This is an optimization exercise on Yosys and OpenROAD, whose aim is small area and a short achievable clock period, not a production implementation. Where RTL was checked, it was by simulation tests only, not by an equivalence proof against the original. Some runs may be left out. An edit can pass the tests and still lose a function that they never use. Only the layout flow was run in runs 2 and 3; the RTL was not checked for function there.

### design/flow/config.mk
export PLATFORM = sky130hd
export DESIGN_NAME = mult16_top
export DESIGN_NICKNAME = mult16_top
export VERILOG_FILES = /design/flow/design.v
export SDC_FILE = /design/flow/constraint.sdc
export NUM_CORES = 4
export LEC_CHECK = 0
export CAP_MARGIN = 20
export CORE_MARGIN = 2
export CORE_UTILIZATION = 40
export SLEW_MARGIN = 20
### design/flow/constraint.sdc
create_clock -name core_clock -period 15.0 [get_ports {clk}]
set_input_delay 3.0000 -clock core_clock [delete_from_list [all_inputs] [get_ports {clk}]]
set_output_delay 3.0000 -clock core_clock [all_outputs]
set_load 0.01 [all_outputs]
### design/flow/design.v
module mult16_top (
  input         clk,
  input  [15:0] a,
  input  [15:0] b,
  output [31:0] p
);
  reg  [15:0] a_r, b_r;
  reg  [31:0] p_r;
  wire [31:0] o;
  multiplier_16bit u_mul (.a(a_r), .b(b_r), .o(o));
  always @(posedge clk) begin
    a_r <= a;
    b_r <= b;
    p_r <= o;
  end
  assign p = p_r;
endmodule

module ha(input a, b, output sum, cout);
  assign {cout, sum} = a + b;
endmodule
module fa(input a, b, cin, output sum, cout);
  assign {cout, sum} = a + b + cin;
endmodule
module multiplier_16bit(input [15:0] a, b, output [31:0] o);
  wire [254:0] c;
  wire [209:0] s;
  assign o[0] = a[0] & b[0];
  ha ha1(.a(a[1]&b[0]), .b(a[0]&b[1]), .sum(o[1]), .cout(c[0]));
  ha ha2(.a(a[2]&b[0]), .b(a[1]&b[1]), .sum(s[0]), .cout(c[1]));
  ha ha3(.a(a[3]&b[0]), .b(a[2]&b[1]), .sum(s[1]), .cout(c[2]));
  ha ha4(.a(a[4]&b[0]), .b(a[3]&b[1]), .sum(s[2]), .cout(c[3]));
  ha ha5(.a(a[5]&b[0]), .b(a[4]&b[1]), .sum(s[3]), .cout(c[4]));
  ha ha6(.a(a[6]&b[0]), .b(a[5]&b[1]), .sum(s[4]), .cout(c[5]));
  ha ha7(.a(a[7]&b[0]), .b(a[6]&b[1]), .sum(s[5]), .cout(c[6]));
  ha ha8(.a(a[8]&b[0]), .b(a[7]&b[1]), .sum(s[6]), .cout(c[7]));
  ha ha9(.a(a[9]&b[0]), .b(a[8]&b[1]), .sum(s[7]), .cout(c[8]));
  ha ha10(.a(a[10]&b[0]), .b(a[9]&b[1]), .sum(s[8]), .cout(c[9]));
  ha ha11(.a(a[11]&b[0]), .b(a[10]&b[1]), .sum(s[9]), .cout(c[10]));
  ha ha12(.a(a[12]&b[0]), .b(a[11]&b[1]), .sum(s[10]), .cout(c[11]));
  ha ha13(.a(a[13]&b[0]), .b(a[12]&b[1]), .sum(s[11]), .cout(c[12]));
  ha ha14(.a(a[14]&b[0]), .b(a[13]&b[1]), .sum(s[12]), .cout(c[13]));
  ha ha15(.a(a[15]&b[0]), .b(a[14]&b[1]), .sum(s[13]), .cout(c[14]));
  fa fa1(.a(a[0]&b[2]), .b(s[0]), .cin(c[0]), .sum(o[2]), .cout(c[15]));
  fa fa2(.a(a[1]&b[2]), .b(s[1]), .cin(c[1]), .sum(s[14]), .cout(c[16]));
  fa fa3(.a(a[2]&b[2]), .b(s[2]), .cin(c[2]), .sum(s[15]), .cout(c[17]));
  fa fa4(.a(a[3]&b[2]), .b(s[3]), .cin(c[3]), .sum(s[16]), .cout(c[18]));
  fa fa5(.a(a[4]&b[2]), .b(s[4]), .cin(c[4]), .sum(s[17]), .cout(c[19]));
  fa fa6(.a(a[5]&b[2]), .b(s[5]), .cin(c[5]), .sum(s[18]), .cout(c[20]));
  fa fa7(.a(a[6]&b[2]), .b(s[6]), .cin(c[6]), .sum(s[19]), .cout(c[21]));
  fa fa8(.a(a[7]&b[2]), .b(s[7]), .cin(c[7]), .sum(s[20]), .cout(c[22]));
  fa fa9(.a(a[8]&b[2]), .b(s[8]), .cin(c[8]), .sum(s[21]), .cout(c[23]));
  fa fa10(.a(a[9]&b[2]), .b(s[9]), .cin(c[9]), .sum(s[22]), .cout(c[24]));
  fa fa11(.a(a[10]&b[2]), .b(s[10]), .cin(c[10]), .sum(s[23]), .cout(c[25]));
  fa fa12(.a(a[11]&b[2]), .b(s[11]), .cin(c[11]), .sum(s[24]), .cout(c[26]));
  fa fa13(.a(a[12]&b[2]), .b(s[12]), .cin(c[12]), .sum(s[25]), .cout(c[27]));
  fa fa14(.a(a[13]&b[2]), .b(s[13]), .cin(c[13]), .sum(s[26]), .cout(c[28]));
  fa fa15(.a(a[14]&b[2]), .b(a[15]&b[1]), .cin(c[14]), .sum(s[27]), .cout(c[29]));
  fa fa16(.a(a[0]&b[3]), .b(s[14]), .cin(c[15]), .sum(o[3]), .cout(c[30]));
  fa fa17(.a(a[1]&b[3]), .b(s[15]), .cin(c[16]), .sum(s[28]), .cout(c[31]));
  fa fa18(.a(a[2]&b[3]), .b(s[16]), .cin(c[17]), .sum(s[29]), .cout(c[32]));
  fa fa19(.a(a[3]&b[3]), .b(s[17]), .cin(c[18]), .sum(s[30]), .cout(c[33]));
  fa fa20(.a(a[4]&b[3]), .b(s[18]), .cin(c[19]), .sum(s[31]), .cout(c[34]));
  fa fa21(.a(a[5]&b[3]), .b(s[19]), .cin(c[20]), .sum(s[32]), .cout(c[35]));
  fa fa22(.a(a[6]&b[3]), .b(s[20]), .cin(c[21]), .sum(s[33]), .cout(c[36]));
  fa fa23(.a(a[7]&b[3]), .b(s[21]), .cin(c[22]), .sum(s[34]), .cout(c[37]));
  fa fa24(.a(a[8]&b[3]), .b(s[22]), .cin(c[23]), .sum(s[35]), .cout(c[38]));
  fa fa25(.a(a[9]&b[3]), .b(s[23]), .cin(c[24]), .sum(s[36]), .cout(c[39]));
  fa fa26(.a(a[10]&b[3]), .b(s[24]), .cin(c[25]), .sum(s[37]), .cout(c[40]));
  fa fa27(.a(a[11]&b[3]), .b(s[25]), .cin(c[26]), .sum(s[38]), .cout(c[41]));
  fa fa28(.a(a[12]&b[3]), .b(s[26]), .cin(c[27]), .sum(s[39]), .cout(c[42]));
  fa fa29(.a(a[13]&b[3]), .b(s[27]), .cin(c[28]), .sum(s[40]), .cout(c[43]));
  fa fa30(.a(a[14]&b[3]), .b(a[15]&b[2]), .cin(c[29]), .sum(s[41]), .cout(c[44]));
  fa fa31(.a(a[0]&b[4]), .b(s[28]), .cin(c[30]), .sum(o[4]), .cout(c[45]));
  fa fa32(.a(a[1]&b[4]), .b(s[29]), .cin(c[31]), .sum(s[42]), .cout(c[46]));
  fa fa33(.a(a[2]&b[4]), .b(s[30]), .cin(c[32]), .sum(s[43]), .cout(c[47]));
  fa fa34(.a(a[3]&b[4]), .b(s[31]), .cin(c[33]), .sum(s[44]), .cout(c[48]));
  fa fa35(.a(a[4]&b[4]), .b(s[32]), .cin(c[34]), .sum(s[45]), .cout(c[49]));
  fa fa36(.a(a[5]&b[4]), .b(s[33]), .cin(c[35]), .sum(s[46]), .cout(c[50]));
  fa fa37(.a(a[6]&b[4]), .b(s[34]), .cin(c[36]), .sum(s[47]), .cout(c[51]));
  fa fa38(.a(a[7]&b[4]), .b(s[35]), .cin(c[37]), .sum(s[48]), .cout(c[52]));
  fa fa39(.a(a[8]&b[4]), .b(s[36]), .cin(c[38]), .sum(s[49]), .cout(c[53]));
  fa fa40(.a(a[9]&b[4]), .b(s[37]), .cin(c[39]), .sum(s[50]), .cout(c[54]));
  fa fa41(.a(a[10]&b[4]), .b(s[38]), .cin(c[40]), .sum(s[51]), .cout(c[55]));
  fa fa42(.a(a[11]&b[4]), .b(s[39]), .cin(c[41]), .sum(s[52]), .cout(c[56]));
  fa fa43(.a(a[12]&b[4]), .b(s[40]), .cin(c[42]), .sum(s[53]), .cout(c[57]));
  fa fa44(.a(a[13]&b[4]), .b(s[41]), .cin(c[43]), .sum(s[54]), .cout(c[58]));
  fa fa45(.a(a[14]&b[4]), .b(a[15]&b[3]), .cin(c[44]), .sum(s[55]), .cout(c[59]));
  fa fa46(.a(a[0]&b[5]), .b(s[42]), .cin(c[45]), .sum(o[5]), .cout(c[60]));
  fa fa47(.a(a[1]&b[5]), .b(s[43]), .cin(c[46]), .sum(s[56]), .cout(c[61]));
  fa fa48(.a(a[2]&b[5]), .b(s[44]), .cin(c[47]), .sum(s[57]), .cout(c[62]));
  fa fa49(.a(a[3]&b[5]), .b(s[45]), .cin(c[48]), .sum(s[58]), .cout(c[63]));
  fa fa50(.a(a[4]&b[5]), .b(s[46]), .cin(c[49]), .sum(s[59]), .cout(c[64]));
  fa fa51(.a(a[5]&b[5]), .b(s[47]), .cin(c[50]), .sum(s[60]), .cout(c[65]));
  fa fa52(.a(a[6]&b[5]), .b(s[48]), .cin(c[51]), .sum(s[61]), .cout(c[66]));
  fa fa53(.a(a[7]&b[5]), .b(s[49]), .cin(c[52]), .sum(s[62]), .cout(c[67]));
  fa fa54(.a(a[8]&b[5]), .b(s[50]), .cin(c[53]), .sum(s[63]), .cout(c[68]));
  fa fa55(.a(a[9]&b[5]), .b(s[51]), .cin(c[54]), .sum(s[64]), .cout(c[69]));
  fa fa56(.a(a[10]&b[5]), .b(s[52]), .cin(c[55]), .sum(s[65]), .cout(c[70]));
  fa fa57(.a(a[11]&b[5]), .b(s[53]), .cin(c[56]), .sum(s[66]), .cout(c[71]));
  fa fa58(.a(a[12]&b[5]), .b(s[54]), .cin(c[57]), .sum(s[67]), .cout(c[72]));
  fa fa59(.a(a[13]&b[5]), .b(s[55]), .cin(c[58]), .sum(s[68]), .cout(c[73]));
  fa fa60(.a(a[14]&b[5]), .b(a[15]&b[4]), .cin(c[59]), .sum(s[69]), .cout(c[74]));
  fa fa61(.a(a[0]&b[6]), .b(s[56]), .cin(c[60]), .sum(o[6]), .cout(c[75]));
  fa fa62(.a(a[1]&b[6]), .b(s[57]), .cin(c[61]), .sum(s[70]), .cout(c[76]));
  fa fa63(.a(a[2]&b[6]), .b(s[58]), .cin(c[62]), .sum(s[71]), .cout(c[77]));
  fa fa64(.a(a[3]&b[6]), .b(s[59]), .cin(c[63]), .sum(s[72]), .cout(c[78]));
  fa fa65(.a(a[4]&b[6]), .b(s[60]), .cin(c[64]), .sum(s[73]), .cout(c[79]));
  fa fa66(.a(a[5]&b[6]), .b(s[61]), .cin(c[65]), .sum(s[74]), .cout(c[80]));
  fa fa67(.a(a[6]&b[6]), .b(s[62]), .cin(c[66]), .sum(s[75]), .cout(c[81]));
  fa fa68(.a(a[7]&b[6]), .b(s[63]), .cin(c[67]), .sum(s[76]), .cout(c[82]));
  fa fa69(.a(a[8]&b[6]), .b(s[64]), .cin(c[68]), .sum(s[77]), .cout(c[83]));
  fa fa70(.a(a[9]&b[6]), .b(s[65]), .cin(c[69]), .sum(s[78]), .cout(c[84]));
  fa fa71(.a(a[10]&b[6]), .b(s[66]), .cin(c[70]), .sum(s[79]), .cout(c[85]));
  fa fa72(.a(a[11]&b[6]), .b(s[67]), .cin(c[71]), .sum(s[80]), .cout(c[86]));
  fa fa73(.a(a[12]&b[6]), .b(s[68]), .cin(c[72]), .sum(s[81]), .cout(c[87]));
  fa fa74(.a(a[13]&b[6]), .b(s[69]), .cin(c[73]), .sum(s[82]), .cout(c[88]));
  fa fa75(.a(a[14]&b[6]), .b(a[15]&b[5]), .cin(c[74]), .sum(s[83]), .cout(c[89]));
  fa fa76(.a(a[0]&b[7]), .b(s[70]), .cin(c[75]), .sum(o[7]), .cout(c[90]));
  fa fa77(.a(a[1]&b[7]), .b(s[71]), .cin(c[76]), .sum(s[84]), .cout(c[91]));
  fa fa78(.a(a[2]&b[7]), .b(s[72]), .cin(c[77]), .sum(s[85]), .cout(c[92]));
  fa fa79(.a(a[3]&b[7]), .b(s[73]), .cin(c[78]), .sum(s[86]), .cout(c[93]));
  fa fa80(.a(a[4]&b[7]), .b(s[74]), .cin(c[79]), .sum(s[87]), .cout(c[94]));
  fa fa81(.a(a[5]&b[7]), .b(s[75]), .cin(c[80]), .sum(s[88]), .cout(c[95]));
  fa fa82(.a(a[6]&b[7]), .b(s[76]), .cin(c[81]), .sum(s[89]), .cout(c[96]));
  fa fa83(.a(a[7]&b[7]), .b(s[77]), .cin(c[82]), .sum(s[90]), .cout(c[97]));
  fa fa84(.a(a[8]&b[7]), .b(s[78]), .cin(c[83]), .sum(s[91]), .cout(c[98]));
  fa fa85(.a(a[9]&b[7]), .b(s[79]), .cin(c[84]), .sum(s[92]), .cout(c[99]));
  fa fa86(.a(a[10]&b[7]), .b(s[80]), .cin(c[85]), .sum(s[93]), .cout(c[100]));
  fa fa87(.a(a[11]&b[7]), .b(s[81]), .cin(c[86]), .sum(s[94]), .cout(c[101]));
  fa fa88(.a(a[12]&b[7]), .b(s[82]), .cin(c[87]), .sum(s[95]), .cout(c[102]));
  fa fa89(.a(a[13]&b[7]), .b(s[83]), .cin(c[88]), .sum(s[96]), .cout(c[103]));
  fa fa90(.a(a[14]&b[7]), .b(a[15]&b[6]), .cin(c[89]), .sum(s[97]), .cout(c[104]));
  fa fa91(.a(a[0]&b[8]), .b(s[84]), .cin(c[90]), .sum(o[8]), .cout(c[105]));
  fa fa92(.a(a[1]&b[8]), .b(s[85]), .cin(c[91]), .sum(s[98]), .cout(c[106]));
  fa fa93(.a(a[2]&b[8]), .b(s[86]), .cin(c[92]), .sum(s[99]), .cout(c[107]));
  fa fa94(.a(a[3]&b[8]), .b(s[87]), .cin(c[93]), .sum(s[100]), .cout(c[108]));
  fa fa95(.a(a[4]&b[8]), .b(s[88]), .cin(c[94]), .sum(s[101]), .cout(c[109]));
  fa fa96(.a(a[5]&b[8]), .b(s[89]), .cin(c[95]), .sum(s[102]), .cout(c[110]));
  fa fa97(.a(a[6]&b[8]), .b(s[90]), .cin(c[96]), .sum(s[103]), .cout(c[111]));
  fa fa98(.a(a[7]&b[8]), .b(s[91]), .cin(c[97]), .sum(s[104]), .cout(c[112]));
  fa fa99(.a(a[8]&b[8]), .b(s[92]), .cin(c[98]), .sum(s[105]), .cout(c[113]));
  fa fa100(.a(a[9]&b[8]), .b(s[93]), .cin(c[99]), .sum(s[106]), .cout(c[114]));
  fa fa101(.a(a[10]&b[8]), .b(s[94]), .cin(c[100]), .sum(s[107]), .cout(c[115]));
  fa fa102(.a(a[11]&b[8]), .b(s[95]), .cin(c[101]), .sum(s[108]), .cout(c[116]));
  fa fa103(.a(a[12]&b[8]), .b(s[96]), .cin(c[102]), .sum(s[109]), .cout(c[117]));
  fa fa104(.a(a[13]&b[8]), .b(s[97]), .cin(c[103]), .sum(s[110]), .cout(c[118]));
  fa fa105(.a(a[14]&b[8]), .b(a[15]&b[7]), .cin(c[104]), .sum(s[111]), .cout(c[119]));
  fa fa106(.a(a[0]&b[9]), .b(s[98]), .cin(c[105]), .sum(o[9]), .cout(c[120]));
  fa fa107(.a(a[1]&b[9]), .b(s[99]), .cin(c[106]), .sum(s[112]), .cout(c[121]));
  fa fa108(.a(a[2]&b[9]), .b(s[100]), .cin(c[107]), .sum(s[113]), .cout(c[122]));
  fa fa109(.a(a[3]&b[9]), .b(s[101]), .cin(c[108]), .sum(s[114]), .cout(c[123]));
  fa fa110(.a(a[4]&b[9]), .b(s[102]), .cin(c[109]), .sum(s[115]), .cout(c[124]));
  fa fa111(.a(a[5]&b[9]), .b(s[103]), .cin(c[110]), .sum(s[116]), .cout(c[125]));
  fa fa112(.a(a[6]&b[9]), .b(s[104]), .cin(c[111]), .sum(s[117]), .cout(c[126]));
  fa fa113(.a(a[7]&b[9]), .b(s[105]), .cin(c[112]), .sum(s[118]), .cout(c[127]));
  fa fa114(.a(a[8]&b[9]), .b(s[106]), .cin(c[113]), .sum(s[119]), .cout(c[128]));
  fa fa115(.a(a[9]&b[9]), .b(s[107]), .cin(c[114]), .sum(s[120]), .cout(c[129]));
  fa fa116(.a(a[10]&b[9]), .b(s[108]), .cin(c[115]), .sum(s[121]), .cout(c[130]));
  fa fa117(.a(a[11]&b[9]), .b(s[109]), .cin(c[116]), .sum(s[122]), .cout(c[131]));
  fa fa118(.a(a[12]&b[9]), .b(s[110]), .cin(c[117]), .sum(s[123]), .cout(c[132]));
  fa fa119(.a(a[13]&b[9]), .b(s[111]), .cin(c[118]), .sum(s[124]), .cout(c[133]));
  fa fa120(.a(a[14]&b[9]), .b(a[15]&b[8]), .cin(c[119]), .sum(s[125]), .cout(c[134]));
  fa fa121(.a(a[0]&b[10]), .b(s[112]), .cin(c[120]), .sum(o[10]), .cout(c[135]));
  fa fa122(.a(a[1]&b[10]), .b(s[113]), .cin(c[121]), .sum(s[126]), .cout(c[136]));
  fa fa123(.a(a[2]&b[10]), .b(s[114]), .cin(c[122]), .sum(s[127]), .cout(c[137]));
  fa fa124(.a(a[3]&b[10]), .b(s[115]), .cin(c[123]), .sum(s[128]), .cout(c[138]));
  fa fa125(.a(a[4]&b[10]), .b(s[116]), .cin(c[124]), .sum(s[129]), .cout(c[139]));
  fa fa126(.a(a[5]&b[10]), .b(s[117]), .cin(c[125]), .sum(s[130]), .cout(c[140]));
  fa fa127(.a(a[6]&b[10]), .b(s[118]), .cin(c[126]), .sum(s[131]), .cout(c[141]));
  fa fa128(.a(a[7]&b[10]), .b(s[119]), .cin(c[127]), .sum(s[132]), .cout(c[142]));
  fa fa129(.a(a[8]&b[10]), .b(s[120]), .cin(c[128]), .sum(s[133]), .cout(c[143]));
  fa fa130(.a(a[9]&b[10]), .b(s[121]), .cin(c[129]), .sum(s[134]), .cout(c[144]));
  fa fa131(.a(a[10]&b[10]), .b(s[122]), .cin(c[130]), .sum(s[135]), .cout(c[145]));
  fa fa132(.a(a[11]&b[10]), .b(s[123]), .cin(c[131]), .sum(s[136]), .cout(c[146]));
  fa fa133(.a(a[12]&b[10]), .b(s[124]), .cin(c[132]), .sum(s[137]), .cout(c[147]));
  fa fa134(.a(a[13]&b[10]), .b(s[125]), .cin(c[133]), .sum(s[138]), .cout(c[148]));
  fa fa135(.a(a[14]&b[10]), .b(a[15]&b[9]), .cin(c[134]), .sum(s[139]), .cout(c[149]));
  fa fa136(.a(a[0]&b[11]), .b(s[126]), .cin(c[135]), .sum(o[11]), .cout(c[150]));
  fa fa137(.a(a[1]&b[11]), .b(s[127]), .cin(c[136]), .sum(s[140]), .cout(c[151]));
  fa fa138(.a(a[2]&b[11]), .b(s[128]), .cin(c[137]), .sum(s[141]), .cout(c[152]));
  fa fa139(.a(a[3]&b[11]), .b(s[129]), .cin(c[138]), .sum(s[142]), .cout(c[153]));
  fa fa140(.a(a[4]&b[11]), .b(s[130]), .cin(c[139]), .sum(s[143]), .cout(c[154]));
  fa fa141(.a(a[5]&b[11]), .b(s[131]), .cin(c[140]), .sum(s[144]), .cout(c[155]));
  fa fa142(.a(a[6]&b[11]), .b(s[132]), .cin(c[141]), .sum(s[145]), .cout(c[156]));
  fa fa143(.a(a[7]&b[11]), .b(s[133]), .cin(c[142]), .sum(s[146]), .cout(c[157]));
  fa fa144(.a(a[8]&b[11]), .b(s[134]), .cin(c[143]), .sum(s[147]), .cout(c[158]));
  fa fa145(.a(a[9]&b[11]), .b(s[135]), .cin(c[144]), .sum(s[148]), .cout(c[159]));
  fa fa146(.a(a[10]&b[11]), .b(s[136]), .cin(c[145]), .sum(s[149]), .cout(c[160]));
  fa fa147(.a(a[11]&b[11]), .b(s[137]), .cin(c[146]), .sum(s[150]), .cout(c[161]));
  fa fa148(.a(a[12]&b[11]), .b(s[138]), .cin(c[147]), .sum(s[151]), .cout(c[162]));
  fa fa149(.a(a[13]&b[11]), .b(s[139]), .cin(c[148]), .sum(s[152]), .cout(c[163]));
  fa fa150(.a(a[14]&b[11]), .b(a[15]&b[10]), .cin(c[149]), .sum(s[153]), .cout(c[164]));
  fa fa151(.a(a[0]&b[12]), .b(s[140]), .cin(c[150]), .sum(o[12]), .cout(c[165]));
  fa fa152(.a(a[1]&b[12]), .b(s[141]), .cin(c[151]), .sum(s[154]), .cout(c[166]));
  fa fa153(.a(a[2]&b[12]), .b(s[142]), .cin(c[152]), .sum(s[155]), .cout(c[167]));
  fa fa154(.a(a[3]&b[12]), .b(s[143]), .cin(c[153]), .sum(s[156]), .cout(c[168]));
  fa fa155(.a(a[4]&b[12]), .b(s[144]), .cin(c[154]), .sum(s[157]), .cout(c[169]));
  fa fa156(.a(a[5]&b[12]), .b(s[145]), .cin(c[155]), .sum(s[158]), .cout(c[170]));
  fa fa157(.a(a[6]&b[12]), .b(s[146]), .cin(c[156]), .sum(s[159]), .cout(c[171]));
  fa fa158(.a(a[7]&b[12]), .b(s[147]), .cin(c[157]), .sum(s[160]), .cout(c[172]));
  fa fa159(.a(a[8]&b[12]), .b(s[148]), .cin(c[158]), .sum(s[161]), .cout(c[173]));
  fa fa160(.a(a[9]&b[12]), .b(s[149]), .cin(c[159]), .sum(s[162]), .cout(c[174]));
  fa fa161(.a(a[10]&b[12]), .b(s[150]), .cin(c[160]), .sum(s[163]), .cout(c[175]));
  fa fa162(.a(a[11]&b[12]), .b(s[151]), .cin(c[161]), .sum(s[164]), .cout(c[176]));
  fa fa163(.a(a[12]&b[12]), .b(s[152]), .cin(c[162]), .sum(s[165]), .cout(c[177]));
  fa fa164(.a(a[13]&b[12]), .b(s[153]), .cin(c[163]), .sum(s[166]), .cout(c[178]));
  fa fa165(.a(a[14]&b[12]), .b(a[15]&b[11]), .cin(c[164]), .sum(s[167]), .cout(c[179]));
  fa fa166(.a(a[0]&b[13]), .b(s[154]), .cin(c[165]), .sum(o[13]), .cout(c[180]));
  fa fa167(.a(a[1]&b[13]), .b(s[155]), .cin(c[166]), .sum(s[168]), .cout(c[181]));
  fa fa168(.a(a[2]&b[13]), .b(s[156]), .cin(c[167]), .sum(s[169]), .cout(c[182]));
  fa fa169(.a(a[3]&b[13]), .b(s[157]), .cin(c[168]), .sum(s[170]), .cout(c[183]));
  fa fa170(.a(a[4]&b[13]), .b(s[158]), .cin(c[169]), .sum(s[171]), .cout(c[184]));
  fa fa171(.a(a[5]&b[13]), .b(s[159]), .cin(c[170]), .sum(s[172]), .cout(c[185]));
  fa fa172(.a(a[6]&b[13]), .b(s[160]), .cin(c[171]), .sum(s[173]), .cout(c[186]));
  fa fa173(.a(a[7]&b[13]), .b(s[161]), .cin(c[172]), .sum(s[174]), .cout(c[187]));
  fa fa174(.a(a[8]&b[13]), .b(s[162]), .cin(c[173]), .sum(s[175]), .cout(c[188]));
  fa fa175(.a(a[9]&b[13]), .b(s[163]), .cin(c[174]), .sum(s[176]), .cout(c[189]));
  fa fa176(.a(a[10]&b[13]), .b(s[164]), .cin(c[175]), .sum(s[177]), .cout(c[190]));
  fa fa177(.a(a[11]&b[13]), .b(s[165]), .cin(c[176]), .sum(s[178]), .cout(c[191]));
  fa fa178(.a(a[12]&b[13]), .b(s[166]), .cin(c[177]), .sum(s[179]), .cout(c[192]));
  fa fa179(.a(a[13]&b[13]), .b(s[167]), .cin(c[178]), .sum(s[180]), .cout(c[193]));
  fa fa180(.a(a[14]&b[13]), .b(a[15]&b[12]), .cin(c[179]), .sum(s[181]), .cout(c[194]));
  fa fa181(.a(a[0]&b[14]), .b(s[168]), .cin(c[180]), .sum(o[14]), .cout(c[195]));
  fa fa182(.a(a[1]&b[14]), .b(s[169]), .cin(c[181]), .sum(s[182]), .cout(c[196]));
  fa fa183(.a(a[2]&b[14]), .b(s[170]), .cin(c[182]), .sum(s[183]), .cout(c[197]));
  fa fa184(.a(a[3]&b[14]), .b(s[171]), .cin(c[183]), .sum(s[184]), .cout(c[198]));
  fa fa185(.a(a[4]&b[14]), .b(s[172]), .cin(c[184]), .sum(s[185]), .cout(c[199]));
  fa fa186(.a(a[5]&b[14]), .b(s[173]), .cin(c[185]), .sum(s[186]), .cout(c[200]));
  fa fa187(.a(a[6]&b[14]), .b(s[174]), .cin(c[186]), .sum(s[187]), .cout(c[201]));
  fa fa188(.a(a[7]&b[14]), .b(s[175]), .cin(c[187]), .sum(s[188]), .cout(c[202]));
  fa fa189(.a(a[8]&b[14]), .b(s[176]), .cin(c[188]), .sum(s[189]), .cout(c[203]));
  fa fa190(.a(a[9]&b[14]), .b(s[177]), .cin(c[189]), .sum(s[190]), .cout(c[204]));
  fa fa191(.a(a[10]&b[14]), .b(s[178]), .cin(c[190]), .sum(s[191]), .cout(c[205]));
  fa fa192(.a(a[11]&b[14]), .b(s[179]), .cin(c[191]), .sum(s[192]), .cout(c[206]));
  fa fa193(.a(a[12]&b[14]), .b(s[180]), .cin(c[192]), .sum(s[193]), .cout(c[207]));
  fa fa194(.a(a[13]&b[14]), .b(s[181]), .cin(c[193]), .sum(s[194]), .cout(c[208]));
  fa fa195(.a(a[14]&b[14]), .b(a[15]&b[13]), .cin(c[194]), .sum(s[195]), .cout(c[209]));
  fa fa196(.a(a[0]&b[15]), .b(s[182]), .cin(c[195]), .sum(o[15]), .cout(c[210]));
  fa fa197(.a(a[1]&b[15]), .b(s[183]), .cin(c[196]), .sum(s[196]), .cout(c[211]));
  fa fa198(.a(a[2]&b[15]), .b(s[184]), .cin(c[197]), .sum(s[197]), .cout(c[212]));
  fa fa199(.a(a[3]&b[15]), .b(s[185]), .cin(c[198]), .sum(s[198]), .cout(c[213]));
  fa fa200(.a(a[4]&b[15]), .b(s[186]), .cin(c[199]), .sum(s[199]), .cout(c[214]));
  fa fa201(.a(a[5]&b[15]), .b(s[187]), .cin(c[200]), .sum(s[200]), .cout(c[215]));
  fa fa202(.a(a[6]&b[15]), .b(s[188]), .cin(c[201]), .sum(s[201]), .cout(c[216]));
  fa fa203(.a(a[7]&b[15]), .b(s[189]), .cin(c[202]), .sum(s[202]), .cout(c[217]));
  fa fa204(.a(a[8]&b[15]), .b(s[190]), .cin(c[203]), .sum(s[203]), .cout(c[218]));
  fa fa205(.a(a[9]&b[15]), .b(s[191]), .cin(c[204]), .sum(s[204]), .cout(c[219]));
  fa fa206(.a(a[10]&b[15]), .b(s[192]), .cin(c[205]), .sum(s[205]), .cout(c[220]));
  fa fa207(.a(a[11]&b[15]), .b(s[193]), .cin(c[206]), .sum(s[206]), .cout(c[221]));
  fa fa208(.a(a[12]&b[15]), .b(s[194]), .cin(c[207]), .sum(s[207]), .cout(c[222]));
  fa fa209(.a(a[13]&b[15]), .b(s[195]), .cin(c[208]), .sum(s[208]), .cout(c[223]));
  fa fa210(.a(a[14]&b[15]), .b(a[15]&b[14]), .cin(c[209]), .sum(s[209]), .cout(c[224]));
  ha ha16(.a(c[210]), .b(s[196]), .sum(o[16]), .cout(c[225]));
  fa fa211(.a(c[211]), .b(s[197]), .cin(c[225]), .sum(o[17]), .cout(c[226]));
  fa fa212(.a(c[212]), .b(s[198]), .cin(c[226]), .sum(o[18]), .cout(c[227]));
  fa fa213(.a(c[213]), .b(s[199]), .cin(c[227]), .sum(o[19]), .cout(c[228]));
  fa fa214(.a(c[214]), .b(s[200]), .cin(c[228]), .sum(o[20]), .cout(c[229]));
  fa fa215(.a(c[215]), .b(s[201]), .cin(c[229]), .sum(o[21]), .cout(c[230]));
  fa fa216(.a(c[216]), .b(s[202]), .cin(c[230]), .sum(o[22]), .cout(c[231]));
  fa fa217(.a(c[217]), .b(s[203]), .cin(c[231]), .sum(o[23]), .cout(c[232]));
  fa fa218(.a(c[218]), .b(s[204]), .cin(c[232]), .sum(o[24]), .cout(c[233]));
  fa fa219(.a(c[219]), .b(s[205]), .cin(c[233]), .sum(o[25]), .cout(c[234]));
  fa fa220(.a(c[220]), .b(s[206]), .cin(c[234]), .sum(o[26]), .cout(c[235]));
  fa fa221(.a(c[221]), .b(s[207]), .cin(c[235]), .sum(o[27]), .cout(c[236]));
  fa fa222(.a(c[222]), .b(s[208]), .cin(c[236]), .sum(o[28]), .cout(c[237]));
  fa fa223(.a(c[223]), .b(s[209]), .cin(c[237]), .sum(o[29]), .cout(c[238]));
  fa fa224(.a(c[224]), .b(a[15]&b[15]), .cin(c[238]), .sum(o[30]), .cout(o[31]));
endmodule
### design/flow/run.sh
#!/bin/bash
# synth_recipe.tcl (not shown) runs the flow's synth.tcl, then flattens the netlist and writes it again
# the make line also repeats each setting of config.mk as NAME=value (left out here)
make -C /OpenROAD-flow-scripts/flow DESIGN_CONFIG=/design/flow/config.mk WORK_HOME=/design/flow/orfs CLKGATE_MAP_FILE= SYNTH_SCRIPT=/design/flow/synth_recipe.tcl finish
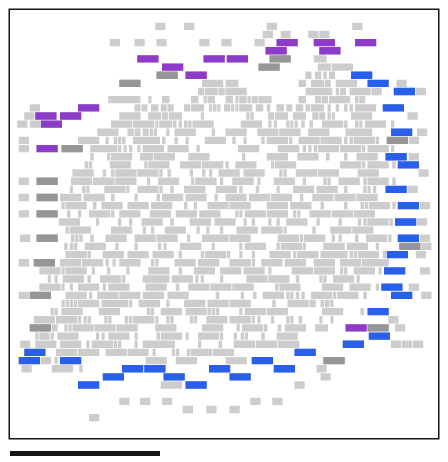
**Above:** run 1 (register map, names as in the netlist).
The bar under the picture is 50 µm long.
blue -> p_r  # placed flops 32, where widely spread
purple -> a_r  # placed flops 16

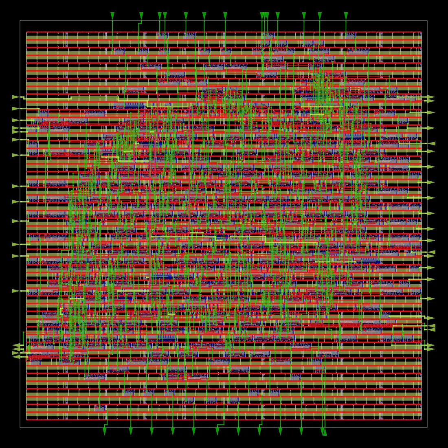
**Above:** run 1 (routing view).
Avg WL per Cell: 12.1 µm
Post-Route M1 WL: 4.83 mm
vias: 4445
met3 wire length: 359 µm

==> metrics.yaml, run 1 <==
status: "finished clean"
hp-start: "b_r[0]"
ys_ff_latch: 64
tightest_slew_ns: 0.628
overflow: 0
cts_setup_buffers: 0
syn-num-nets: 947
ys_types: 10
io_buffers: 64
worst_path_largest_cell_delay_ns: 0.66
cp.arrival_ns: 14.28
cts_tree: "built"
min_to: "p_r[0]"
seq_area_frac_synth_pct: 16.6
cts_root_buf: "clkbuf_16"
required_ns: 15.22
postCtsResizedCells: 0
final_max_slew_viol_count: 0
chipHeight_um: 143
maxSlewHeadroom_pct: 58.1
fmax_mhz: 71.1
ant_nets: 0
final_common_cell: "fa_1"
die_w_um: 143
n_antenna_cell: 0
routed_wl_mm: 11.7
clk_transition_reported_paths_ns: 0.06
routabilityCongestion: 0.752
grtUsageTotal_pct: 13.1
die-area_um2: 20400
fin_crit_sh_pct: 93.7
h-tree-depth: 3
crit_path_max_fanout: 16
cts_buffer_depth: 2
clock_latency_ns: 0.34
synthTopCellsByArea: "fa_1, dfxtp_1, nand2_1, buf_6, inv_1"
multi_input_area_um2: 5750
seq_area_um2: 1280
tns_ns: 0
grt_max_degree: 17
start_util_pct: 40.9
netlist_area_um2: 7710
hold_violations: 0
hold_buffers: 0
startpoint_type: "flip-flop"
postLayoutCellArea_um2: 8570
drive_above_1_share_pct: 3.38
cp_common_cell: "fa_1"
cp-startpoint: "a_r[13]"
cp_slowest_cell: "dfxtp_1"
setup_viol: 0
fillers: 1790
drtPass1Iterations: 4
grt_pass1_wl_mm: 21.6
clock-sinks: 64
setup.worst_path.class: "reg -> reg"
worstReg2RegStart: "a_r[13]"
placed_area_um2: 8270
numCtsBuffers: 9
drv_cap: 0
fin_util_pct: 45.5
synth_top_area_share_pct: 58.2
rrSetupSlack_ns: 0.94
grt_antenna_before_repair: 0
post_drt_via_cell_ratio: 4.58
drt_iter0_markers: 135
yosys.area.top_type: "fa_1"
num-nets-final: 979
post_synth.cell_area_avg_um2: 11.4
final_cell_mix: "fa_1, nand2_1, inv_1"
core-area_um2: 18800
crit_path_end_kind: "flip-flop"
r2r_cells: 35
rows: 50
hold_path_class: "reg -> reg"
rsz0062_at_grt: "false"
fin_crit_ns: 14.06
dp_hpwl_mm: 10.1
yosysWarnings: 1
drc_errors: 0
r2r-end: "p_r[30]"
synthCells: 674
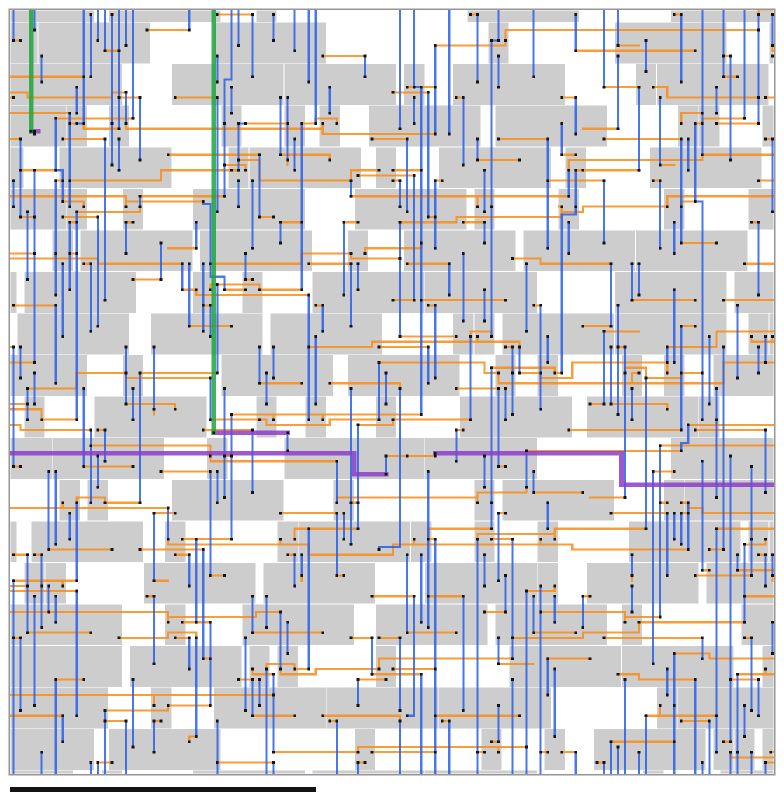
**Above:** run 1 (zoomed window).
The bar under the picture is 20 µm long. Region (46, 46) to (96, 96) µm. Cells in gray, sequential cells in the stronger gray; small squares are vias.
blue -> metal 2
purple -> metal 3
orange -> metal 1
green -> metal 4
most frequent = fa_1 (68), nand2_1 (64), clkbuf_16 (2)
sequential cells in the window = 0
cells with their middle in the window = 135

-- run 1: cells by family after synthesis --
group / count (synthesis) / synth area share (%)
adders and majority gates: 240 / 60.8
buffers and inverters: 114 / 8.70
DFF: 64 / 16.6
and+or+nand+nor: 256 / 13.9
-- run 1: sequential cells by signal, summed over array words and instances, names as in the netlist --
name,count
p_r,32
b_r,16
a_r,16
-- run 1: synthesized netlist by cell type (all sizes together) --
cell type and count:
fa 224, nand2 218, inv 71, dfxtp 64
buf 43, and2 38, ha 16
-- run 1: worst max-delay path by stage --
stage / to / slack (ns)
2_1_floorplan: p_r[30] / 1.46
3_3_place_gp: p_r[30] / 1.03
3_5_place_dp: p_r[30] / 0.88
4_1_cts: p_r[30] / 0.86
5_1_grt: p_r[30] / 0.36
6_report: p_r[30] / 0.94
-- run 1: critical path: cells and delay by family (launching register included) --
family | cells | cell delay [ns]
flip-flops | 1 | 0.66
buffers and inverters | 4 | 0.28
AND/OR/NAND/NOR | 1 | 0.25
adder cells (fa/ha/maj) | 30 | 12.78
-- run 1: layout make-up --
type	count	area share, %
Timing Repair Buffer	64	7.47
Tap cell	260	3.80
Clock inverter	4	0.818
Sequential cell	64	14.9
Inverter	71	3.11
Multi-Input combinational cell	496	67.1
Clock buffer	11	2.72
-- run 1: through the flow --
stage | setup WS (ns) | cells | hold slack [ns]
2_1_floorplan | 1.46 | 674 | 0.521
3_3_place_gp | 1.03 | 955 | 0.655
3_5_place_dp | 0.877 | 955 | 0.684
4_1_cts | 0.860 | 970 | 0.691
5_1_grt | 0.365 | 970 | 0.748
6_report | 0.940 | 970 | 0.709
-- run 1: metal layers --
| metal | GRT usage, % | wire length [µm] | up-vias |
|---|---|---|---|
| met5 | 0 | 0 | - |
| met4 | 3.96 | 182 | 0 |
| met3 | 2.98 | 359 | 15 |
| met2 | 23.5 | 6340 | 65 |
| met1 | 15.8 | 4830 | 2374 |
| li1 | - | - | 1991 |
**Run 1: cell sizes after repair**

The bar under the picture is 50 µm long.
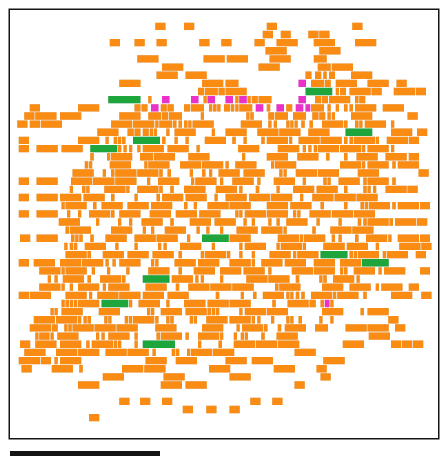

--- run 2 (changed files replaced; the others as in run 1) ---
==> design/flow/design.v <==
module mult16_top (
  input         clk,
  input  [15:0] a,
  input  [15:0] b,
  output [31:0] p
);
  reg  [15:0] a_r, b_r;
  reg  [31:0] p_r;
  wire [31:0] o;
  multiplier_16bit u_mul (.a(a_r), .b(b_r), .o(o));
  always @(posedge clk) begin
    a_r <= a;
    b_r <= b;
    p_r <= o;
  end
  assign p = p_r;
endmodule

module ha(input a, b, output sum, cout);
  assign {cout, sum} = a + b;
endmodule
module fa(input a, b, cin, output sum, cout);
  assign {cout, sum} = a + b + cin;
endmodule
module multiplier_16bit(input [15:0] a, b, output [31:0] o);
  wire pp_0_0;
  wire pp_0_1;
  wire pp_0_2;
  wire pp_0_3;
  wire pp_0_4;
  wire pp_0_5;
  wire pp_0_6;
  wire pp_0_7;
  wire pp_0_8;
  wire pp_0_9;
  wire pp_0_10;
  wire pp_0_11;
  wire pp_0_12;
  wire pp_0_13;
  wire pp_0_14;
  wire pp_0_15;
  wire pp_1_0;
  wire pp_1_1;
  wire pp_1_2;
  wire pp_1_3;
  wire pp_1_4;
  wire pp_1_5;
  wire pp_1_6;
  wire pp_1_7;
  wire pp_1_8;
  wire pp_1_9;
  wire pp_1_10;
  wire pp_1_11;
  wire pp_1_12;
  wire pp_1_13;
  wire pp_1_14;
  wire pp_1_15;
  wire pp_2_0;
  wire pp_2_1;
  wire pp_2_2;
  wire pp_2_3;
  wire pp_2_4;
  wire pp_2_5;
  wire pp_2_6;
  wire pp_2_7;
  wire pp_2_8;
  wire pp_2_9;
  wire pp_2_10;
  wire pp_2_11;
  wire pp_2_12;
  wire pp_2_13;
  wire pp_2_14;
  wire pp_2_15;
  wire pp_3_0;
  wire pp_3_1;
  wire pp_3_2;
  wire pp_3_3;
  wire pp_3_4;
  wire pp_3_5;
  wire pp_3_6;
  wire pp_3_7;
  wire pp_3_8;
  wire pp_3_9;
  wire pp_3_10;
  wire pp_3_11;
  wire pp_3_12;
  wire pp_3_13;
  wire pp_3_14;
  wire pp_3_15;
  wire pp_4_0;
  wire pp_4_1;
  wire pp_4_2;
  wire pp_4_3;
  wire pp_4_4;
  wire pp_4_5;
  wire pp_4_6;
  wire pp_4_7;
  wire pp_4_8;
  wire pp_4_9;
  wire pp_4_10;
  wire pp_4_11;
  wire pp_4_12;
  wire pp_4_13;
  wire pp_4_14;
  wire pp_4_15;
  wire pp_5_0;
  wire pp_5_1;
  wire pp_5_2;
  wire pp_5_3;
  wire pp_5_4;
  wire pp_5_5;
  wire pp_5_6;
  wire pp_5_7;
  wire pp_5_8;
  wire pp_5_9;
  wire pp_5_10;
  wire pp_5_11;
  wire pp_5_12;
  wire pp_5_13;
  wire pp_5_14;
  wire pp_5_15;
  wire pp_6_0;
  wire pp_6_1;
  wire pp_6_2;
  wire pp_6_3;
  wire pp_6_4;
  wire pp_6_5;
  wire pp_6_6;
  wire pp_6_7;
  wire pp_6_8;
  wire pp_6_9;
  wire pp_6_10;
  wire pp_6_11;
  wire pp_6_12;
  wire pp_6_13;
  wire pp_6_14;
  wire pp_6_15;
  wire pp_7_0;
  wire pp_7_1;
  wire pp_7_2;
  wire pp_7_3;
  wire pp_7_4;
  wire pp_7_5;
  wire pp_7_6;
  wire pp_7_7;
  wire pp_7_8;
  wire pp_7_9;
  wire pp_7_10;
  wire pp_7_11;
  wire pp_7_12;
  wire pp_7_13;
  wire pp_7_14;
  wire pp_7_15;
  wire pp_8_0;
  wire pp_8_1;
  wire pp_8_2;
  wire pp_8_3;
  wire pp_8_4;
  wire pp_8_5;
  wire pp_8_6;
  wire pp_8_7;
  wire pp_8_8;
  wire pp_8_9;
  wire pp_8_10;
  wire pp_8_11;
  wire pp_8_12;
  wire pp_8_13;
  wire pp_8_14;
  wire pp_8_15;
  wire pp_9_0;
  wire pp_9_1;
  wire pp_9_2;
  wire pp_9_3;
  wire pp_9_4;
  wire pp_9_5;
  wire pp_9_6;
  wire pp_9_7;
  wire pp_9_8;
  wire pp_9_9;
  wire pp_9_10;
  wire pp_9_11;
  wire pp_9_12;
  wire pp_9_13;
  wire pp_9_14;
  wire pp_9_15;
  wire pp_10_0;
  wire pp_10_1;
  wire pp_10_2;
  wire pp_10_3;
  wire pp_10_4;
  wire pp_10_5;
  wire pp_10_6;
  wire pp_10_7;
  wire pp_10_8;
  wire pp_10_9;
  wire pp_10_10;
  wire pp_10_11;
  wire pp_10_12;
  wire pp_10_13;
  wire pp_10_14;
  wire pp_10_15;
  wire pp_11_0;
  wire pp_11_1;
  wire pp_11_2;
  wire pp_11_3;
  wire pp_11_4;
  wire pp_11_5;
  wire pp_11_6;
  wire pp_11_7;
  wire pp_11_8;
  wire pp_11_9;
  wire pp_11_10;
  wire pp_11_11;
  wire pp_11_12;
  wire pp_11_13;
  wire pp_11_14;
  wire pp_11_15;
  wire pp_12_0;
  wire pp_12_1;
  wire pp_12_2;
  wire pp_12_3;
  wire pp_12_4;
  wire pp_12_5;
  wire pp_12_6;
  wire pp_12_7;
  wire pp_12_8;
  wire pp_12_9;
  wire pp_12_10;
  wire pp_12_11;
  wire pp_12_12;
  wire pp_12_13;
  wire pp_12_14;
  wire pp_12_15;
  wire pp_13_0;
  wire pp_13_1;
  wire pp_13_2;
  wire pp_13_3;
  wire pp_13_4;
  wire pp_13_5;
  wire pp_13_6;
  wire pp_13_7;
  wire pp_13_8;
  wire pp_13_9;
  wire pp_13_10;
  wire pp_13_11;
  wire pp_13_12;
  wire pp_13_13;
  wire pp_13_14;
  wire pp_13_15;
  wire pp_14_0;
  wire pp_14_1;
  wire pp_14_2;
  wire pp_14_3;
  wire pp_14_4;
  wire pp_14_5;
  wire pp_14_6;
  wire pp_14_7;
  wire pp_14_8;
  wire pp_14_9;
  wire pp_14_10;
  wire pp_14_11;
  wire pp_14_12;
  wire pp_14_13;
  wire pp_14_14;
  wire pp_14_15;
  wire pp_15_0;
  wire pp_15_1;
  wire pp_15_2;
  wire pp_15_3;
  wire pp_15_4;
  wire pp_15_5;
  wire pp_15_6;
  wire pp_15_7;
  wire pp_15_8;
  wire pp_15_9;
  wire pp_15_10;
  wire pp_15_11;
  wire pp_15_12;
  wire pp_15_13;
  wire pp_15_14;
  wire pp_15_15;
  wire s1;
  wire c2;
  wire s3;
  wire c4;
  wire s5;
  wire c6;
  wire s7;
  wire c8;
  wire s9;
  wire c10;
  wire s11;
  wire c12;
  wire s13;
  wire c14;
  wire s15;
  wire c16;
  wire s17;
  wire c18;
  wire s19;
  wire c20;
  wire s21;
  wire c22;
  wire s23;
  wire c24;
  wire s25;
  wire c26;
  wire s27;
  wire c28;
  wire s29;
  wire c30;
  wire s31;
  wire c32;
  wire s33;
  wire c34;
  wire s35;
  wire c36;
  wire s37;
  wire c38;
  wire s39;
  wire c40;
  wire s41;
  wire c42;
  wire s43;
  wire c44;
  wire s45;
  wire c46;
  wire s47;
  wire c48;
  wire s49;
  wire c50;
  wire s51;
  wire c52;
  wire s53;
  wire c54;
  wire s55;
  wire c56;
  wire s57;
  wire c58;
  wire s59;
  wire c60;
  wire s61;
  wire c62;
  wire s63;
  wire c64;
  wire s65;
  wire c66;
  wire s67;
  wire c68;
  wire s69;
  wire c70;
  wire s71;
  wire c72;
  wire s73;
  wire c74;
  wire s75;
  wire c76;
  wire s77;
  wire c78;
  wire s79;
  wire c80;
  wire s81;
  wire c82;
  wire s83;
  wire c84;
  wire s85;
  wire c86;
  wire s87;
  wire c88;
  wire s89;
  wire c90;
  wire s91;
  wire c92;
  wire s93;
  wire c94;
  wire s95;
  wire c96;
  wire s97;
  wire c98;
  wire s99;
  wire c100;
  wire s101;
  wire c102;
  wire s103;
  wire c104;
  wire s105;
  wire c106;
  wire s107;
  wire c108;
  wire s109;
  wire c110;
  wire s111;
  wire c112;
  wire s113;
  wire c114;
  wire s115;
  wire c116;
  wire s117;
  wire c118;
  wire s119;
  wire c120;
  wire s121;
  wire c122;
  wire s123;
  wire c124;
  wire s125;
  wire c126;
  wire s127;
  wire c128;
  wire s129;
  wire c130;
  wire s131;
  wire c132;
  wire s133;
  wire c134;
  wire s135;
  wire c136;
  wire s137;
  wire c138;
  wire s139;
  wire c140;
  wire s141;
  wire c142;
  wire s143;
  wire c144;
  wire s145;
  wire c146;
  wire s147;
  wire c148;
  wire s149;
  wire c150;
  wire s151;
  wire c152;
  wire s153;
  wire c154;
  wire s155;
  wire c156;
  wire s157;
  wire c158;
  wire s159;
  wire c160;
  wire s161;
  wire c162;
  wire s163;
  wire c164;
  wire s165;
  wire c166;
  wire s167;
  wire c168;
  wire s169;
  wire c170;
  wire s171;
  wire c172;
  wire s173;
  wire c174;
  wire s175;
  wire c176;
  wire s177;
  wire c178;
  wire s179;
  wire c180;
  wire s181;
  wire c182;
  wire s183;
  wire c184;
  wire s185;
  wire c186;
  wire s187;
  wire c188;
  wire s189;
  wire c190;
  wire s191;
  wire c192;
  wire s193;
  wire c194;
  wire s195;
  wire c196;
  wire s197;
  wire c198;
  wire s199;
  wire c200;
  wire s201;
  wire c202;
  wire s203;
  wire c204;
  wire s205;
  wire c206;
  wire s207;
  wire c208;
  wire s209;
  wire c210;
  wire s211;
  wire c212;
  wire s213;
  wire c214;
  wire s215;
  wire c216;
  wire s217;
  wire c218;
  wire s219;
  wire c220;
  wire s221;
  wire c222;
  wire s223;
  wire c224;
  wire s225;
  wire c226;
  wire s227;
  wire c228;
  wire s229;
  wire c230;
  wire s231;
  wire c232;
  wire s233;
  wire c234;
  wire s235;
  wire c236;
  wire s237;
  wire c238;
  wire s239;
  wire c240;
  wire s241;
  wire c242;
  wire s243;
  wire c244;
  wire s245;
  wire c246;
  wire s247;
  wire c248;
  wire s249;
  wire c250;
  wire s251;
  wire c252;
  wire s253;
  wire c254;
  wire s255;
  wire c256;
  wire s257;
  wire c258;
  wire s259;
  wire c260;
  wire s261;
  wire c262;
  wire s263;
  wire c264;
  wire s265;
  wire c266;
  wire s267;
  wire c268;
  wire s269;
  wire c270;
  wire s271;
  wire c272;
  wire s273;
  wire c274;
  wire s275;
  wire c276;
  wire s277;
  wire c278;
  wire s279;
  wire c280;
  wire s281;
  wire c282;
  wire s283;
  wire c284;
  wire s285;
  wire c286;
  wire s287;
  wire c288;
  wire s289;
  wire c290;
  wire s291;
  wire c292;
  wire s293;
  wire c294;
  wire s295;
  wire c296;
  wire s297;
  wire c298;
  wire s299;
  wire c300;
  wire s301;
  wire c302;
  wire s303;
  wire c304;
  wire s305;
  wire c306;
  wire s307;
  wire c308;
  wire s309;
  wire c310;
  wire s311;
  wire c312;
  wire s313;
  wire c314;
  wire s315;
  wire c316;
  wire s317;
  wire c318;
  wire s319;
  wire c320;
  wire s321;
  wire c322;
  wire s323;
  wire c324;
  wire s325;
  wire c326;
  wire s327;
  wire c328;
  wire s329;
  wire c330;
  wire s331;
  wire c332;
  wire s333;
  wire c334;
  wire s335;
  wire c336;
  wire s337;
  wire c338;
  wire s339;
  wire c340;
  wire s341;
  wire c342;
  wire s343;
  wire c344;
  wire s345;
  wire c346;
  wire s347;
  wire c348;
  wire s349;
  wire c350;
  wire s351;
  wire c352;
  wire s353;
  wire c354;
  wire s355;
  wire c356;
  wire s357;
  wire c358;
  wire s359;
  wire c360;
  wire s361;
  wire c362;
  wire s363;
  wire c364;
  wire s365;
  wire c366;
  wire s367;
  wire c368;
  wire s369;
  wire c370;
  wire s371;
  wire c372;
  wire s373;
  wire c374;
  wire s375;
  wire c376;
  wire s377;
  wire c378;
  wire s379;
  wire c380;
  wire s381;
  wire c382;
  wire s383;
  wire c384;
  wire s385;
  wire c386;
  wire s387;
  wire c388;
  wire s389;
  wire c390;
  wire s391;
  wire c392;
  wire s393;
  wire c394;
  wire s395;
  wire c396;
  wire s397;
  wire c398;
  wire s399;
  wire c400;
  wire s401;
  wire c402;
  wire s403;
  wire c404;
  wire s405;
  wire c406;
  wire s407;
  wire c408;
  wire s409;
  wire c410;
  wire s411;
  wire c412;
  wire s413;
  wire c414;
  wire s415;
  wire c416;
  wire s417;
  wire c418;
  wire s419;
  wire c420;
  assign pp_0_0 = a[0] & b[0];
  assign pp_0_1 = a[0] & b[1];
  assign pp_0_2 = a[0] & b[2];
  assign pp_0_3 = a[0] & b[3];
  assign pp_0_4 = a[0] & b[4];
  assign pp_0_5 = a[0] & b[5];
  assign pp_0_6 = a[0] & b[6];
  assign pp_0_7 = a[0] & b[7];
  assign pp_0_8 = a[0] & b[8];
  assign pp_0_9 = a[0] & b[9];
  assign pp_0_10 = a[0] & b[10];
  assign pp_0_11 = a[0] & b[11];
  assign pp_0_12 = a[0] & b[12];
  assign pp_0_13 = a[0] & b[13];
  assign pp_0_14 = a[0] & b[14];
  assign pp_0_15 = a[0] & b[15];
  assign pp_1_0 = a[1] & b[0];
  assign pp_1_1 = a[1] & b[1];
  assign pp_1_2 = a[1] & b[2];
  assign pp_1_3 = a[1] & b[3];
  assign pp_1_4 = a[1] & b[4];
  assign pp_1_5 = a[1] & b[5];
  assign pp_1_6 = a[1] & b[6];
  assign pp_1_7 = a[1] & b[7];
  assign pp_1_8 = a[1] & b[8];
  assign pp_1_9 = a[1] & b[9];
  assign pp_1_10 = a[1] & b[10];
  assign pp_1_11 = a[1] & b[11];
  assign pp_1_12 = a[1] & b[12];
  assign pp_1_13 = a[1] & b[13];
  assign pp_1_14 = a[1] & b[14];
  assign pp_1_15 = a[1] & b[15];
  assign pp_2_0 = a[2] & b[0];
  assign pp_2_1 = a[2] & b[1];
  assign pp_2_2 = a[2] & b[2];
  assign pp_2_3 = a[2] & b[3];
  assign pp_2_4 = a[2] & b[4];
  assign pp_2_5 = a[2] & b[5];
  assign pp_2_6 = a[2] & b[6];
  assign pp_2_7 = a[2] & b[7];
  assign pp_2_8 = a[2] & b[8];
  assign pp_2_9 = a[2] & b[9];
  assign pp_2_10 = a[2] & b[10];
  assign pp_2_11 = a[2] & b[11];
  assign pp_2_12 = a[2] & b[12];
  assign pp_2_13 = a[2] & b[13];
  assign pp_2_14 = a[2] & b[14];
  assign pp_2_15 = a[2] & b[15];
  assign pp_3_0 = a[3] & b[0];
  assign pp_3_1 = a[3] & b[1];
  assign pp_3_2 = a[3] & b[2];
  assign pp_3_3 = a[3] & b[3];
  assign pp_3_4 = a[3] & b[4];
  assign pp_3_5 = a[3] & b[5];
  assign pp_3_6 = a[3] & b[6];
  assign pp_3_7 = a[3] & b[7];
  assign pp_3_8 = a[3] & b[8];
  assign pp_3_9 = a[3] & b[9];
  assign pp_3_10 = a[3] & b[10];
  assign pp_3_11 = a[3] & b[11];
  assign pp_3_12 = a[3] & b[12];
  assign pp_3_13 = a[3] & b[13];
  assign pp_3_14 = a[3] & b[14];
  assign pp_3_15 = a[3] & b[15];
  assign pp_4_0 = a[4] & b[0];
  assign pp_4_1 = a[4] & b[1];
  assign pp_4_2 = a[4] & b[2];
  assign pp_4_3 = a[4] & b[3];
  assign pp_4_4 = a[4] & b[4];
  assign pp_4_5 = a[4] & b[5];
  assign pp_4_6 = a[4] & b[6];
  assign pp_4_7 = a[4] & b[7];
  assign pp_4_8 = a[4] & b[8];
  assign pp_4_9 = a[4] & b[9];
  assign pp_4_10 = a[4] & b[10];
  assign pp_4_11 = a[4] & b[11];
  assign pp_4_12 = a[4] & b[12];
  assign pp_4_13 = a[4] & b[13];
  assign pp_4_14 = a[4] & b[14];
  assign pp_4_15 = a[4] & b[15];
  assign pp_5_0 = a[5] & b[0];
  assign pp_5_1 = a[5] & b[1];
  assign pp_5_2 = a[5] & b[2];
  assign pp_5_3 = a[5] & b[3];
  assign pp_5_4 = a[5] & b[4];
  assign pp_5_5 = a[5] & b[5];
  assign pp_5_6 = a[5] & b[6];
  assign pp_5_7 = a[5] & b[7];
  assign pp_5_8 = a[5] & b[8];
  assign pp_5_9 = a[5] & b[9];
  assign pp_5_10 = a[5] & b[10];
  assign pp_5_11 = a[5] & b[11];
  assign pp_5_12 = a[5] & b[12];
  assign pp_5_13 = a[5] & b[13];
  assign pp_5_14 = a[5] & b[14];
  assign pp_5_15 = a[5] & b[15];
  assign pp_6_0 = a[6] & b[0];
  assign pp_6_1 = a[6] & b[1];
  assign pp_6_2 = a[6] & b[2];
  assign pp_6_3 = a[6] & b[3];
  assign pp_6_4 = a[6] & b[4];
  assign pp_6_5 = a[6] & b[5];
  assign pp_6_6 = a[6] & b[6];
  assign pp_6_7 = a[6] & b[7];
  assign pp_6_8 = a[6] & b[8];
  assign pp_6_9 = a[6] & b[9];
  assign pp_6_10 = a[6] & b[10];
  assign pp_6_11 = a[6] & b[11];
  assign pp_6_12 = a[6] & b[12];
  assign pp_6_13 = a[6] & b[13];
  assign pp_6_14 = a[6] & b[14];
  assign pp_6_15 = a[6] & b[15];
  assign pp_7_0 = a[7] & b[0];
  assign pp_7_1 = a[7] & b[1];
  assign pp_7_2 = a[7] & b[2];
  assign pp_7_3 = a[7] & b[3];
  assign pp_7_4 = a[7] & b[4];
  assign pp_7_5 = a[7] & b[5];
  assign pp_7_6 = a[7] & b[6];
  assign pp_7_7 = a[7] & b[7];
  assign pp_7_8 = a[7] & b[8];
  assign pp_7_9 = a[7] & b[9];
  assign pp_7_10 = a[7] & b[10];
  assign pp_7_11 = a[7] & b[11];
  assign pp_7_12 = a[7] & b[12];
  assign pp_7_13 = a[7] & b[13];
  assign pp_7_14 = a[7] & b[14];
  assign pp_7_15 = a[7] & b[15];
  assign pp_8_0 = a[8] & b[0];
  assign pp_8_1 = a[8] & b[1];
  assign pp_8_2 = a[8] & b[2];
  assign pp_8_3 = a[8] & b[3];
  assign pp_8_4 = a[8] & b[4];
  assign pp_8_5 = a[8] & b[5];
  assign pp_8_6 = a[8] & b[6];
  assign pp_8_7 = a[8] & b[7];
  assign pp_8_8 = a[8] & b[8];
  assign pp_8_9 = a[8] & b[9];
  assign pp_8_10 = a[8] & b[10];
  assign pp_8_11 = a[8] & b[11];
  assign pp_8_12 = a[8] & b[12];
  assign pp_8_13 = a[8] & b[13];
  assign pp_8_14 = a[8] & b[14];
  assign pp_8_15 = a[8] & b[15];
  assign pp_9_0 = a[9] & b[0];
  assign pp_9_1 = a[9] & b[1];
  assign pp_9_2 = a[9] & b[2];
  assign pp_9_3 = a[9] & b[3];
  assign pp_9_4 = a[9] & b[4];
  assign pp_9_5 = a[9] & b[5];
  assign pp_9_6 = a[9] & b[6];
  assign pp_9_7 = a[9] & b[7];
  assign pp_9_8 = a[9] & b[8];
  assign pp_9_9 = a[9] & b[9];
  assign pp_9_10 = a[9] & b[10];
  assign pp_9_11 = a[9] & b[11];
  assign pp_9_12 = a[9] & b[12];
  assign pp_9_13 = a[9] & b[13];
  assign pp_9_14 = a[9] & b[14];
  assign pp_9_15 = a[9] & b[15];
  assign pp_10_0 = a[10] & b[0];
  assign pp_10_1 = a[10] & b[1];
  assign pp_10_2 = a[10] & b[2];
  assign pp_10_3 = a[10] & b[3];
  assign pp_10_4 = a[10] & b[4];
  assign pp_10_5 = a[10] & b[5];
  assign pp_10_6 = a[10] & b[6];
  assign pp_10_7 = a[10] & b[7];
  assign pp_10_8 = a[10] & b[8];
  assign pp_10_9 = a[10] & b[9];
  assign pp_10_10 = a[10] & b[10];
  assign pp_10_11 = a[10] & b[11];
  assign pp_10_12 = a[10] & b[12];
  assign pp_10_13 = a[10] & b[13];
  assign pp_10_14 = a[10] & b[14];
  assign pp_10_15 = a[10] & b[15];
  assign pp_11_0 = a[11] & b[0];
  assign pp_11_1 = a[11] & b[1];
  assign pp_11_2 = a[11] & b[2];
  assign pp_11_3 = a[11] & b[3];
  assign pp_11_4 = a[11] & b[4];
  assign pp_11_5 = a[11] & b[5];
  assign pp_11_6 = a[11] & b[6];
  assign pp_11_7 = a[11] & b[7];
  assign pp_11_8 = a[11] & b[8];
  assign pp_11_9 = a[11] & b[9];
  assign pp_11_10 = a[11] & b[10];
  assign pp_11_11 = a[11] & b[11];
  assign pp_11_12 = a[11] & b[12];
  assign pp_11_13 = a[11] & b[13];
  assign pp_11_14 = a[11] & b[14];
  assign pp_11_15 = a[11] & b[15];
  assign pp_12_0 = a[12] & b[0];
  assign pp_12_1 = a[12] & b[1];
  assign pp_12_2 = a[12] & b[2];
  assign pp_12_3 = a[12] & b[3];
  assign pp_12_4 = a[12] & b[4];
  assign pp_12_5 = a[12] & b[5];
  assign pp_12_6 = a[12] & b[6];
  assign pp_12_7 = a[12] & b[7];
  assign pp_12_8 = a[12] & b[8];
  assign pp_12_9 = a[12] & b[9];
  assign pp_12_10 = a[12] & b[10];
  assign pp_12_11 = a[12] & b[11];
  assign pp_12_12 = a[12] & b[12];
  assign pp_12_13 = a[12] & b[13];
  assign pp_12_14 = a[12] & b[14];
  assign pp_12_15 = a[12] & b[15];
  assign pp_13_0 = a[13] & b[0];
  assign pp_13_1 = a[13] & b[1];
  assign pp_13_2 = a[13] & b[2];
  assign pp_13_3 = a[13] & b[3];
  assign pp_13_4 = a[13] & b[4];
  assign pp_13_5 = a[13] & b[5];
  assign pp_13_6 = a[13] & b[6];
  assign pp_13_7 = a[13] & b[7];
  assign pp_13_8 = a[13] & b[8];
  assign pp_13_9 = a[13] & b[9];
  assign pp_13_10 = a[13] & b[10];
  assign pp_13_11 = a[13] & b[11];
  assign pp_13_12 = a[13] & b[12];
  assign pp_13_13 = a[13] & b[13];
  assign pp_13_14 = a[13] & b[14];
  assign pp_13_15 = a[13] & b[15];
  assign pp_14_0 = a[14] & b[0];
  assign pp_14_1 = a[14] & b[1];
  assign pp_14_2 = a[14] & b[2];
  assign pp_14_3 = a[14] & b[3];
  assign pp_14_4 = a[14] & b[4];
  assign pp_14_5 = a[14] & b[5];
  assign pp_14_6 = a[14] & b[6];
  assign pp_14_7 = a[14] & b[7];
  assign pp_14_8 = a[14] & b[8];
  assign pp_14_9 = a[14] & b[9];
  assign pp_14_10 = a[14] & b[10];
  assign pp_14_11 = a[14] & b[11];
  assign pp_14_12 = a[14] & b[12];
  assign pp_14_13 = a[14] & b[13];
  assign pp_14_14 = a[14] & b[14];
  assign pp_14_15 = a[14] & b[15];
  assign pp_15_0 = a[15] & b[0];
  assign pp_15_1 = a[15] & b[1];
  assign pp_15_2 = a[15] & b[2];
  assign pp_15_3 = a[15] & b[3];
  assign pp_15_4 = a[15] & b[4];
  assign pp_15_5 = a[15] & b[5];
  assign pp_15_6 = a[15] & b[6];
  assign pp_15_7 = a[15] & b[7];
  assign pp_15_8 = a[15] & b[8];
  assign pp_15_9 = a[15] & b[9];
  assign pp_15_10 = a[15] & b[10];
  assign pp_15_11 = a[15] & b[11];
  assign pp_15_12 = a[15] & b[12];
  assign pp_15_13 = a[15] & b[13];
  assign pp_15_14 = a[15] & b[14];
  assign pp_15_15 = a[15] & b[15];
  ha u_ha1 (.a(pp_0_13), .b(pp_10_3), .sum(s1), .cout(c2));
  fa u_fa1 (.a(pp_0_14), .b(pp_10_4), .cin(pp_11_3), .sum(s3), .cout(c4));
  ha u_ha2 (.a(pp_12_2), .b(pp_13_1), .sum(s5), .cout(c6));
  fa u_fa2 (.a(pp_0_15), .b(pp_10_5), .cin(pp_11_4), .sum(s7), .cout(c8));
  fa u_fa3 (.a(pp_12_3), .b(pp_13_2), .cin(pp_14_1), .sum(s9), .cout(c10));
  ha u_ha3 (.a(pp_15_0), .b(pp_1_14), .sum(s11), .cout(c12));
  fa u_fa4 (.a(pp_10_6), .b(pp_11_5), .cin(pp_12_4), .sum(s13), .cout(c14));
  fa u_fa5 (.a(pp_13_3), .b(pp_14_2), .cin(pp_15_1), .sum(s15), .cout(c16));
  ha u_ha4 (.a(pp_1_15), .b(pp_2_14), .sum(s17), .cout(c18));
  fa u_fa6 (.a(pp_10_7), .b(pp_11_6), .cin(pp_12_5), .sum(s19), .cout(c20));
  fa u_fa7 (.a(pp_13_4), .b(pp_14_3), .cin(pp_15_2), .sum(s21), .cout(c22));
  fa u_fa8 (.a(pp_10_8), .b(pp_11_7), .cin(pp_12_6), .sum(s23), .cout(c24));
  ha u_ha5 (.a(pp_0_9), .b(pp_1_8), .sum(s25), .cout(c26));
  fa u_fa9 (.a(pp_0_10), .b(pp_10_0), .cin(pp_1_9), .sum(s27), .cout(c28));
  ha u_ha6 (.a(pp_2_8), .b(pp_3_7), .sum(s29), .cout(c30));
  fa u_fa10 (.a(pp_0_11), .b(pp_10_1), .cin(pp_11_0), .sum(s31), .cout(c32));
  fa u_fa11 (.a(pp_1_10), .b(pp_2_9), .cin(pp_3_8), .sum(s33), .cout(c34));
  ha u_ha7 (.a(pp_4_7), .b(pp_5_6), .sum(s35), .cout(c36));
  fa u_fa12 (.a(pp_0_12), .b(pp_10_2), .cin(pp_11_1), .sum(s37), .cout(c38));
  fa u_fa13 (.a(pp_12_0), .b(pp_1_11), .cin(pp_2_10), .sum(s39), .cout(c40));
  fa u_fa14 (.a(pp_3_9), .b(pp_4_8), .cin(pp_5_7), .sum(s41), .cout(c42));
  ha u_ha8 (.a(pp_6_6), .b(pp_7_5), .sum(s43), .cout(c44));
  fa u_fa15 (.a(pp_11_2), .b(pp_12_1), .cin(pp_13_0), .sum(s45), .cout(c46));
  fa u_fa16 (.a(pp_1_12), .b(pp_2_11), .cin(pp_3_10), .sum(s47), .cout(c48));
  fa u_fa17 (.a(pp_4_9), .b(pp_5_8), .cin(pp_6_7), .sum(s49), .cout(c50));
  fa u_fa18 (.a(pp_7_6), .b(pp_8_5), .cin(pp_9_4), .sum(s51), .cout(c52));
  fa u_fa19 (.a(pp_14_0), .b(pp_1_13), .cin(pp_2_12), .sum(s53), .cout(c54));
  fa u_fa20 (.a(pp_3_11), .b(pp_4_10), .cin(pp_5_9), .sum(s55), .cout(c56));
  fa u_fa21 (.a(pp_6_8), .b(pp_7_7), .cin(pp_8_6), .sum(s57), .cout(c58));
  fa u_fa22 (.a(pp_9_5), .b(c2), .cin(s5), .sum(s59), .cout(c60));
  fa u_fa23 (.a(pp_2_13), .b(pp_3_12), .cin(pp_4_11), .sum(s61), .cout(c62));
  fa u_fa24 (.a(pp_5_10), .b(pp_6_9), .cin(pp_7_8), .sum(s63), .cout(c64));
  fa u_fa25 (.a(pp_8_7), .b(pp_9_6), .cin(c6), .sum(s65), .cout(c66));
  fa u_fa26 (.a(s11), .b(c4), .cin(s7), .sum(s67), .cout(c68));
  fa u_fa27 (.a(pp_3_13), .b(pp_4_12), .cin(pp_5_11), .sum(s69), .cout(c70));
  fa u_fa28 (.a(pp_6_10), .b(pp_7_9), .cin(pp_8_8), .sum(s71), .cout(c72));
  fa u_fa29 (.a(pp_9_7), .b(c12), .cin(s17), .sum(s73), .cout(c74));
  fa u_fa30 (.a(c10), .b(c8), .cin(s13), .sum(s75), .cout(c76));
  fa u_fa31 (.a(pp_2_15), .b(pp_3_14), .cin(pp_4_13), .sum(s77), .cout(c78));
  fa u_fa32 (.a(pp_5_12), .b(pp_6_11), .cin(pp_7_10), .sum(s79), .cout(c80));
  fa u_fa33 (.a(pp_8_9), .b(pp_9_8), .cin(c18), .sum(s81), .cout(c82));
  fa u_fa34 (.a(c14), .b(c16), .cin(s19), .sum(s83), .cout(c84));
  fa u_fa35 (.a(pp_13_5), .b(pp_14_4), .cin(pp_15_3), .sum(s85), .cout(c86));
  fa u_fa36 (.a(pp_3_15), .b(pp_4_14), .cin(pp_5_13), .sum(s87), .cout(c88));
  fa u_fa37 (.a(pp_6_12), .b(pp_7_11), .cin(pp_8_10), .sum(s89), .cout(c90));
  fa u_fa38 (.a(pp_9_9), .b(c20), .cin(c22), .sum(s91), .cout(c92));
  fa u_fa39 (.a(pp_10_9), .b(pp_11_8), .cin(pp_12_7), .sum(s93), .cout(c94));
  fa u_fa40 (.a(pp_13_6), .b(pp_14_5), .cin(pp_15_4), .sum(s95), .cout(c96));
  fa u_fa41 (.a(pp_4_15), .b(pp_5_14), .cin(pp_6_13), .sum(s97), .cout(c98));
  fa u_fa42 (.a(pp_7_12), .b(pp_8_11), .cin(pp_9_10), .sum(s99), .cout(c100));
  fa u_fa43 (.a(pp_10_10), .b(pp_11_9), .cin(pp_12_8), .sum(s101), .cout(c102));
  fa u_fa44 (.a(pp_13_7), .b(pp_14_6), .cin(pp_15_5), .sum(s103), .cout(c104));
  fa u_fa45 (.a(pp_5_15), .b(pp_6_14), .cin(pp_7_13), .sum(s105), .cout(c106));
  fa u_fa46 (.a(pp_10_11), .b(pp_11_10), .cin(pp_12_9), .sum(s107), .cout(c108));
  fa u_fa47 (.a(pp_13_8), .b(pp_14_7), .cin(pp_15_6), .sum(s109), .cout(c110));
  fa u_fa48 (.a(pp_10_12), .b(pp_11_11), .cin(pp_12_10), .sum(s111), .cout(c112));
  ha u_ha9 (.a(pp_0_6), .b(pp_1_5), .sum(s113), .cout(c114));
  fa u_fa49 (.a(pp_0_7), .b(pp_1_6), .cin(pp_2_5), .sum(s115), .cout(c116));
  ha u_ha10 (.a(pp_3_4), .b(pp_4_3), .sum(s117), .cout(c118));
  fa u_fa50 (.a(pp_0_8), .b(pp_1_7), .cin(pp_2_6), .sum(s119), .cout(c120));
  fa u_fa51 (.a(pp_3_5), .b(pp_4_4), .cin(pp_5_3), .sum(s121), .cout(c122));
  ha u_ha11 (.a(pp_6_2), .b(pp_7_1), .sum(s123), .cout(c124));
  fa u_fa52 (.a(pp_2_7), .b(pp_3_6), .cin(pp_4_5), .sum(s125), .cout(c126));
  fa u_fa53 (.a(pp_5_4), .b(pp_6_3), .cin(pp_7_2), .sum(s127), .cout(c128));
  fa u_fa54 (.a(pp_8_1), .b(pp_9_0), .cin(s25), .sum(s129), .cout(c130));
  fa u_fa55 (.a(pp_4_6), .b(pp_5_5), .cin(pp_6_4), .sum(s131), .cout(c132));
  fa u_fa56 (.a(pp_7_3), .b(pp_8_2), .cin(pp_9_1), .sum(s133), .cout(c134));
  fa u_fa57 (.a(c26), .b(s29), .cin(s27), .sum(s135), .cout(c136));
  fa u_fa58 (.a(pp_6_5), .b(pp_7_4), .cin(pp_8_3), .sum(s137), .cout(c138));
  fa u_fa59 (.a(pp_9_2), .b(c30), .cin(s35), .sum(s139), .cout(c140));
  fa u_fa60 (.a(c28), .b(s31), .cin(s33), .sum(s141), .cout(c142));
  fa u_fa61 (.a(pp_8_4), .b(pp_9_3), .cin(c36), .sum(s143), .cout(c144));
  fa u_fa62 (.a(s43), .b(c32), .cin(c34), .sum(s145), .cout(c146));
  fa u_fa63 (.a(s37), .b(s39), .cin(s41), .sum(s147), .cout(c148));
  fa u_fa64 (.a(c44), .b(s1), .cin(c38), .sum(s149), .cout(c150));
  fa u_fa65 (.a(c40), .b(c42), .cin(s45), .sum(s151), .cout(c152));
  fa u_fa66 (.a(s47), .b(s49), .cin(s51), .sum(s153), .cout(c154));
  fa u_fa67 (.a(c46), .b(c48), .cin(c50), .sum(s155), .cout(c156));
  fa u_fa68 (.a(c52), .b(s3), .cin(s53), .sum(s157), .cout(c158));
  fa u_fa69 (.a(s55), .b(s57), .cin(s59), .sum(s159), .cout(c160));
  fa u_fa70 (.a(c54), .b(c56), .cin(c58), .sum(s161), .cout(c162));
  fa u_fa71 (.a(s61), .b(s63), .cin(s9), .sum(s163), .cout(c164));
  fa u_fa72 (.a(s65), .b(c60), .cin(s67), .sum(s165), .cout(c166));
  fa u_fa73 (.a(c62), .b(c64), .cin(s15), .sum(s167), .cout(c168));
  fa u_fa74 (.a(s69), .b(s71), .cin(c66), .sum(s169), .cout(c170));
  fa u_fa75 (.a(s73), .b(c68), .cin(s75), .sum(s171), .cout(c172));
  fa u_fa76 (.a(c70), .b(c72), .cin(s21), .sum(s173), .cout(c174));
  fa u_fa77 (.a(s77), .b(s79), .cin(s81), .sum(s175), .cout(c176));
  fa u_fa78 (.a(c74), .b(c76), .cin(s83), .sum(s177), .cout(c178));
  fa u_fa79 (.a(c78), .b(c80), .cin(s23), .sum(s179), .cout(c180));
  fa u_fa80 (.a(s85), .b(s87), .cin(s89), .sum(s181), .cout(c182));
  fa u_fa81 (.a(c82), .b(c84), .cin(s91), .sum(s183), .cout(c184));
  fa u_fa82 (.a(c24), .b(c86), .cin(c88), .sum(s185), .cout(c186));
  fa u_fa83 (.a(c90), .b(s93), .cin(s95), .sum(s187), .cout(c188));
  fa u_fa84 (.a(s97), .b(s99), .cin(c92), .sum(s189), .cout(c190));
  fa u_fa85 (.a(pp_8_12), .b(pp_9_11), .cin(c100), .sum(s191), .cout(c192));
  fa u_fa86 (.a(c94), .b(c96), .cin(c98), .sum(s193), .cout(c194));
  fa u_fa87 (.a(s101), .b(s103), .cin(s105), .sum(s195), .cout(c196));
  fa u_fa88 (.a(pp_6_15), .b(pp_7_14), .cin(pp_8_13), .sum(s197), .cout(c198));
  fa u_fa89 (.a(pp_9_12), .b(c102), .cin(c104), .sum(s199), .cout(c200));
  fa u_fa90 (.a(c106), .b(s107), .cin(s109), .sum(s201), .cout(c202));
  fa u_fa91 (.a(pp_13_9), .b(pp_14_8), .cin(pp_15_7), .sum(s203), .cout(c204));
  fa u_fa92 (.a(pp_7_15), .b(pp_8_14), .cin(pp_9_13), .sum(s205), .cout(c206));
  fa u_fa93 (.a(c108), .b(c110), .cin(s111), .sum(s207), .cout(c208));
  fa u_fa94 (.a(pp_10_13), .b(pp_11_12), .cin(pp_12_11), .sum(s209), .cout(c210));
  fa u_fa95 (.a(pp_13_10), .b(pp_14_9), .cin(pp_15_8), .sum(s211), .cout(c212));
  fa u_fa96 (.a(pp_8_15), .b(pp_9_14), .cin(c112), .sum(s213), .cout(c214));
  fa u_fa97 (.a(pp_10_14), .b(pp_11_13), .cin(pp_12_12), .sum(s215), .cout(c216));
  fa u_fa98 (.a(pp_13_11), .b(pp_14_10), .cin(pp_15_9), .sum(s217), .cout(c218));
  fa u_fa99 (.a(pp_10_15), .b(pp_11_14), .cin(pp_12_13), .sum(s219), .cout(c220));
  ha u_ha12 (.a(pp_0_4), .b(pp_1_3), .sum(s221), .cout(c222));
  fa u_fa100 (.a(pp_0_5), .b(pp_1_4), .cin(pp_2_3), .sum(s223), .cout(c224));
  ha u_ha13 (.a(pp_3_2), .b(pp_4_1), .sum(s225), .cout(c226));
  fa u_fa101 (.a(pp_2_4), .b(pp_3_3), .cin(pp_4_2), .sum(s227), .cout(c228));
  fa u_fa102 (.a(pp_5_1), .b(pp_6_0), .cin(s113), .sum(s229), .cout(c230));
  fa u_fa103 (.a(pp_5_2), .b(pp_6_1), .cin(pp_7_0), .sum(s231), .cout(c232));
  fa u_fa104 (.a(c114), .b(s117), .cin(s115), .sum(s233), .cout(c234));
  fa u_fa105 (.a(pp_8_0), .b(c118), .cin(s123), .sum(s235), .cout(c236));
  fa u_fa106 (.a(c116), .b(s119), .cin(s121), .sum(s237), .cout(c238));
  fa u_fa107 (.a(c124), .b(c120), .cin(c122), .sum(s239), .cout(c240));
  fa u_fa108 (.a(s125), .b(s127), .cin(s129), .sum(s241), .cout(c242));
  fa u_fa109 (.a(c126), .b(c128), .cin(s131), .sum(s243), .cout(c244));
  fa u_fa110 (.a(s133), .b(c130), .cin(s135), .sum(s245), .cout(c246));
  fa u_fa111 (.a(c132), .b(c134), .cin(s137), .sum(s247), .cout(c248));
  fa u_fa112 (.a(s139), .b(c136), .cin(s141), .sum(s249), .cout(c250));
  fa u_fa113 (.a(c138), .b(s143), .cin(c140), .sum(s251), .cout(c252));
  fa u_fa114 (.a(c142), .b(s145), .cin(s147), .sum(s253), .cout(c254));
  fa u_fa115 (.a(c144), .b(s149), .cin(c146), .sum(s255), .cout(c256));
  fa u_fa116 (.a(c148), .b(s151), .cin(s153), .sum(s257), .cout(c258));
  fa u_fa117 (.a(c150), .b(c152), .cin(c154), .sum(s259), .cout(c260));
  fa u_fa118 (.a(s155), .b(s157), .cin(s159), .sum(s261), .cout(c262));
  fa u_fa119 (.a(c156), .b(c158), .cin(s161), .sum(s263), .cout(c264));
  fa u_fa120 (.a(s163), .b(c160), .cin(s165), .sum(s265), .cout(c266));
  fa u_fa121 (.a(c162), .b(c164), .cin(s167), .sum(s267), .cout(c268));
  fa u_fa122 (.a(s169), .b(c166), .cin(s171), .sum(s269), .cout(c270));
  fa u_fa123 (.a(c168), .b(s173), .cin(c170), .sum(s271), .cout(c272));
  fa u_fa124 (.a(s175), .b(c172), .cin(s177), .sum(s273), .cout(c274));
  fa u_fa125 (.a(c174), .b(s179), .cin(s181), .sum(s275), .cout(c276));
  fa u_fa126 (.a(c176), .b(c178), .cin(s183), .sum(s277), .cout(c278));
  fa u_fa127 (.a(c180), .b(c182), .cin(s185), .sum(s279), .cout(c280));
  fa u_fa128 (.a(s187), .b(s189), .cin(c184), .sum(s281), .cout(c282));
  fa u_fa129 (.a(s191), .b(c186), .cin(c188), .sum(s283), .cout(c284));
  fa u_fa130 (.a(s193), .b(s195), .cin(c190), .sum(s285), .cout(c286));
  fa u_fa131 (.a(s197), .b(c192), .cin(c194), .sum(s287), .cout(c288));
  fa u_fa132 (.a(c196), .b(s199), .cin(s201), .sum(s289), .cout(c290));
  fa u_fa133 (.a(c198), .b(s203), .cin(s205), .sum(s291), .cout(c292));
  fa u_fa134 (.a(c200), .b(c202), .cin(s207), .sum(s293), .cout(c294));
  fa u_fa135 (.a(c204), .b(c206), .cin(s209), .sum(s295), .cout(c296));
  fa u_fa136 (.a(s211), .b(s213), .cin(c208), .sum(s297), .cout(c298));
  fa u_fa137 (.a(pp_9_15), .b(c210), .cin(c212), .sum(s299), .cout(c300));
  fa u_fa138 (.a(s215), .b(s217), .cin(c214), .sum(s301), .cout(c302));
  fa u_fa139 (.a(pp_13_12), .b(pp_14_11), .cin(pp_15_10), .sum(s303), .cout(c304));
  fa u_fa140 (.a(c216), .b(c218), .cin(s219), .sum(s305), .cout(c306));
  fa u_fa141 (.a(pp_11_15), .b(pp_12_14), .cin(pp_13_13), .sum(s307), .cout(c308));
  fa u_fa142 (.a(pp_14_12), .b(pp_15_11), .cin(c220), .sum(s309), .cout(c310));
  fa u_fa143 (.a(pp_12_15), .b(pp_13_14), .cin(pp_14_13), .sum(s311), .cout(c312));
  ha u_ha14 (.a(pp_0_3), .b(pp_1_2), .sum(s313), .cout(c314));
  fa u_fa144 (.a(pp_2_2), .b(pp_3_1), .cin(pp_4_0), .sum(s315), .cout(c316));
  fa u_fa145 (.a(pp_5_0), .b(c222), .cin(s225), .sum(s317), .cout(c318));
  fa u_fa146 (.a(c226), .b(c224), .cin(s227), .sum(s319), .cout(c320));
  fa u_fa147 (.a(c228), .b(s231), .cin(c230), .sum(s321), .cout(c322));
  fa u_fa148 (.a(c232), .b(s235), .cin(c234), .sum(s323), .cout(c324));
  fa u_fa149 (.a(c236), .b(c238), .cin(s239), .sum(s325), .cout(c326));
  fa u_fa150 (.a(c240), .b(s243), .cin(c242), .sum(s327), .cout(c328));
  fa u_fa151 (.a(c244), .b(s247), .cin(c246), .sum(s329), .cout(c330));
  fa u_fa152 (.a(c248), .b(s251), .cin(c250), .sum(s331), .cout(c332));
  fa u_fa153 (.a(c252), .b(s255), .cin(c254), .sum(s333), .cout(c334));
  fa u_fa154 (.a(c256), .b(c258), .cin(s259), .sum(s335), .cout(c336));
  fa u_fa155 (.a(c260), .b(s263), .cin(c262), .sum(s337), .cout(c338));
  fa u_fa156 (.a(c264), .b(s267), .cin(c266), .sum(s339), .cout(c340));
  fa u_fa157 (.a(c268), .b(s271), .cin(c270), .sum(s341), .cout(c342));
  fa u_fa158 (.a(c272), .b(s275), .cin(c274), .sum(s343), .cout(c344));
  fa u_fa159 (.a(c276), .b(s279), .cin(c278), .sum(s345), .cout(c346));
  fa u_fa160 (.a(c280), .b(s283), .cin(s285), .sum(s347), .cout(c348));
  fa u_fa161 (.a(s287), .b(c284), .cin(s289), .sum(s349), .cout(c350));
  fa u_fa162 (.a(s291), .b(c288), .cin(c290), .sum(s351), .cout(c352));
  fa u_fa163 (.a(c292), .b(s295), .cin(s297), .sum(s353), .cout(c354));
  fa u_fa164 (.a(c296), .b(s299), .cin(s301), .sum(s355), .cout(c356));
  fa u_fa165 (.a(s303), .b(c300), .cin(s305), .sum(s357), .cout(c358));
  fa u_fa166 (.a(c304), .b(s307), .cin(s309), .sum(s359), .cout(c360));
  fa u_fa167 (.a(pp_15_12), .b(c308), .cin(s311), .sum(s361), .cout(c362));
  fa u_fa168 (.a(pp_13_15), .b(pp_14_14), .cin(pp_15_13), .sum(s363), .cout(c364));
  ha u_ha15 (.a(pp_0_2), .b(pp_1_1), .sum(s365), .cout(c366));
  fa u_fa169 (.a(pp_2_1), .b(pp_3_0), .cin(s313), .sum(s367), .cout(c368));
  fa u_fa170 (.a(c314), .b(s221), .cin(s315), .sum(s369), .cout(c370));
  fa u_fa171 (.a(c316), .b(s223), .cin(s317), .sum(s371), .cout(c372));
  fa u_fa172 (.a(c318), .b(s229), .cin(s319), .sum(s373), .cout(c374));
  fa u_fa173 (.a(c320), .b(s233), .cin(s321), .sum(s375), .cout(c376));
  fa u_fa174 (.a(s237), .b(c322), .cin(s323), .sum(s377), .cout(c378));
  fa u_fa175 (.a(s241), .b(c324), .cin(s325), .sum(s379), .cout(c380));
  fa u_fa176 (.a(s245), .b(c326), .cin(s327), .sum(s381), .cout(c382));
  fa u_fa177 (.a(s249), .b(c328), .cin(s329), .sum(s383), .cout(c384));
  fa u_fa178 (.a(s253), .b(c330), .cin(s331), .sum(s385), .cout(c386));
  fa u_fa179 (.a(s257), .b(c332), .cin(s333), .sum(s387), .cout(c388));
  fa u_fa180 (.a(s261), .b(c334), .cin(s335), .sum(s389), .cout(c390));
  fa u_fa181 (.a(s265), .b(c336), .cin(s337), .sum(s391), .cout(c392));
  fa u_fa182 (.a(s269), .b(c338), .cin(s339), .sum(s393), .cout(c394));
  fa u_fa183 (.a(s273), .b(c340), .cin(s341), .sum(s395), .cout(c396));
  fa u_fa184 (.a(s277), .b(c342), .cin(s343), .sum(s397), .cout(c398));
  fa u_fa185 (.a(s281), .b(c344), .cin(s345), .sum(s399), .cout(c400));
  fa u_fa186 (.a(c282), .b(s347), .cin(c346), .sum(s401), .cout(c402));
  fa u_fa187 (.a(c286), .b(s349), .cin(c348), .sum(s403), .cout(c404));
  fa u_fa188 (.a(s293), .b(c350), .cin(s351), .sum(s405), .cout(c406));
  fa u_fa189 (.a(c294), .b(c352), .cin(s353), .sum(s407), .cout(c408));
  fa u_fa190 (.a(c298), .b(s355), .cin(c354), .sum(s409), .cout(c410));
  fa u_fa191 (.a(c302), .b(s357), .cin(c356), .sum(s411), .cout(c412));
  fa u_fa192 (.a(c306), .b(s359), .cin(c358), .sum(s413), .cout(c414));
  fa u_fa193 (.a(c310), .b(s361), .cin(c360), .sum(s415), .cout(c416));
  fa u_fa194 (.a(c312), .b(s363), .cin(c362), .sum(s417), .cout(c418));
  fa u_fa195 (.a(pp_14_15), .b(pp_15_14), .cin(c364), .sum(s419), .cout(c420));
  assign o[0] = pp_0_0;
  wire [30:0] fx = {1'b0, pp_15_15, s419, s417, s415, s413, s411, s409, c406, s405, s403, s401, c398, c396, c394, c392, c390, c388, c386, c384, c382, c380, c378, c376, c374, c372, c370, c368, c366, pp_2_0, pp_0_1};
  wire [30:0] fy = {1'b0, c420, c418, c416, c414, c412, c410, c408, s407, c404, c402, c400, s399, s397, s395, s393, s391, s389, s387, s385, s383, s381, s379, s377, s375, s373, s371, s369, s367, s365, pp_1_0};
  assign o[31:1] = fx + fy;
endmodule
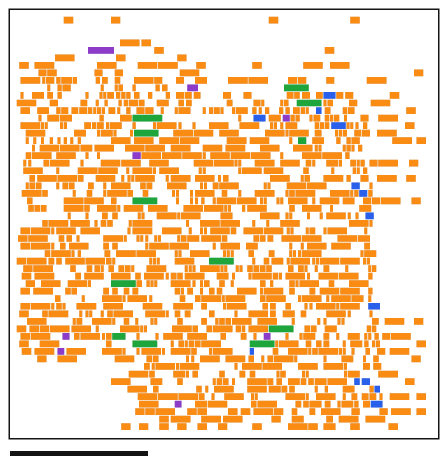
**Above:** run 2 (cell sizes after repair).
The bar under the picture is 50 µm long.
green -> _6 and larger  # cells 12, share 1.2%, most used clkbuf_16
purple -> _3 and _4 cells  # cells 8, share 0.80%, most used buf_4
blue -> _2 cells  # cells 13, share 1.3%, most used a21oi_2
orange -> _0 and _1 cells  # cells 961, share 97%, most used fa_1

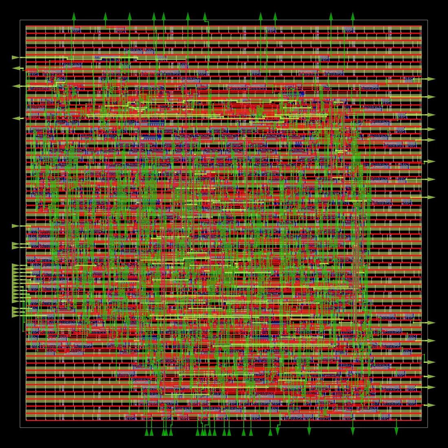
**Above:** run 2 (routing view).
Post-Route M1 WL: 9.27 mm
Avg WL per Cell: 17.6 µm
met2 wire length: 11.1 mm
Top Layer Used: met4

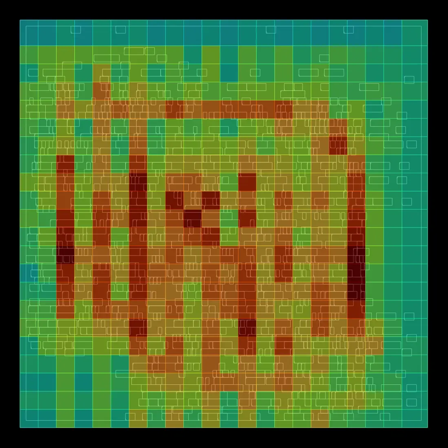
**Above:** run 2 (routing congestion map).
met2 GRT Util: 35.2%
gr usage total: 20.5%
met3 GRT Util: 4.34%

==> run 2 against run 1 <==
  * Hold slack better by 0.072 ns
  * Routed wire length rose by 92%
  * Die area rose by 17%
  * Setup slack improved by 8.1 ns
  * Via count increased by 45%
  * Sequential share of layout area down 2.5 points
  * Critical path depth shrank 18
  * Area after synthesis increased by 18%
  * Critical endpoint is now p_r[31]
  * Largest cell class unchanged
==> metrics.yaml, run 2 <==
status: "finished clean"
ys_top_cells_by_count: "fa_1, inv_1, and2_1"
reg_top3: "p_r: 32 flops, a_r: 16 flops, b_r: 16 flops"
n_antenna_cell: 0
hold_buffers: 0
cp_slowest_cell: "dfxtp_1"
io_buffers: 64
grt_max_degree: 17
startpoint_type: "flip-flop"
cp.depth: 17
final.setup_skew_ns: 0.0155
dp_hpwl_mm: 17.1
chipHeight_um: 155
tns_ns: 0
post_synth.cell_area_avg_um2: 9.57
rsz0062_at_grt: "false"
async_reset_ff_share_pct: 0
postCtsResizedCells: 0
setup.worst_path.class: "reg -> reg"
hold_violations: 0
synth.most_common_cell: "fa_1"
numCtsBuffers: 9
hold_slack_ns: 0.781
synthTopCellsByArea: "fa_1, dfxtp_1, and2_1, inv_1, ha_1"
synthCells: 949
cp-startpoint: "b_r[7]"
rrSetupSlack_ns: 9.05
clock_latency_ns: 0.36
fmax_mhz: 168
synth_ff_type: "dfxtp_1"
worst_path_largest_cell_delay_ns: 0.73
start_util_pct: 40.5
r2r-end: "p_r[31]"
io_pins: 65
post_drt_via_cell_ratio: 5.03
path_cells: "and2_1, fa_1, inv_1, fa_1, fa_1, fa_1, fa_1, fa_1, inv_1, ha_1, a21oi_1, o21ai_0, a221oi_2, o31ai_2, and3_4, a221oi_4, o221ai_1"
drt_iter0_markers: 280
drive_above_1_share_pct: 3.32
crit_end: "p_r[31]"
clock-sinks: 64
crit_path_end_kind: "flip-flop"
fin_crit_sh_pct: 39.6
num_vias: 6439
netlist_area_um2: 9080
cts_tree: "built"
seq_area_frac_synth_pct: 14.1
routabilityCongestion: 0.845
cts_buffer_depth: 2
path_buf_inv: 2
cts_root_buf: "clkbuf_16"
area_growth_pct: 13.0
cp_common_cell: "fa_1"
hold_path_class: "reg -> reg"
cp.arrival_ns: 6.17
grt_pass1_wl_mm: 37.2
maxSlewHeadroom_pct: 45.5
worstReg2RegStart: "b_r[7]"
tightest_slew_ns: 0.817
setup_viol: 0
grt_antenna_before_repair: 0
ys_ff_latch: 64
drtPass1Iterations: 4
final_cell_mix: "fa_1, inv_1, and2_1"
yosys.area.top_type: "fa_1"
die_w_um: 155
synth_edf_count: 0
critPathTopFamily: "adder cells"
die-area_um2: 23900
core-area_um2: 22400
h-tree-depth: 3
ant_nets: 0
largest_register_ffs: 32
synth_top_area_share_pct: 43.2
yosysWarnings: 1
drv_cap: 0
final_common_cell: "fa_1"
overflow: 0
final_max_slew_viol_count: 0
clk_transition_reported_paths_ns: 0.06
fin_crit_ns: 5.95
num-nets-final: 1263
crit_path_max_fanout: 16
cts_setup_buffers: 0
routed_wl_mm: 22.5
r2r_cells: 17
drc_errors: 0
required_ns: 15.22
ys_types: 49
grt_pass1_vias: 7109
syn-num-nets: 1223
rows: 55
regMostFlops: "p_r"
run 2: cell types whose count changed after synthesis, moves of 17 or more:
cell / before / now
and2_1: 27 / 162
nor2_1: 0 / 17
fa_1: 224 / 196
ha_1: 16 / 45
a21oi_1: 0 / 29
clkbuf_1: 0 / 34
nand2_1: 218 / 115
inv_1: 71 / 167
buf_6: 29 / 0
run 2: metal layers:
layer | wire length [µm] | part of all wire (%) | global-route usage, %
met1 | 9270 | 41 | 24.9
met2 | 11100 | 49 | 35.2
met3 | 1300 | 5.8 | 4.34
met4 | 826 | 3.7 | 9.35
met5 | 0 | 0 | 0
run 2: cells by family (layout without fill, tap and decap cells):
kind of cell	Yosys count	count (layout)	synth area share (%)
buffers and inverters	205	250	8.53
AO/OA/AOI/OAI	87	87	6.53
XOR/XNOR	24	24	2.32
adder cells (fa/ha/maj)	241	241	49.4
flip-flops	64	64	14.1
multiplexers	1	1	0.110
AND/OR/NAND/NOR	327	327	19.0
run 2: metrics by stage:
step / cells / instance area (µm²) / utilization (%) / worst slack (ns)
2_1_floorplan: 949 / 9080 / - / 9.63
3_3_place_gp: 1263 / 9950 / 44.4 / 9.09
3_5_place_dp: 1263 / 9950 / 44.4 / 9.04
4_1_cts: 1279 / 10300 / 45.7 / 9.03
5_1_grt: 1279 / 10300 / 45.7 / 8.67
6_report: 1279 / 10300 / 45.7 / 9.05
run 2: area by class of cell:
type	instances	area (µm²)
inverter	167	627
multi-input combinational	680	7020
timing repair buffer	67	663
clock buffer	10	239
sequential	64	1280
tap	285	357
clock inverter	6	67.6
fill	2146	12200
run 2: worst min path at each step:
stage	startpoint	end	depth (start not counted)
after global routing	a_r[0]	p_r[0]	1
after global placement	b_r[0]	p_r[0]	1
final	a_r[0]	p_r[0]	1
after detailed placement	b_r[0]	p_r[0]	1
after floorplan	b_r[0]	p_r[0]	1
after CTS	a_r[0]	p_r[0]	1
**Run 2: register map, names as in the netlist**

The bar under the picture is 50 µm long.
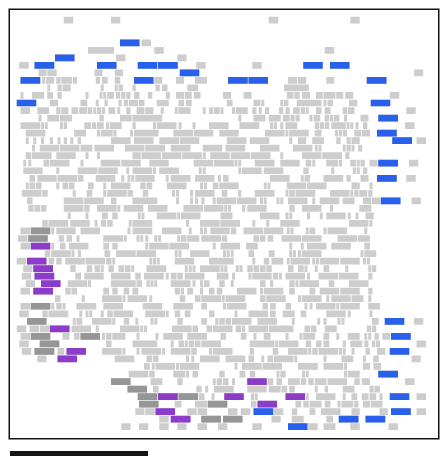

==> inputs of run 3 (changes only) <==
--- a/design/flow/design.v
+++ b/design/flow/design.v
@@ -1170,3 +1170,185 @@
   wire [30:0] fy = {1'b0, c420, c418, c416, c414, c412, c410, c408, s407, c404, c402, c400, s399, s397, s395, s393, s391, s389, s387, s385, s383, s381, s379, s377, s375, s373, s371, s369, s367, s365, pp_1_0};
-  assign o[31:1] = fx + fy;
+  wire [30:0] g0 = fx & fy;
+  wire [30:0] p0 = fx ^ fy;
+  wire G1_1 = g0[1] | (p0[1] & g0[0]);
+  wire P1_1 = p0[1] & p0[0];
+  wire G1_3 = g0[3] | (p0[3] & g0[2]);
+  wire P1_3 = p0[3] & p0[2];
+  wire G1_5 = g0[5] | (p0[5] & g0[4]);
+  wire P1_5 = p0[5] & p0[4];
+  wire G1_7 = g0[7] | (p0[7] & g0[6]);
+  wire P1_7 = p0[7] & p0[6];
+  wire G1_9 = g0[9] | (p0[9] & g0[8]);
+  wire P1_9 = p0[9] & p0[8];
+  wire G1_11 = g0[11] | (p0[11] & g0[10]);
+  wire P1_11 = p0[11] & p0[10];
+  wire G1_13 = g0[13] | (p0[13] & g0[12]);
+  wire P1_13 = p0[13] & p0[12];
+  wire G1_15 = g0[15] | (p0[15] & g0[14]);
+  wire P1_15 = p0[15] & p0[14];
+  wire G1_17 = g0[17] | (p0[17] & g0[16]);
+  wire P1_17 = p0[17] & p0[16];
+  wire G1_19 = g0[19] | (p0[19] & g0[18]);
+  wire P1_19 = p0[19] & p0[18];
+  wire G1_21 = g0[21] | (p0[21] & g0[20]);
+  wire P1_21 = p0[21] & p0[20];
+  wire G1_23 = g0[23] | (p0[23] & g0[22]);
+  wire P1_23 = p0[23] & p0[22];
+  wire G1_25 = g0[25] | (p0[25] & g0[24]);
+  wire P1_25 = p0[25] & p0[24];
+  wire G1_27 = g0[27] | (p0[27] & g0[26]);
+  wire P1_27 = p0[27] & p0[26];
+  wire G1_29 = g0[29] | (p0[29] & g0[28]);
+  wire P1_29 = p0[29] & p0[28];
+  wire G2_2 = g0[2] | (p0[2] & G1_1);
+  wire P2_2 = p0[2] & P1_1;
+  wire G2_3 = G1_3 | (P1_3 & G1_1);
+  wire P2_3 = P1_3 & P1_1;
+  wire G2_6 = g0[6] | (p0[6] & G1_5);
+  wire P2_6 = p0[6] & P1_5;
+  wire G2_7 = G1_7 | (P1_7 & G1_5);
+  wire P2_7 = P1_7 & P1_5;
+  wire G2_10 = g0[10] | (p0[10] & G1_9);
+  wire P2_10 = p0[10] & P1_9;
+  wire G2_11 = G1_11 | (P1_11 & G1_9);
+  wire P2_11 = P1_11 & P1_9;
+  wire G2_14 = g0[14] | (p0[14] & G1_13);
+  wire P2_14 = p0[14] & P1_13;
+  wire G2_15 = G1_15 | (P1_15 & G1_13);
+  wire P2_15 = P1_15 & P1_13;
+  wire G2_18 = g0[18] | (p0[18] & G1_17);
+  wire P2_18 = p0[18] & P1_17;
+  wire G2_19 = G1_19 | (P1_19 & G1_17);
+  wire P2_19 = P1_19 & P1_17;
+  wire G2_22 = g0[22] | (p0[22] & G1_21);
+  wire P2_22 = p0[22] & P1_21;
+  wire G2_23 = G1_23 | (P1_23 & G1_21);
+  wire P2_23 = P1_23 & P1_21;
+  wire G2_26 = g0[26] | (p0[26] & G1_25);
+  wire P2_26 = p0[26] & P1_25;
+  wire G2_27 = G1_27 | (P1_27 & G1_25);
+  wire P2_27 = P1_27 & P1_25;
+  wire G2_30 = g0[30] | (p0[30] & G1_29);
+  wire P2_30 = p0[30] & P1_29;
+  wire G3_4 = g0[4] | (p0[4] & G2_3);
+  wire P3_4 = p0[4] & P2_3;
+  wire G3_5 = G1_5 | (P1_5 & G2_3);
+  wire P3_5 = P1_5 & P2_3;
+  wire G3_6 = G2_6 | (P2_6 & G2_3);
+  wire P3_6 = P2_6 & P2_3;
+  wire G3_7 = G2_7 | (P2_7 & G2_3);
+  wire P3_7 = P2_7 & P2_3;
+  wire G3_12 = g0[12] | (p0[12] & G2_11);
+  wire P3_12 = p0[12] & P2_11;
+  wire G3_13 = G1_13 | (P1_13 & G2_11);
+  wire P3_13 = P1_13 & P2_11;
+  wire G3_14 = G2_14 | (P2_14 & G2_11);
+  wire P3_14 = P2_14 & P2_11;
+  wire G3_15 = G2_15 | (P2_15 & G2_11);
+  wire P3_15 = P2_15 & P2_11;
+  wire G3_20 = g0[20] | (p0[20] & G2_19);
+  wire P3_20 = p0[20] & P2_19;
+  wire G3_21 = G1_21 | (P1_21 & G2_19);
+  wire P3_21 = P1_21 & P2_19;
+  wire G3_22 = G2_22 | (P2_22 & G2_19);
+  wire P3_22 = P2_22 & P2_19;
+  wire G3_23 = G2_23 | (P2_23 & G2_19);
+  wire P3_23 = P2_23 & P2_19;
+  wire G3_28 = g0[28] | (p0[28] & G2_27);
+  wire P3_28 = p0[28] & P2_27;
+  wire G3_29 = G1_29 | (P1_29 & G2_27);
+  wire P3_29 = P1_29 & P2_27;
+  wire G3_30 = G2_30 | (P2_30 & G2_27);
+  wire P3_30 = P2_30 & P2_27;
+  wire G4_8 = g0[8] | (p0[8] & G3_7);
+  wire P4_8 = p0[8] & P3_7;
+  wire G4_9 = G1_9 | (P1_9 & G3_7);
+  wire P4_9 = P1_9 & P3_7;
+  wire G4_10 = G2_10 | (P2_10 & G3_7);
+  wire P4_10 = P2_10 & P3_7;
+  wire G4_11 = G2_11 | (P2_11 & G3_7);
+  wire P4_11 = P2_11 & P3_7;
+  wire G4_12 = G3_12 | (P3_12 & G3_7);
+  wire P4_12 = P3_12 & P3_7;
+  wire G4_13 = G3_13 | (P3_13 & G3_7);
+  wire P4_13 = P3_13 & P3_7;
+  wire G4_14 = G3_14 | (P3_14 & G3_7);
+  wire P4_14 = P3_14 & P3_7;
+  wire G4_15 = G3_15 | (P3_15 & G3_7);
+  wire P4_15 = P3_15 & P3_7;
+  wire G4_24 = g0[24] | (p0[24] & G3_23);
+  wire P4_24 = p0[24] & P3_23;
+  wire G4_25 = G1_25 | (P1_25 & G3_23);
+  wire P4_25 = P1_25 & P3_23;
+  wire G4_26 = G2_26 | (P2_26 & G3_23);
+  wire P4_26 = P2_26 & P3_23;
+  wire G4_27 = G2_27 | (P2_27 & G3_23);
+  wire P4_27 = P2_27 & P3_23;
+  wire G4_28 = G3_28 | (P3_28 & G3_23);
+  wire P4_28 = P3_28 & P3_23;
+  wire G4_29 = G3_29 | (P3_29 & G3_23);
+  wire P4_29 = P3_29 & P3_23;
+  wire G4_30 = G3_30 | (P3_30 & G3_23);
+  wire P4_30 = P3_30 & P3_23;
+  wire G5_16 = g0[16] | (p0[16] & G4_15);
+  wire P5_16 = p0[16] & P4_15;
+  wire G5_17 = G1_17 | (P1_17 & G4_15);
+  wire P5_17 = P1_17 & P4_15;
+  wire G5_18 = G2_18 | (P2_18 & G4_15);
+  wire P5_18 = P2_18 & P4_15;
+  wire G5_19 = G2_19 | (P2_19 & G4_15);
+  wire P5_19 = P2_19 & P4_15;
+  wire G5_20 = G3_20 | (P3_20 & G4_15);
+  wire P5_20 = P3_20 & P4_15;
+  wire G5_21 = G3_21 | (P3_21 & G4_15);
+  wire P5_21 = P3_21 & P4_15;
+  wire G5_22 = G3_22 | (P3_22 & G4_15);
+  wire P5_22 = P3_22 & P4_15;
+  wire G5_23 = G3_23 | (P3_23 & G4_15);
+  wire P5_23 = P3_23 & P4_15;
+  wire G5_24 = G4_24 | (P4_24 & G4_15);
+  wire P5_24 = P4_24 & P4_15;
+  wire G5_25 = G4_25 | (P4_25 & G4_15);
+  wire P5_25 = P4_25 & P4_15;
+  wire G5_26 = G4_26 | (P4_26 & G4_15);
+  wire P5_26 = P4_26 & P4_15;
+  wire G5_27 = G4_27 | (P4_27 & G4_15);
+  wire P5_27 = P4_27 & P4_15;
+  wire G5_28 = G4_28 | (P4_28 & G4_15);
+  wire P5_28 = P4_28 & P4_15;
+  wire G5_29 = G4_29 | (P4_29 & G4_15);
+  wire P5_29 = P4_29 & P4_15;
+  wire G5_30 = G4_30 | (P4_30 & G4_15);
+  wire P5_30 = P4_30 & P4_15;
+  assign o[1] = p0[0] ^ 1'b0;
+  assign o[2] = p0[1] ^ g0[0];
+  assign o[3] = p0[2] ^ G1_1;
+  assign o[4] = p0[3] ^ G2_2;
+  assign o[5] = p0[4] ^ G2_3;
+  assign o[6] = p0[5] ^ G3_4;
+  assign o[7] = p0[6] ^ G3_5;
+  assign o[8] = p0[7] ^ G3_6;
+  assign o[9] = p0[8] ^ G3_7;
+  assign o[10] = p0[9] ^ G4_8;
+  assign o[11] = p0[10] ^ G4_9;
+  assign o[12] = p0[11] ^ G4_10;
+  assign o[13] = p0[12] ^ G4_11;
+  assign o[14] = p0[13] ^ G4_12;
+  assign o[15] = p0[14] ^ G4_13;
+  assign o[16] = p0[15] ^ G4_14;
+  assign o[17] = p0[16] ^ G4_15;
+  assign o[18] = p0[17] ^ G5_16;
+  assign o[19] = p0[18] ^ G5_17;
+  assign o[20] = p0[19] ^ G5_18;
+  assign o[21] = p0[20] ^ G5_19;
+  assign o[22] = p0[21] ^ G5_20;
+  assign o[23] = p0[22] ^ G5_21;
+  assign o[24] = p0[23] ^ G5_22;
+  assign o[25] = p0[24] ^ G5_23;
+  assign o[26] = p0[25] ^ G5_24;
+  assign o[27] = p0[26] ^ G5_25;
+  assign o[28] = p0[27] ^ G5_26;
+  assign o[29] = p0[28] ^ G5_27;
+  assign o[30] = p0[29] ^ G5_28;
+  assign o[31] = p0[30] ^ G5_29;
 endmodule
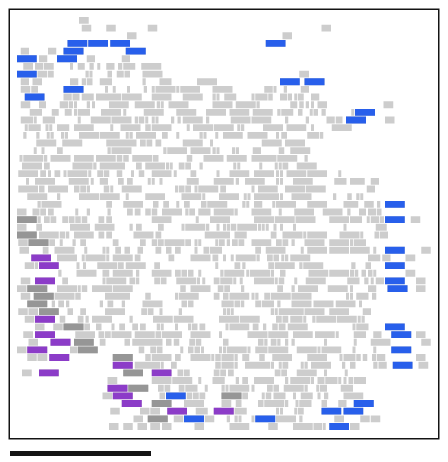
**Above:** run 3 (register map, names as in the netlist).
The bar under the picture is 50 µm long.
blue -> p_r  # placed flops 32, where widely spread
purple -> a_r  # placed flops 16, where bottom left
not colored = 16

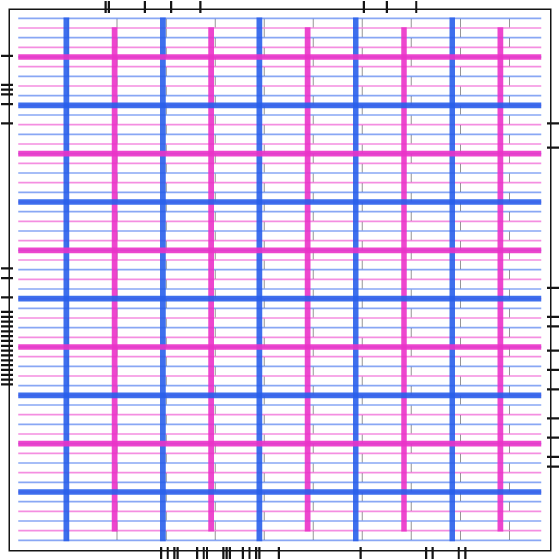
**Above:** run 3 (power grid).
Pins as bars on the die edge. Tap cells in gray.
blue -> VSS
magenta -> VDD
signal pins = 65
tap cells = 280

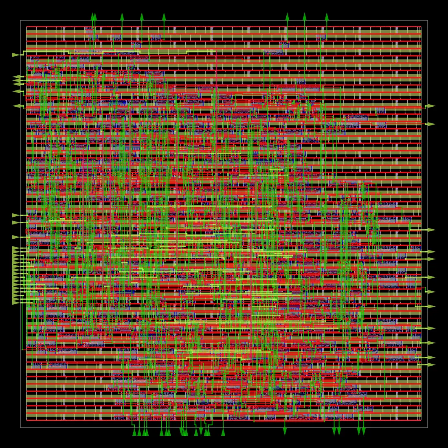
**Above:** run 3 (routing view).
met3 wire length: 1.21 mm
gr usage total: 19.4%
Avg WL per Cell: 16.9 µm
vias: 5826

==> run 3 against run 2 <==
  * Clock-buffer cell count is 1 lower
  * Global-route usage is 1.1 points lower
  * First-iteration DRC count is 16% lower
  * Synthesized cell count is 6.6% lower
  * Cell count is 4.8% lower
==> metrics.yaml, run 3 <==
status: "finished clean"
cp.arrival_ns: 6.19
yosysWarnings: 1
clock-sinks: 64
post_drt_via_cell_ratio: 4.79
postCtsResizedCells: 0
syn-num-nets: 1163
crit_path_max_fanout: 16
final_common_cell: "fa_1"
r2r_cells: 17
io_buffers: 64
netlist_area_um2: 8750
routed_wl_mm: 20.6
fin_crit_sh_pct: 39.4
synth_ff_type: "dfxtp_1"
async_reset_ff_share_pct: 0
cts_root_buf: "clkbuf_16"
h-tree-depth: 3
drv_cap: 0
worstReg2RegStart: "a_r[0]"
tns_ns: 0
rows: 54
synth.most_common_cell: "fa_1"
synthCells: 886
clock_latency_ns: 0.36
ys_ff_latch: 64
routabilityCongestion: 0.812
rsz0062_at_grt: "false"
cts_setup_buffers: 0
fin_crit_ns: 5.91
drtPass1Iterations: 4
hp-start: "a_r[0]"
numCtsBuffers: 9
post_synth.cell_area_avg_um2: 9.88
final.setup_skew_ns: 0.0163
rrSetupSlack_ns: 9.09
n_antenna_cell: 0
ys_top_cells_by_count: "fa_1, inv_1, and2_1"
hold_path_class: "reg -> reg"
fmax_mhz: 169
grt_max_degree: 17
grt_pass1_vias: 6441
hold_buffers: 0
die_w_um: 152
die-area_um2: 23100
start_util_pct: 40.5
startpoint_type: "flip-flop"
grt_antenna_before_repair: 0
overflow: 0
final_cell_mix: "fa_1, inv_1, and2_1"
seq_area_frac_synth_pct: 14.6
cts_buffer_depth: 2
crit_end: "p_r[30]"
largest_register_ffs: 32
io_pins: 65
tightest_slew_ns: 0.795
regMostFlops: "p_r"
crit_path_end_kind: "flip-flop"
cts_tree: "built"
synth_top_area_share_pct: 45.7
synth_edf_count: 0
ant_nets: 0
yosys.area.top_type: "fa_1"
drc_errors: 0
core-area_um2: 21600
synthTopCellsByArea: "fa_1, dfxtp_1, and2_1, inv_1, ha_1"
ys_types: 36
hold_violations: 0
drt_iter0_markers: 234
r2r-end: "p_r[30]"
clk_transition_reported_paths_ns: 0.07
setup_viol: 0
area_growth_pct: 13.9
reg_top3: "p_r: 32 flops, a_r: 16 flops, b_r: 16 flops"
grt_pass1_wl_mm: 34.8
drive_above_1_share_pct: 2.88
dp_hpwl_mm: 15.9
setup.worst_path.class: "reg -> reg"
required_ns: 15.28
maxSlewHeadroom_pct: 46.9
num-nets-final: 1209
final_max_slew_viol_count: 0
cp-startpoint: "a_r[0]"
chipHeight_um: 152
==> run 3: cell types whose count changed in the layout (fill, tap and decap cells not counted), moves of 8 or more <==
cell,change
a21oi_1,-12
nor2_1,-10
and2_1,+19
nand2_1,-29
o21ai_0,-8
inv_1,+22
nand4_1,-8
==> run 3: worst min path at each step <==
stage | to | slack [ns] | cells after the start
3_3_place_gp | p_r[0] | 0.75 | 1
2_1_floorplan | p_r[0] | 0.49 | 1
6_report | p_r[0] | 0.77 | 1
4_1_cts | p_r[0] | 0.77 | 1
3_5_place_dp | p_r[0] | 0.76 | 1
5_1_grt | p_r[0] | 0.82 | 1
==> run 3: kinds of logic (layout without fill, tap and decap cells) <==
logic type                 Yosys count  count (layout)  share of synthesized area [%]
buffers and inverters              221             272                           9.48
and+or+nand+nor                    287             287                           17.9
DFF                                 64              64                           14.6
xor gates and xnor gates            21              21                           2.10
AOI/OAI and AO/OA                   49              49                           3.89
adders and majority gates          244             244                           52.0
==> run 3: stage by stage <==
step	instances	setup WS, ns	util [%]	instance area, µm²	hold slack (ns)
after floorplan	886	9.58	-	8750	0.495
after global placement	1201	9.19	44.6	9650	0.750
after detailed placement	1201	9.03	44.6	9650	0.758
after CTS	1217	9.02	46.1	9970	0.768
after global routing	1217	8.71	46.1	9970	0.825
final	1217	9.09	46.1	9970	0.769
==> run 3: layout make-up <==
cell class	instances	area (µm²)
clock buffers	9	225
multi-input cells	601	6640
inverters	189	709
fillers	2104	11600
flip-flops and latches	64	1280
well taps	280	350
clock inverters	7	101
repair buffers	67	663
==> run 3: worst max-delay path: stages (launching register included) <==
cell and delay [ns]:
dfxtp_1 0.66, and2_1 0.23, fa_1 0.42, inv_1 0.08, fa_1 0.47, fa_1 0.53
fa_1 0.43, fa_1 0.51, fa_1 0.54, inv_1 0.04, ha_1 0.35, nand3_1 0.10
a2111oi_2 0.46, o2111ai_1 0.17, o211a_2 0.23, o21ai_2 0.23, a221o_1 0.22, xor2_1 0.14
==> run 3: routing by layer <==
layer,share of wire (%),track usage [%]
met2,48,32.7
met3,5.9,3.37
met5,0,0
met4,2.0,6.19
met1,44,25.7
**Run 3: zoomed window**

The bar under the picture is 20 µm long. Region (51, 51) to (101, 101) µm. Cells in gray, sequential cells in the stronger gray; small squares are vias.
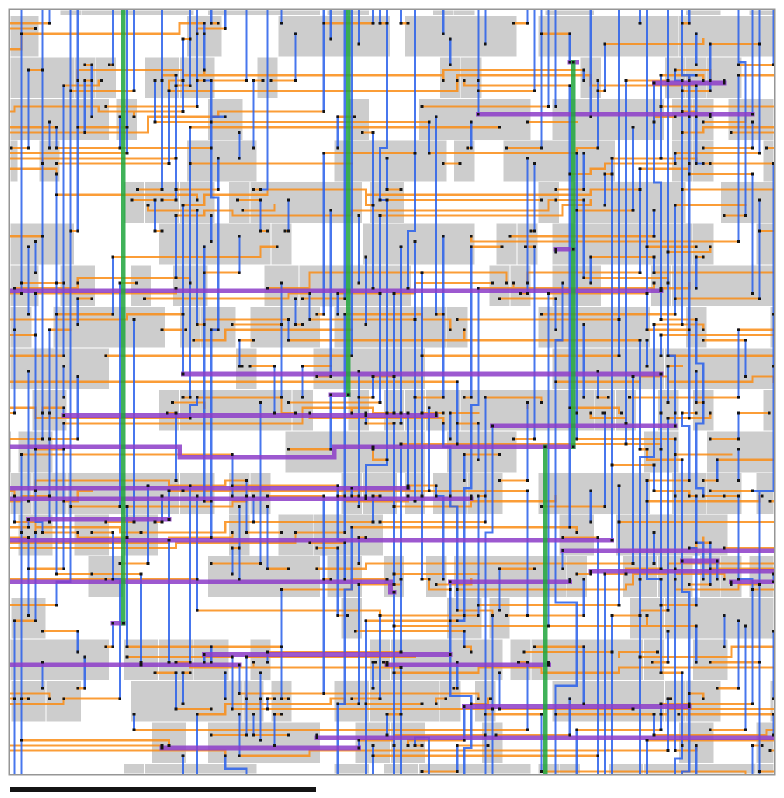

--- run 4: outline of the changes from run 3 ---
design/flow/design.v: 1354 -> 1454 lines; modules unchanged: 1
  ha: edited, 3 -> 4 lines
  fa: edited, 3 -> 4 lines
  multiplier_16bit: edited, 1330 -> 1428 lines
==> module ha as of run 4 <==
module ha(input a, b, output sum, cout);
  assign sum = a ^ b;
  assign cout = a & b;
endmodule
==> module fa as of run 4 <==
module fa(input a, b, cin, output sum, cout);
  assign sum = a ^ b ^ cin;
  assign cout = (a & b) | (a & cin) | (b & cin);
endmodule
--- a/design/flow/config.mk
+++ b/design/flow/config.mk
@@ -8,4 +8,6 @@
 export CAP_MARGIN = 20
 export CORE_MARGIN = 2
-export CORE_UTILIZATION = 40
+export CORE_UTILIZATION = 65
 export SLEW_MARGIN = 20
+export SYNTH_HIERARCHICAL = 1
+export SYNTH_MINIMUM_KEEP_SIZE = 0
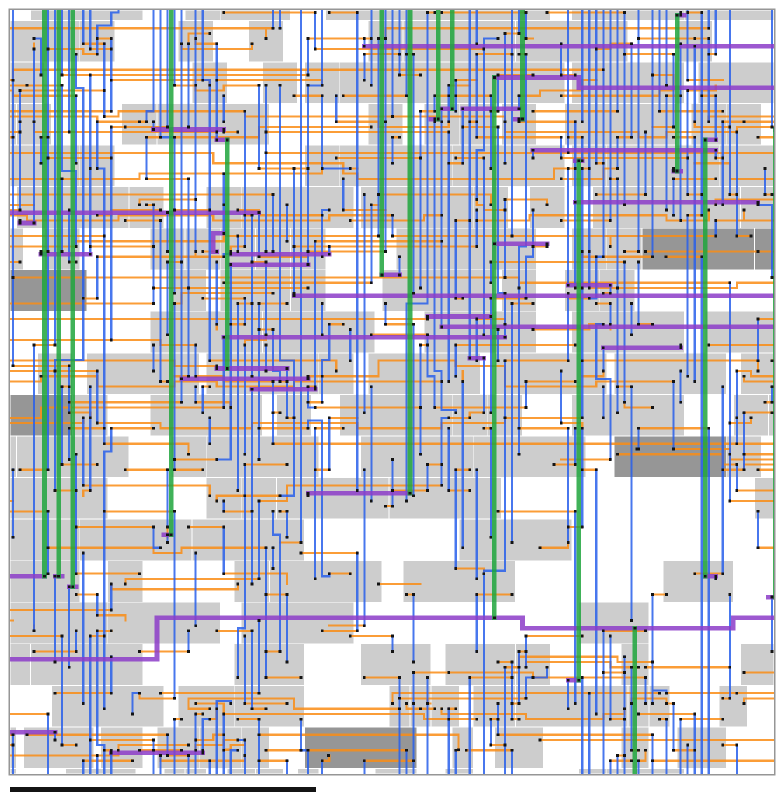
**Above:** run 4 (zoomed window).
The bar under the picture is 20 µm long. Region (35, 35) to (85, 85) µm. Cells in gray, sequential cells in the stronger gray; small squares are vias.

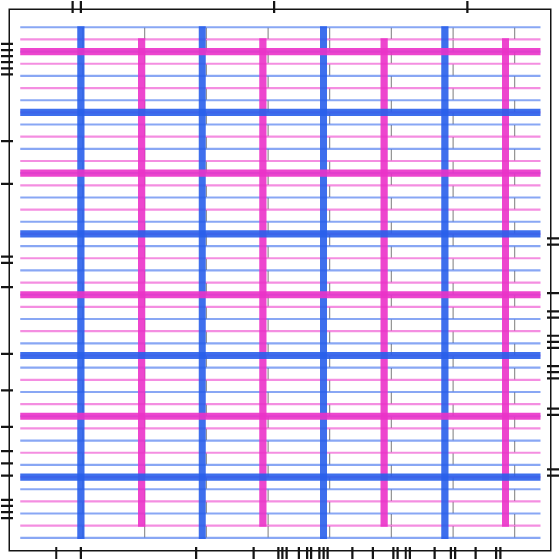
**Above:** run 4 (power grid).
Pins as bars on the die edge. Tap cells in gray.
magenta -> VDD
blue -> VSS
met1 rails = 43
rows = 42

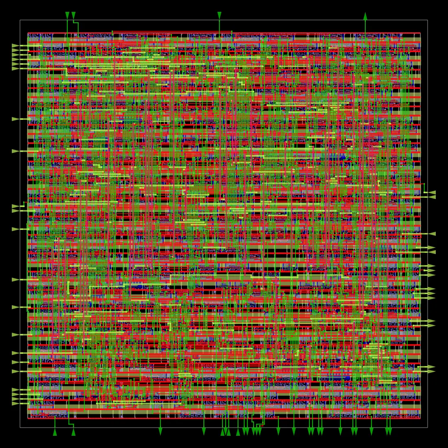
**Above:** run 4 (routing view).
met3 wire length: 1.46 mm
gr usage total: 35.4%
Post-Route M1 WL: 9.25 mm
Avg WL per Cell: 23.2 µm

==> run 4 against run 3 <==
  * Clock-buffer cell count grew 2
  * Area after synthesis up 1.3%
  * Flip-flop and latch count is the same
  * Core utilization rose by 28 points
  * Critical path depth shrank 3
  * Non-clock buffer count down 3
  * Register-to-register slack better by 0.35 ns
  * Via count increased by 10%
  * Critical endpoint is now p_r[31]
==> metrics.yaml, run 4 <==
status: "finished clean"
post_synth.cell_area_avg_um2: 10.9
setup_viol: 0
tightest_slew_ns: 0.730
final_max_slew_viol_count: 0
clk_transition_reported_paths_ns: 0.06
h-tree-depth: 3
synth_compound_area_share_pct: 7.87
synth-simple-area-share_pct: 22.0
rsz0062_at_grt: "false"
dp_hpwl_mm: 18.2
worstReg2RegStart: "b_r[15]"
largest_register_ffs: 32
seq_area_frac_synth_pct: 14.4
ys_types: 53
rows: 42
cts_tree: "built"
drt_iter0_markers: 539
final.setup_skew_ns: 0.0102
overflow: 0
async_reset_ff_share_pct: 0
core-area_um2: 13300
synth_top_area_share_pct: 44.2
num-nets-final: 1120
cts_setup_buffers: 0
synth_ff_type: "dfxtp_1"
n_antenna_cell: 0
grt_pass1_vias: 7112
postCtsResizedCells: 0
synth.area.mux_share_pct: 0
tns_ns: 0
setup_ws_ns: 9.44
routed_wl_mm: 23.8
hp-start: "a_r[0]"
ys_ff_latch: 64
yosys.area.top_type: "fa_1"
start_util_pct: 66.7
cp.arrival_ns: 5.79
io_pins: 65
regMostFlops: "p_r"
maxSlewHeadroom_pct: 51.2
chipHeight_um: 121
synth.most_common_cell: "and2_1"
reg_top3: "p_r: 32 flops, a_r: 16 flops, b_r: 16 flops"
final_common_cell: "and2_1"
stdcell_count: 1027
fin_crit_sh_pct: 37.1
hold_path_class: "reg -> reg"
fin_crit_ns: 5.56
die_w_um: 121
post_drt_via_cell_ratio: 6.27
syn-num-nets: 1090
numCtsBuffers: 9
grt_max_degree: 17
fmax_mhz: 180
cp-startpoint: "b_r[15]"
final_cell_mix: "and2_1, fa_1, dfxtp_1, clkdlybuf4s50_1, ha_1"
place_ws_ns: 9.51
grt_antenna_before_repair: 0
startpoint_type: "flip-flop"
crit_path_end_kind: "flip-flop"
clock_latency_ns: 0.35
grt_pass1_wl_mm: 38.1
drc_errors: 0
crit_path_max_fanout: 16
clock-sinks: 64
synth_fa_ha_area_share_pct: 50.6
yosysWarnings: 7
drtPass1Iterations: 5
area_growth_pct: 10.9
cts_root_buf: "clkbuf_16"
cts_buffer_depth: 2
netlist_area_um2: 8870
synthCells: 816
ys_top_cells_by_count: "and2_1, fa_1, dfxtp_1"
synthTopCellsByArea: "fa_1, and2_1, dfxtp_1, ha_1, a21oi_1"
io_buffers: 64
hold_buffers: 0
ant_nets: 0
placed_cells: 1011
drive_above_1_share_pct: 2.70
routabilityCongestion: 0.927
setup.worst_path.class: "reg -> reg"
hold_violations: 0
synth_edf_count: 0
drv_cap: 0
fillers: 912
num_vias: 6437
yosys.area_share.xor_xnor_pct: 2.37
die-area_um2: 14600
synth_top_family_by_area: "adder cells"
required_ns: 15.24
[run 4: cell count changes in the layout (fill, tap and decap cells not counted), moves of 4 or more]
| cell | change |
|---|---|
| fa_1 | -4 |
| and3_1 | +4 |
| a21oi_1 | +14 |
| o211ai_1 | +7 |
| and2_1 | +76 |
| o21ai_0 | +12 |
| nor2_1 | +12 |
| inv_1 | -178 |
| nor3_1 | +4 |
| xnor2_1 | +4 |
| nand2b_1 | -5 |
| nand2_1 | -64 |
[run 4: cell type report]
type                            count  area (µm²)  share of cell area [%]
Sequential cell                    64        1280                    13.0
Clock buffer                       11         243                    2.47
Tap cell                          176         220                    2.24
Multi-Input combinational cell    696        7350                    74.7
Timing Repair Buffer               64         641                    6.51
Inverter                           11        41.3                   0.420
Clock inverter                      5        63.8                   0.649
[run 4: stage by stage]
step	hold WS, ns	util, %	area [µm²]
floorplan	0.592	-	8870
global placement	0.729	71.7	9530
detailed placement	0.759	71.7	9530
CTS	0.757	74.0	9840
global route	0.801	74.0	9840
finish	0.766	74.0	9840
[run 4: cells by family (layout without fill, tap and decap cells)]
kind of cell / count (synthesis) / count (layout)
AO/OA/AOI/OAI: 102 / 102
buffers and inverters: 56 / 91
flip-flops: 64 / 64
AND/OR/NAND/NOR: 329 / 329
XOR/XNOR: 24 / 24
adder cells (fa/ha/maj): 241 / 241
[run 4: worst max-delay path, cell delays in order, from the launching register on]
cell and delay (ns):
dfxtp_1 0.70, and2_1 0.24, fa_1 0.41, fa_1 0.51
fa_1 0.45, fa_1 0.39, fa_1 0.52, fa_1 0.42
ha_1 0.37, a21oi_1 0.21, o21ai_0 0.18, or3_1 0.40
o21a_2 0.25, a2111oi_2 0.30, nor2_1 0.08
[run 4: Yosys stat by module, one instance, submodules excluded]
module / flops+latches / cells inside
fa: 0 / 1
mult16_top: 64 / 64
ha: 0 / 1
multiplier_16bit: 0 / 542
[run 4: worst paths after layout]
check / cells after the start / end / slack [ns]
worst min register to register: 1 / p_r[0] / 0.77
worst max register to register: 14 / p_r[31] / 9.44
worst min-delay path: 1 / p_r[0] / 0.77
worst max-delay path: 14 / p_r[31] / 9.44
[run 4: metal layers]
metal | routed length (µm) | GRT usage (%)
met1 | 9250 | 45.1
met2 | 11600 | 57.0
met3 | 1460 | 5.90
met4 | 1510 | 21.1
met5 | 0 | 0
**Run 4: register map, names as in the netlist**

The bar under the picture is 20 µm long.
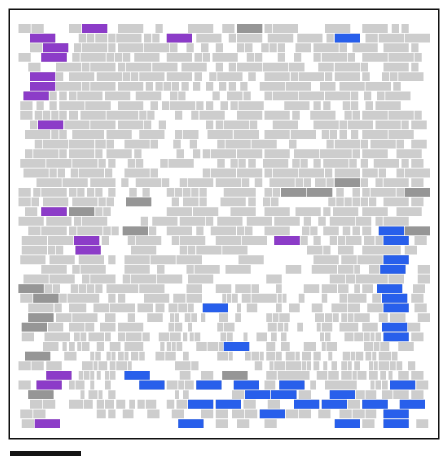

==> inputs of run 5 (changes only) <==
--- a/design/flow/config.mk
+++ b/design/flow/config.mk
@@ -9,3 +9,3 @@
 export CORE_MARGIN = 2
-export CORE_UTILIZATION = 65
+export CORE_UTILIZATION = 40
 export SLEW_MARGIN = 20
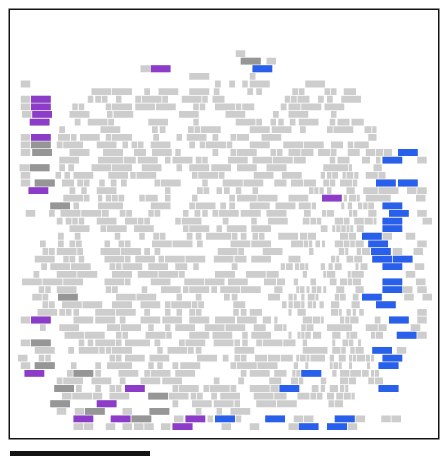
**Above:** run 5 (register map, names as in the netlist).
The bar under the picture is 50 µm long.
blue -> p_r  # placed flops 32
purple -> a_r  # placed flops 16

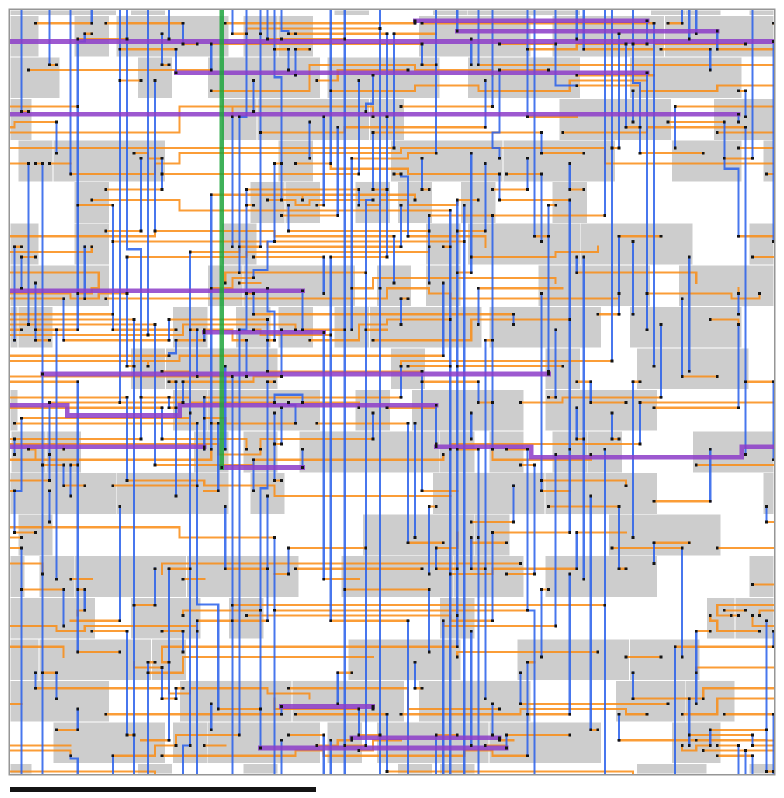
**Above:** run 5 (zoomed window).
The bar under the picture is 20 µm long. Region (51, 51) to (101, 101) µm. Cells in gray, sequential cells in the stronger gray; small squares are vias.

==> run 5 against run 4 <==
  * Global-route usage fell by 14 points
  * First-iteration DRC count fell by 49%
  * Non-clock buffer count did not move
  * Via count fell by 6.3%
  * Clock skew rose by 0.0016 ns
  * Sequential share of layout area fell by 0.11 points
  * Core utilization fell by 29 points
  * Critical path type unchanged
  * Highest routed layer unchanged
==> metrics.yaml, run 5 <==
status: "finished clean"
io_buffers: 64
yosysWarnings: 7
h-tree-depth: 3
drtPass1Iterations: 5
cp.arrival_ns: 5.85
reg_top3: "p_r: 32 flops, a_r: 16 flops, b_r: 16 flops"
async_reset_ff_share_pct: 0
grt_pass1_wl_mm: 37.8
place_ws_ns: 9.42
synth.most_common_cell: "and2_1"
clock-sinks: 64
ys_ff_latch: 64
tightest_slew_ns: 0.762
chipHeight_um: 153
grtUsageTotal_pct: 21.0
setup.worst_path.class: "reg -> reg"
drv_cap: 0
post_synth.cell_area_avg_um2: 10.9
fin_util_pct: 45.5
crit_path_max_fanout: 16
drt_iter0_markers: 275
dp_hpwl_mm: 17.8
drive_above_1_share_pct: 2.59
ys_types: 53
hold_buffers: 0
clock_latency_ns: 0.35
placed_cells: 1115
fin_crit_ns: 5.62
required_ns: 15.23
largest_register_ffs: 32
cts_buffer_depth: 2
area_growth_pct: 11.9
core-area_um2: 21800
final_common_cell: "and2_1"
syn-num-nets: 1090
final.setup_skew_ns: 0.0118
setup_viol: 0
hold_path_class: "reg -> reg"
fin_crit_sh_pct: 37.5
grt_antenna_before_repair: 0
n_antenna_cell: 0
netlist_area_um2: 8870
cts_setup_buffers: 0
num_vias: 6030
post_drt_via_cell_ratio: 5.34
cts_tree: "built"
synth_top_area_share_pct: 44.2
hold_violations: 0
postCtsResizedCells: 0
rsz0062_at_grt: "false"
startpoint_type: "flip-flop"
synth_edf_count: 0
num-nets-final: 1120
clk_transition_reported_paths_ns: 0.06
routabilityCongestion: 0.871
start_util_pct: 40.6
rows: 54
ant_nets: 0
ys_top_cells_by_count: "and2_1, fa_1, dfxtp_1"
die-area_um2: 23400
regMostFlops: "p_r"
seq_area_frac_synth_pct: 14.4
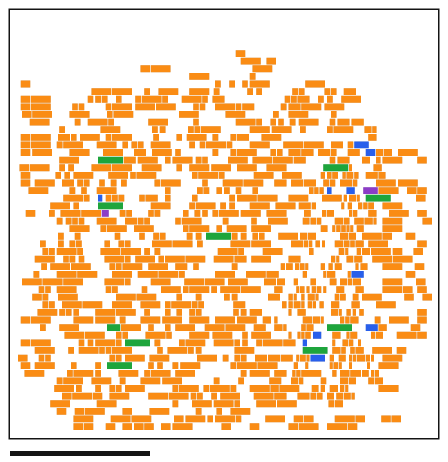
**Above:** run 5 (cell sizes after repair).
The bar under the picture is 50 µm long.
blue -> _2 cells  # cells 10, share 1.2%, most used clkinv_2
orange -> _0 and _1 cells  # cells 827, share 97%, most used and2_1
green -> _6 and larger  # cells 10, share 1.2%, most used clkbuf_16
purple -> _3 and _4 cells  # cells 2, share 0.24%

-- run 5: cell counts after synthesis --
No cell type changed its count.
-- run 5: per-module statistics from Yosys (local to each module, per instance) --
module / copies in the design / cells
multiplier_16bit: 1 / 542
mult16_top: 1 / 64
fa: 195 / 1
ha: 15 / 1
-- run 5: critical path: stages, from the launching register on --
cell and delay (ns):
dfxtp_1 0.76, and2_1 0.24, fa_1 0.43, fa_1 0.51, fa_1 0.43, fa_1 0.39
fa_1 0.53, fa_1 0.44, ha_1 0.39, a21oi_1 0.20, o21ai_0 0.17, or3_1 0.39
o21a_2 0.25, a2111oi_2 0.30, nor2_1 0.08
-- run 5: final timing paths --
kind | from | end | slack, ns | depth (start not counted)
worst min-delay path | a_r[0] | p_r[0] | 0.80 | 1
worst min register to register | a_r[0] | p_r[0] | 0.80 | 1
worst max-delay path | a_r[11] | p_r[31] | 9.38 | 14
worst max register to register | a_r[11] | p_r[31] | 9.38 | 14
-- run 5: kinds of logic (layout without fill, tap and decap cells) --
logic type      after synthesis  count (layout)  share of synthesized area [%]
compound gates              102             102                           7.87
xor+xnor                     24              24                           2.37
fa+ha+maj                   241             241                           50.6
buf+inv                      56              89                           2.72
flops                        64              64                           14.4
simple gates                329             329                           22.0
-- run 5: cell type report --
class	count	area, µm²	area share [%]
clock inverters	4	22.5	0.227
repair buffers	64	641	6.46
multi-input cells	696	7350	74.1
well taps	280	350	3.53
flip-flops and latches	64	1280	12.9
clock buffers	10	239	2.41
inverters	11	41.3	0.416
-- run 5: stage by stage --
step                cell area, µm²  hold WS (ns)
global route                  9920         0.829
floorplan                     8870         0.592
CTS                           9920         0.801
finish                        9920         0.797
global placement              9660         0.794
detailed placement            9660         0.786
-- run 5: metal layers --
metal  vias to the layer above  wire [µm]  GRT usage (%)
li1                       2705          -              -
met1                      3107      11300           30.5
met2                       201      10500           31.9
met3                        17       1720           5.39
met4                         0        252           4.41
met5                         -          0              0

[re-timing with driven ports]
No port has a modelled driver above. Below, the same layouts with a new extraction and two added sets of constraints.
Step 1, drivers: a clkbuf_16 drives clk and a buf_2 each remaining input, both assumed.
Step 2 also shifts input and output timing later by t, the mid clock arrival at the registers, as if the neighbouring blocks saw the same clock.
Three values: ideal ports, drivers, drivers and shift; two values: the first two.
run	shift t [ns]	slack for setup (ns)	hold slack, ns	clock arrival spread, ns	worst data-port slew with drivers (ns)
run 1	0.378	0.940 / 0.940 / 0.940	0.709 / 0.709 / 0.709	0.008 / 0.008	0.04
run 2	0.402	9.055 / 9.055 / 9.055	0.781 / 0.781 / 0.781	0.015 / 0.015	0.04
run 3	0.398	9.092 / 9.092 / 9.092	0.769 / 0.769 / 0.769	0.017 / 0.017	0.05
run 4	0.390	9.442 / 9.442 / 9.442	0.766 / 0.766 / 0.766	0.010 / 0.010	0.04
run 5	0.386	9.378 / 9.378 / 9.378	0.797 / 0.797 / 0.797	0.012 / 0.012	0.04
After both steps setup and hold are still met in every run listed.
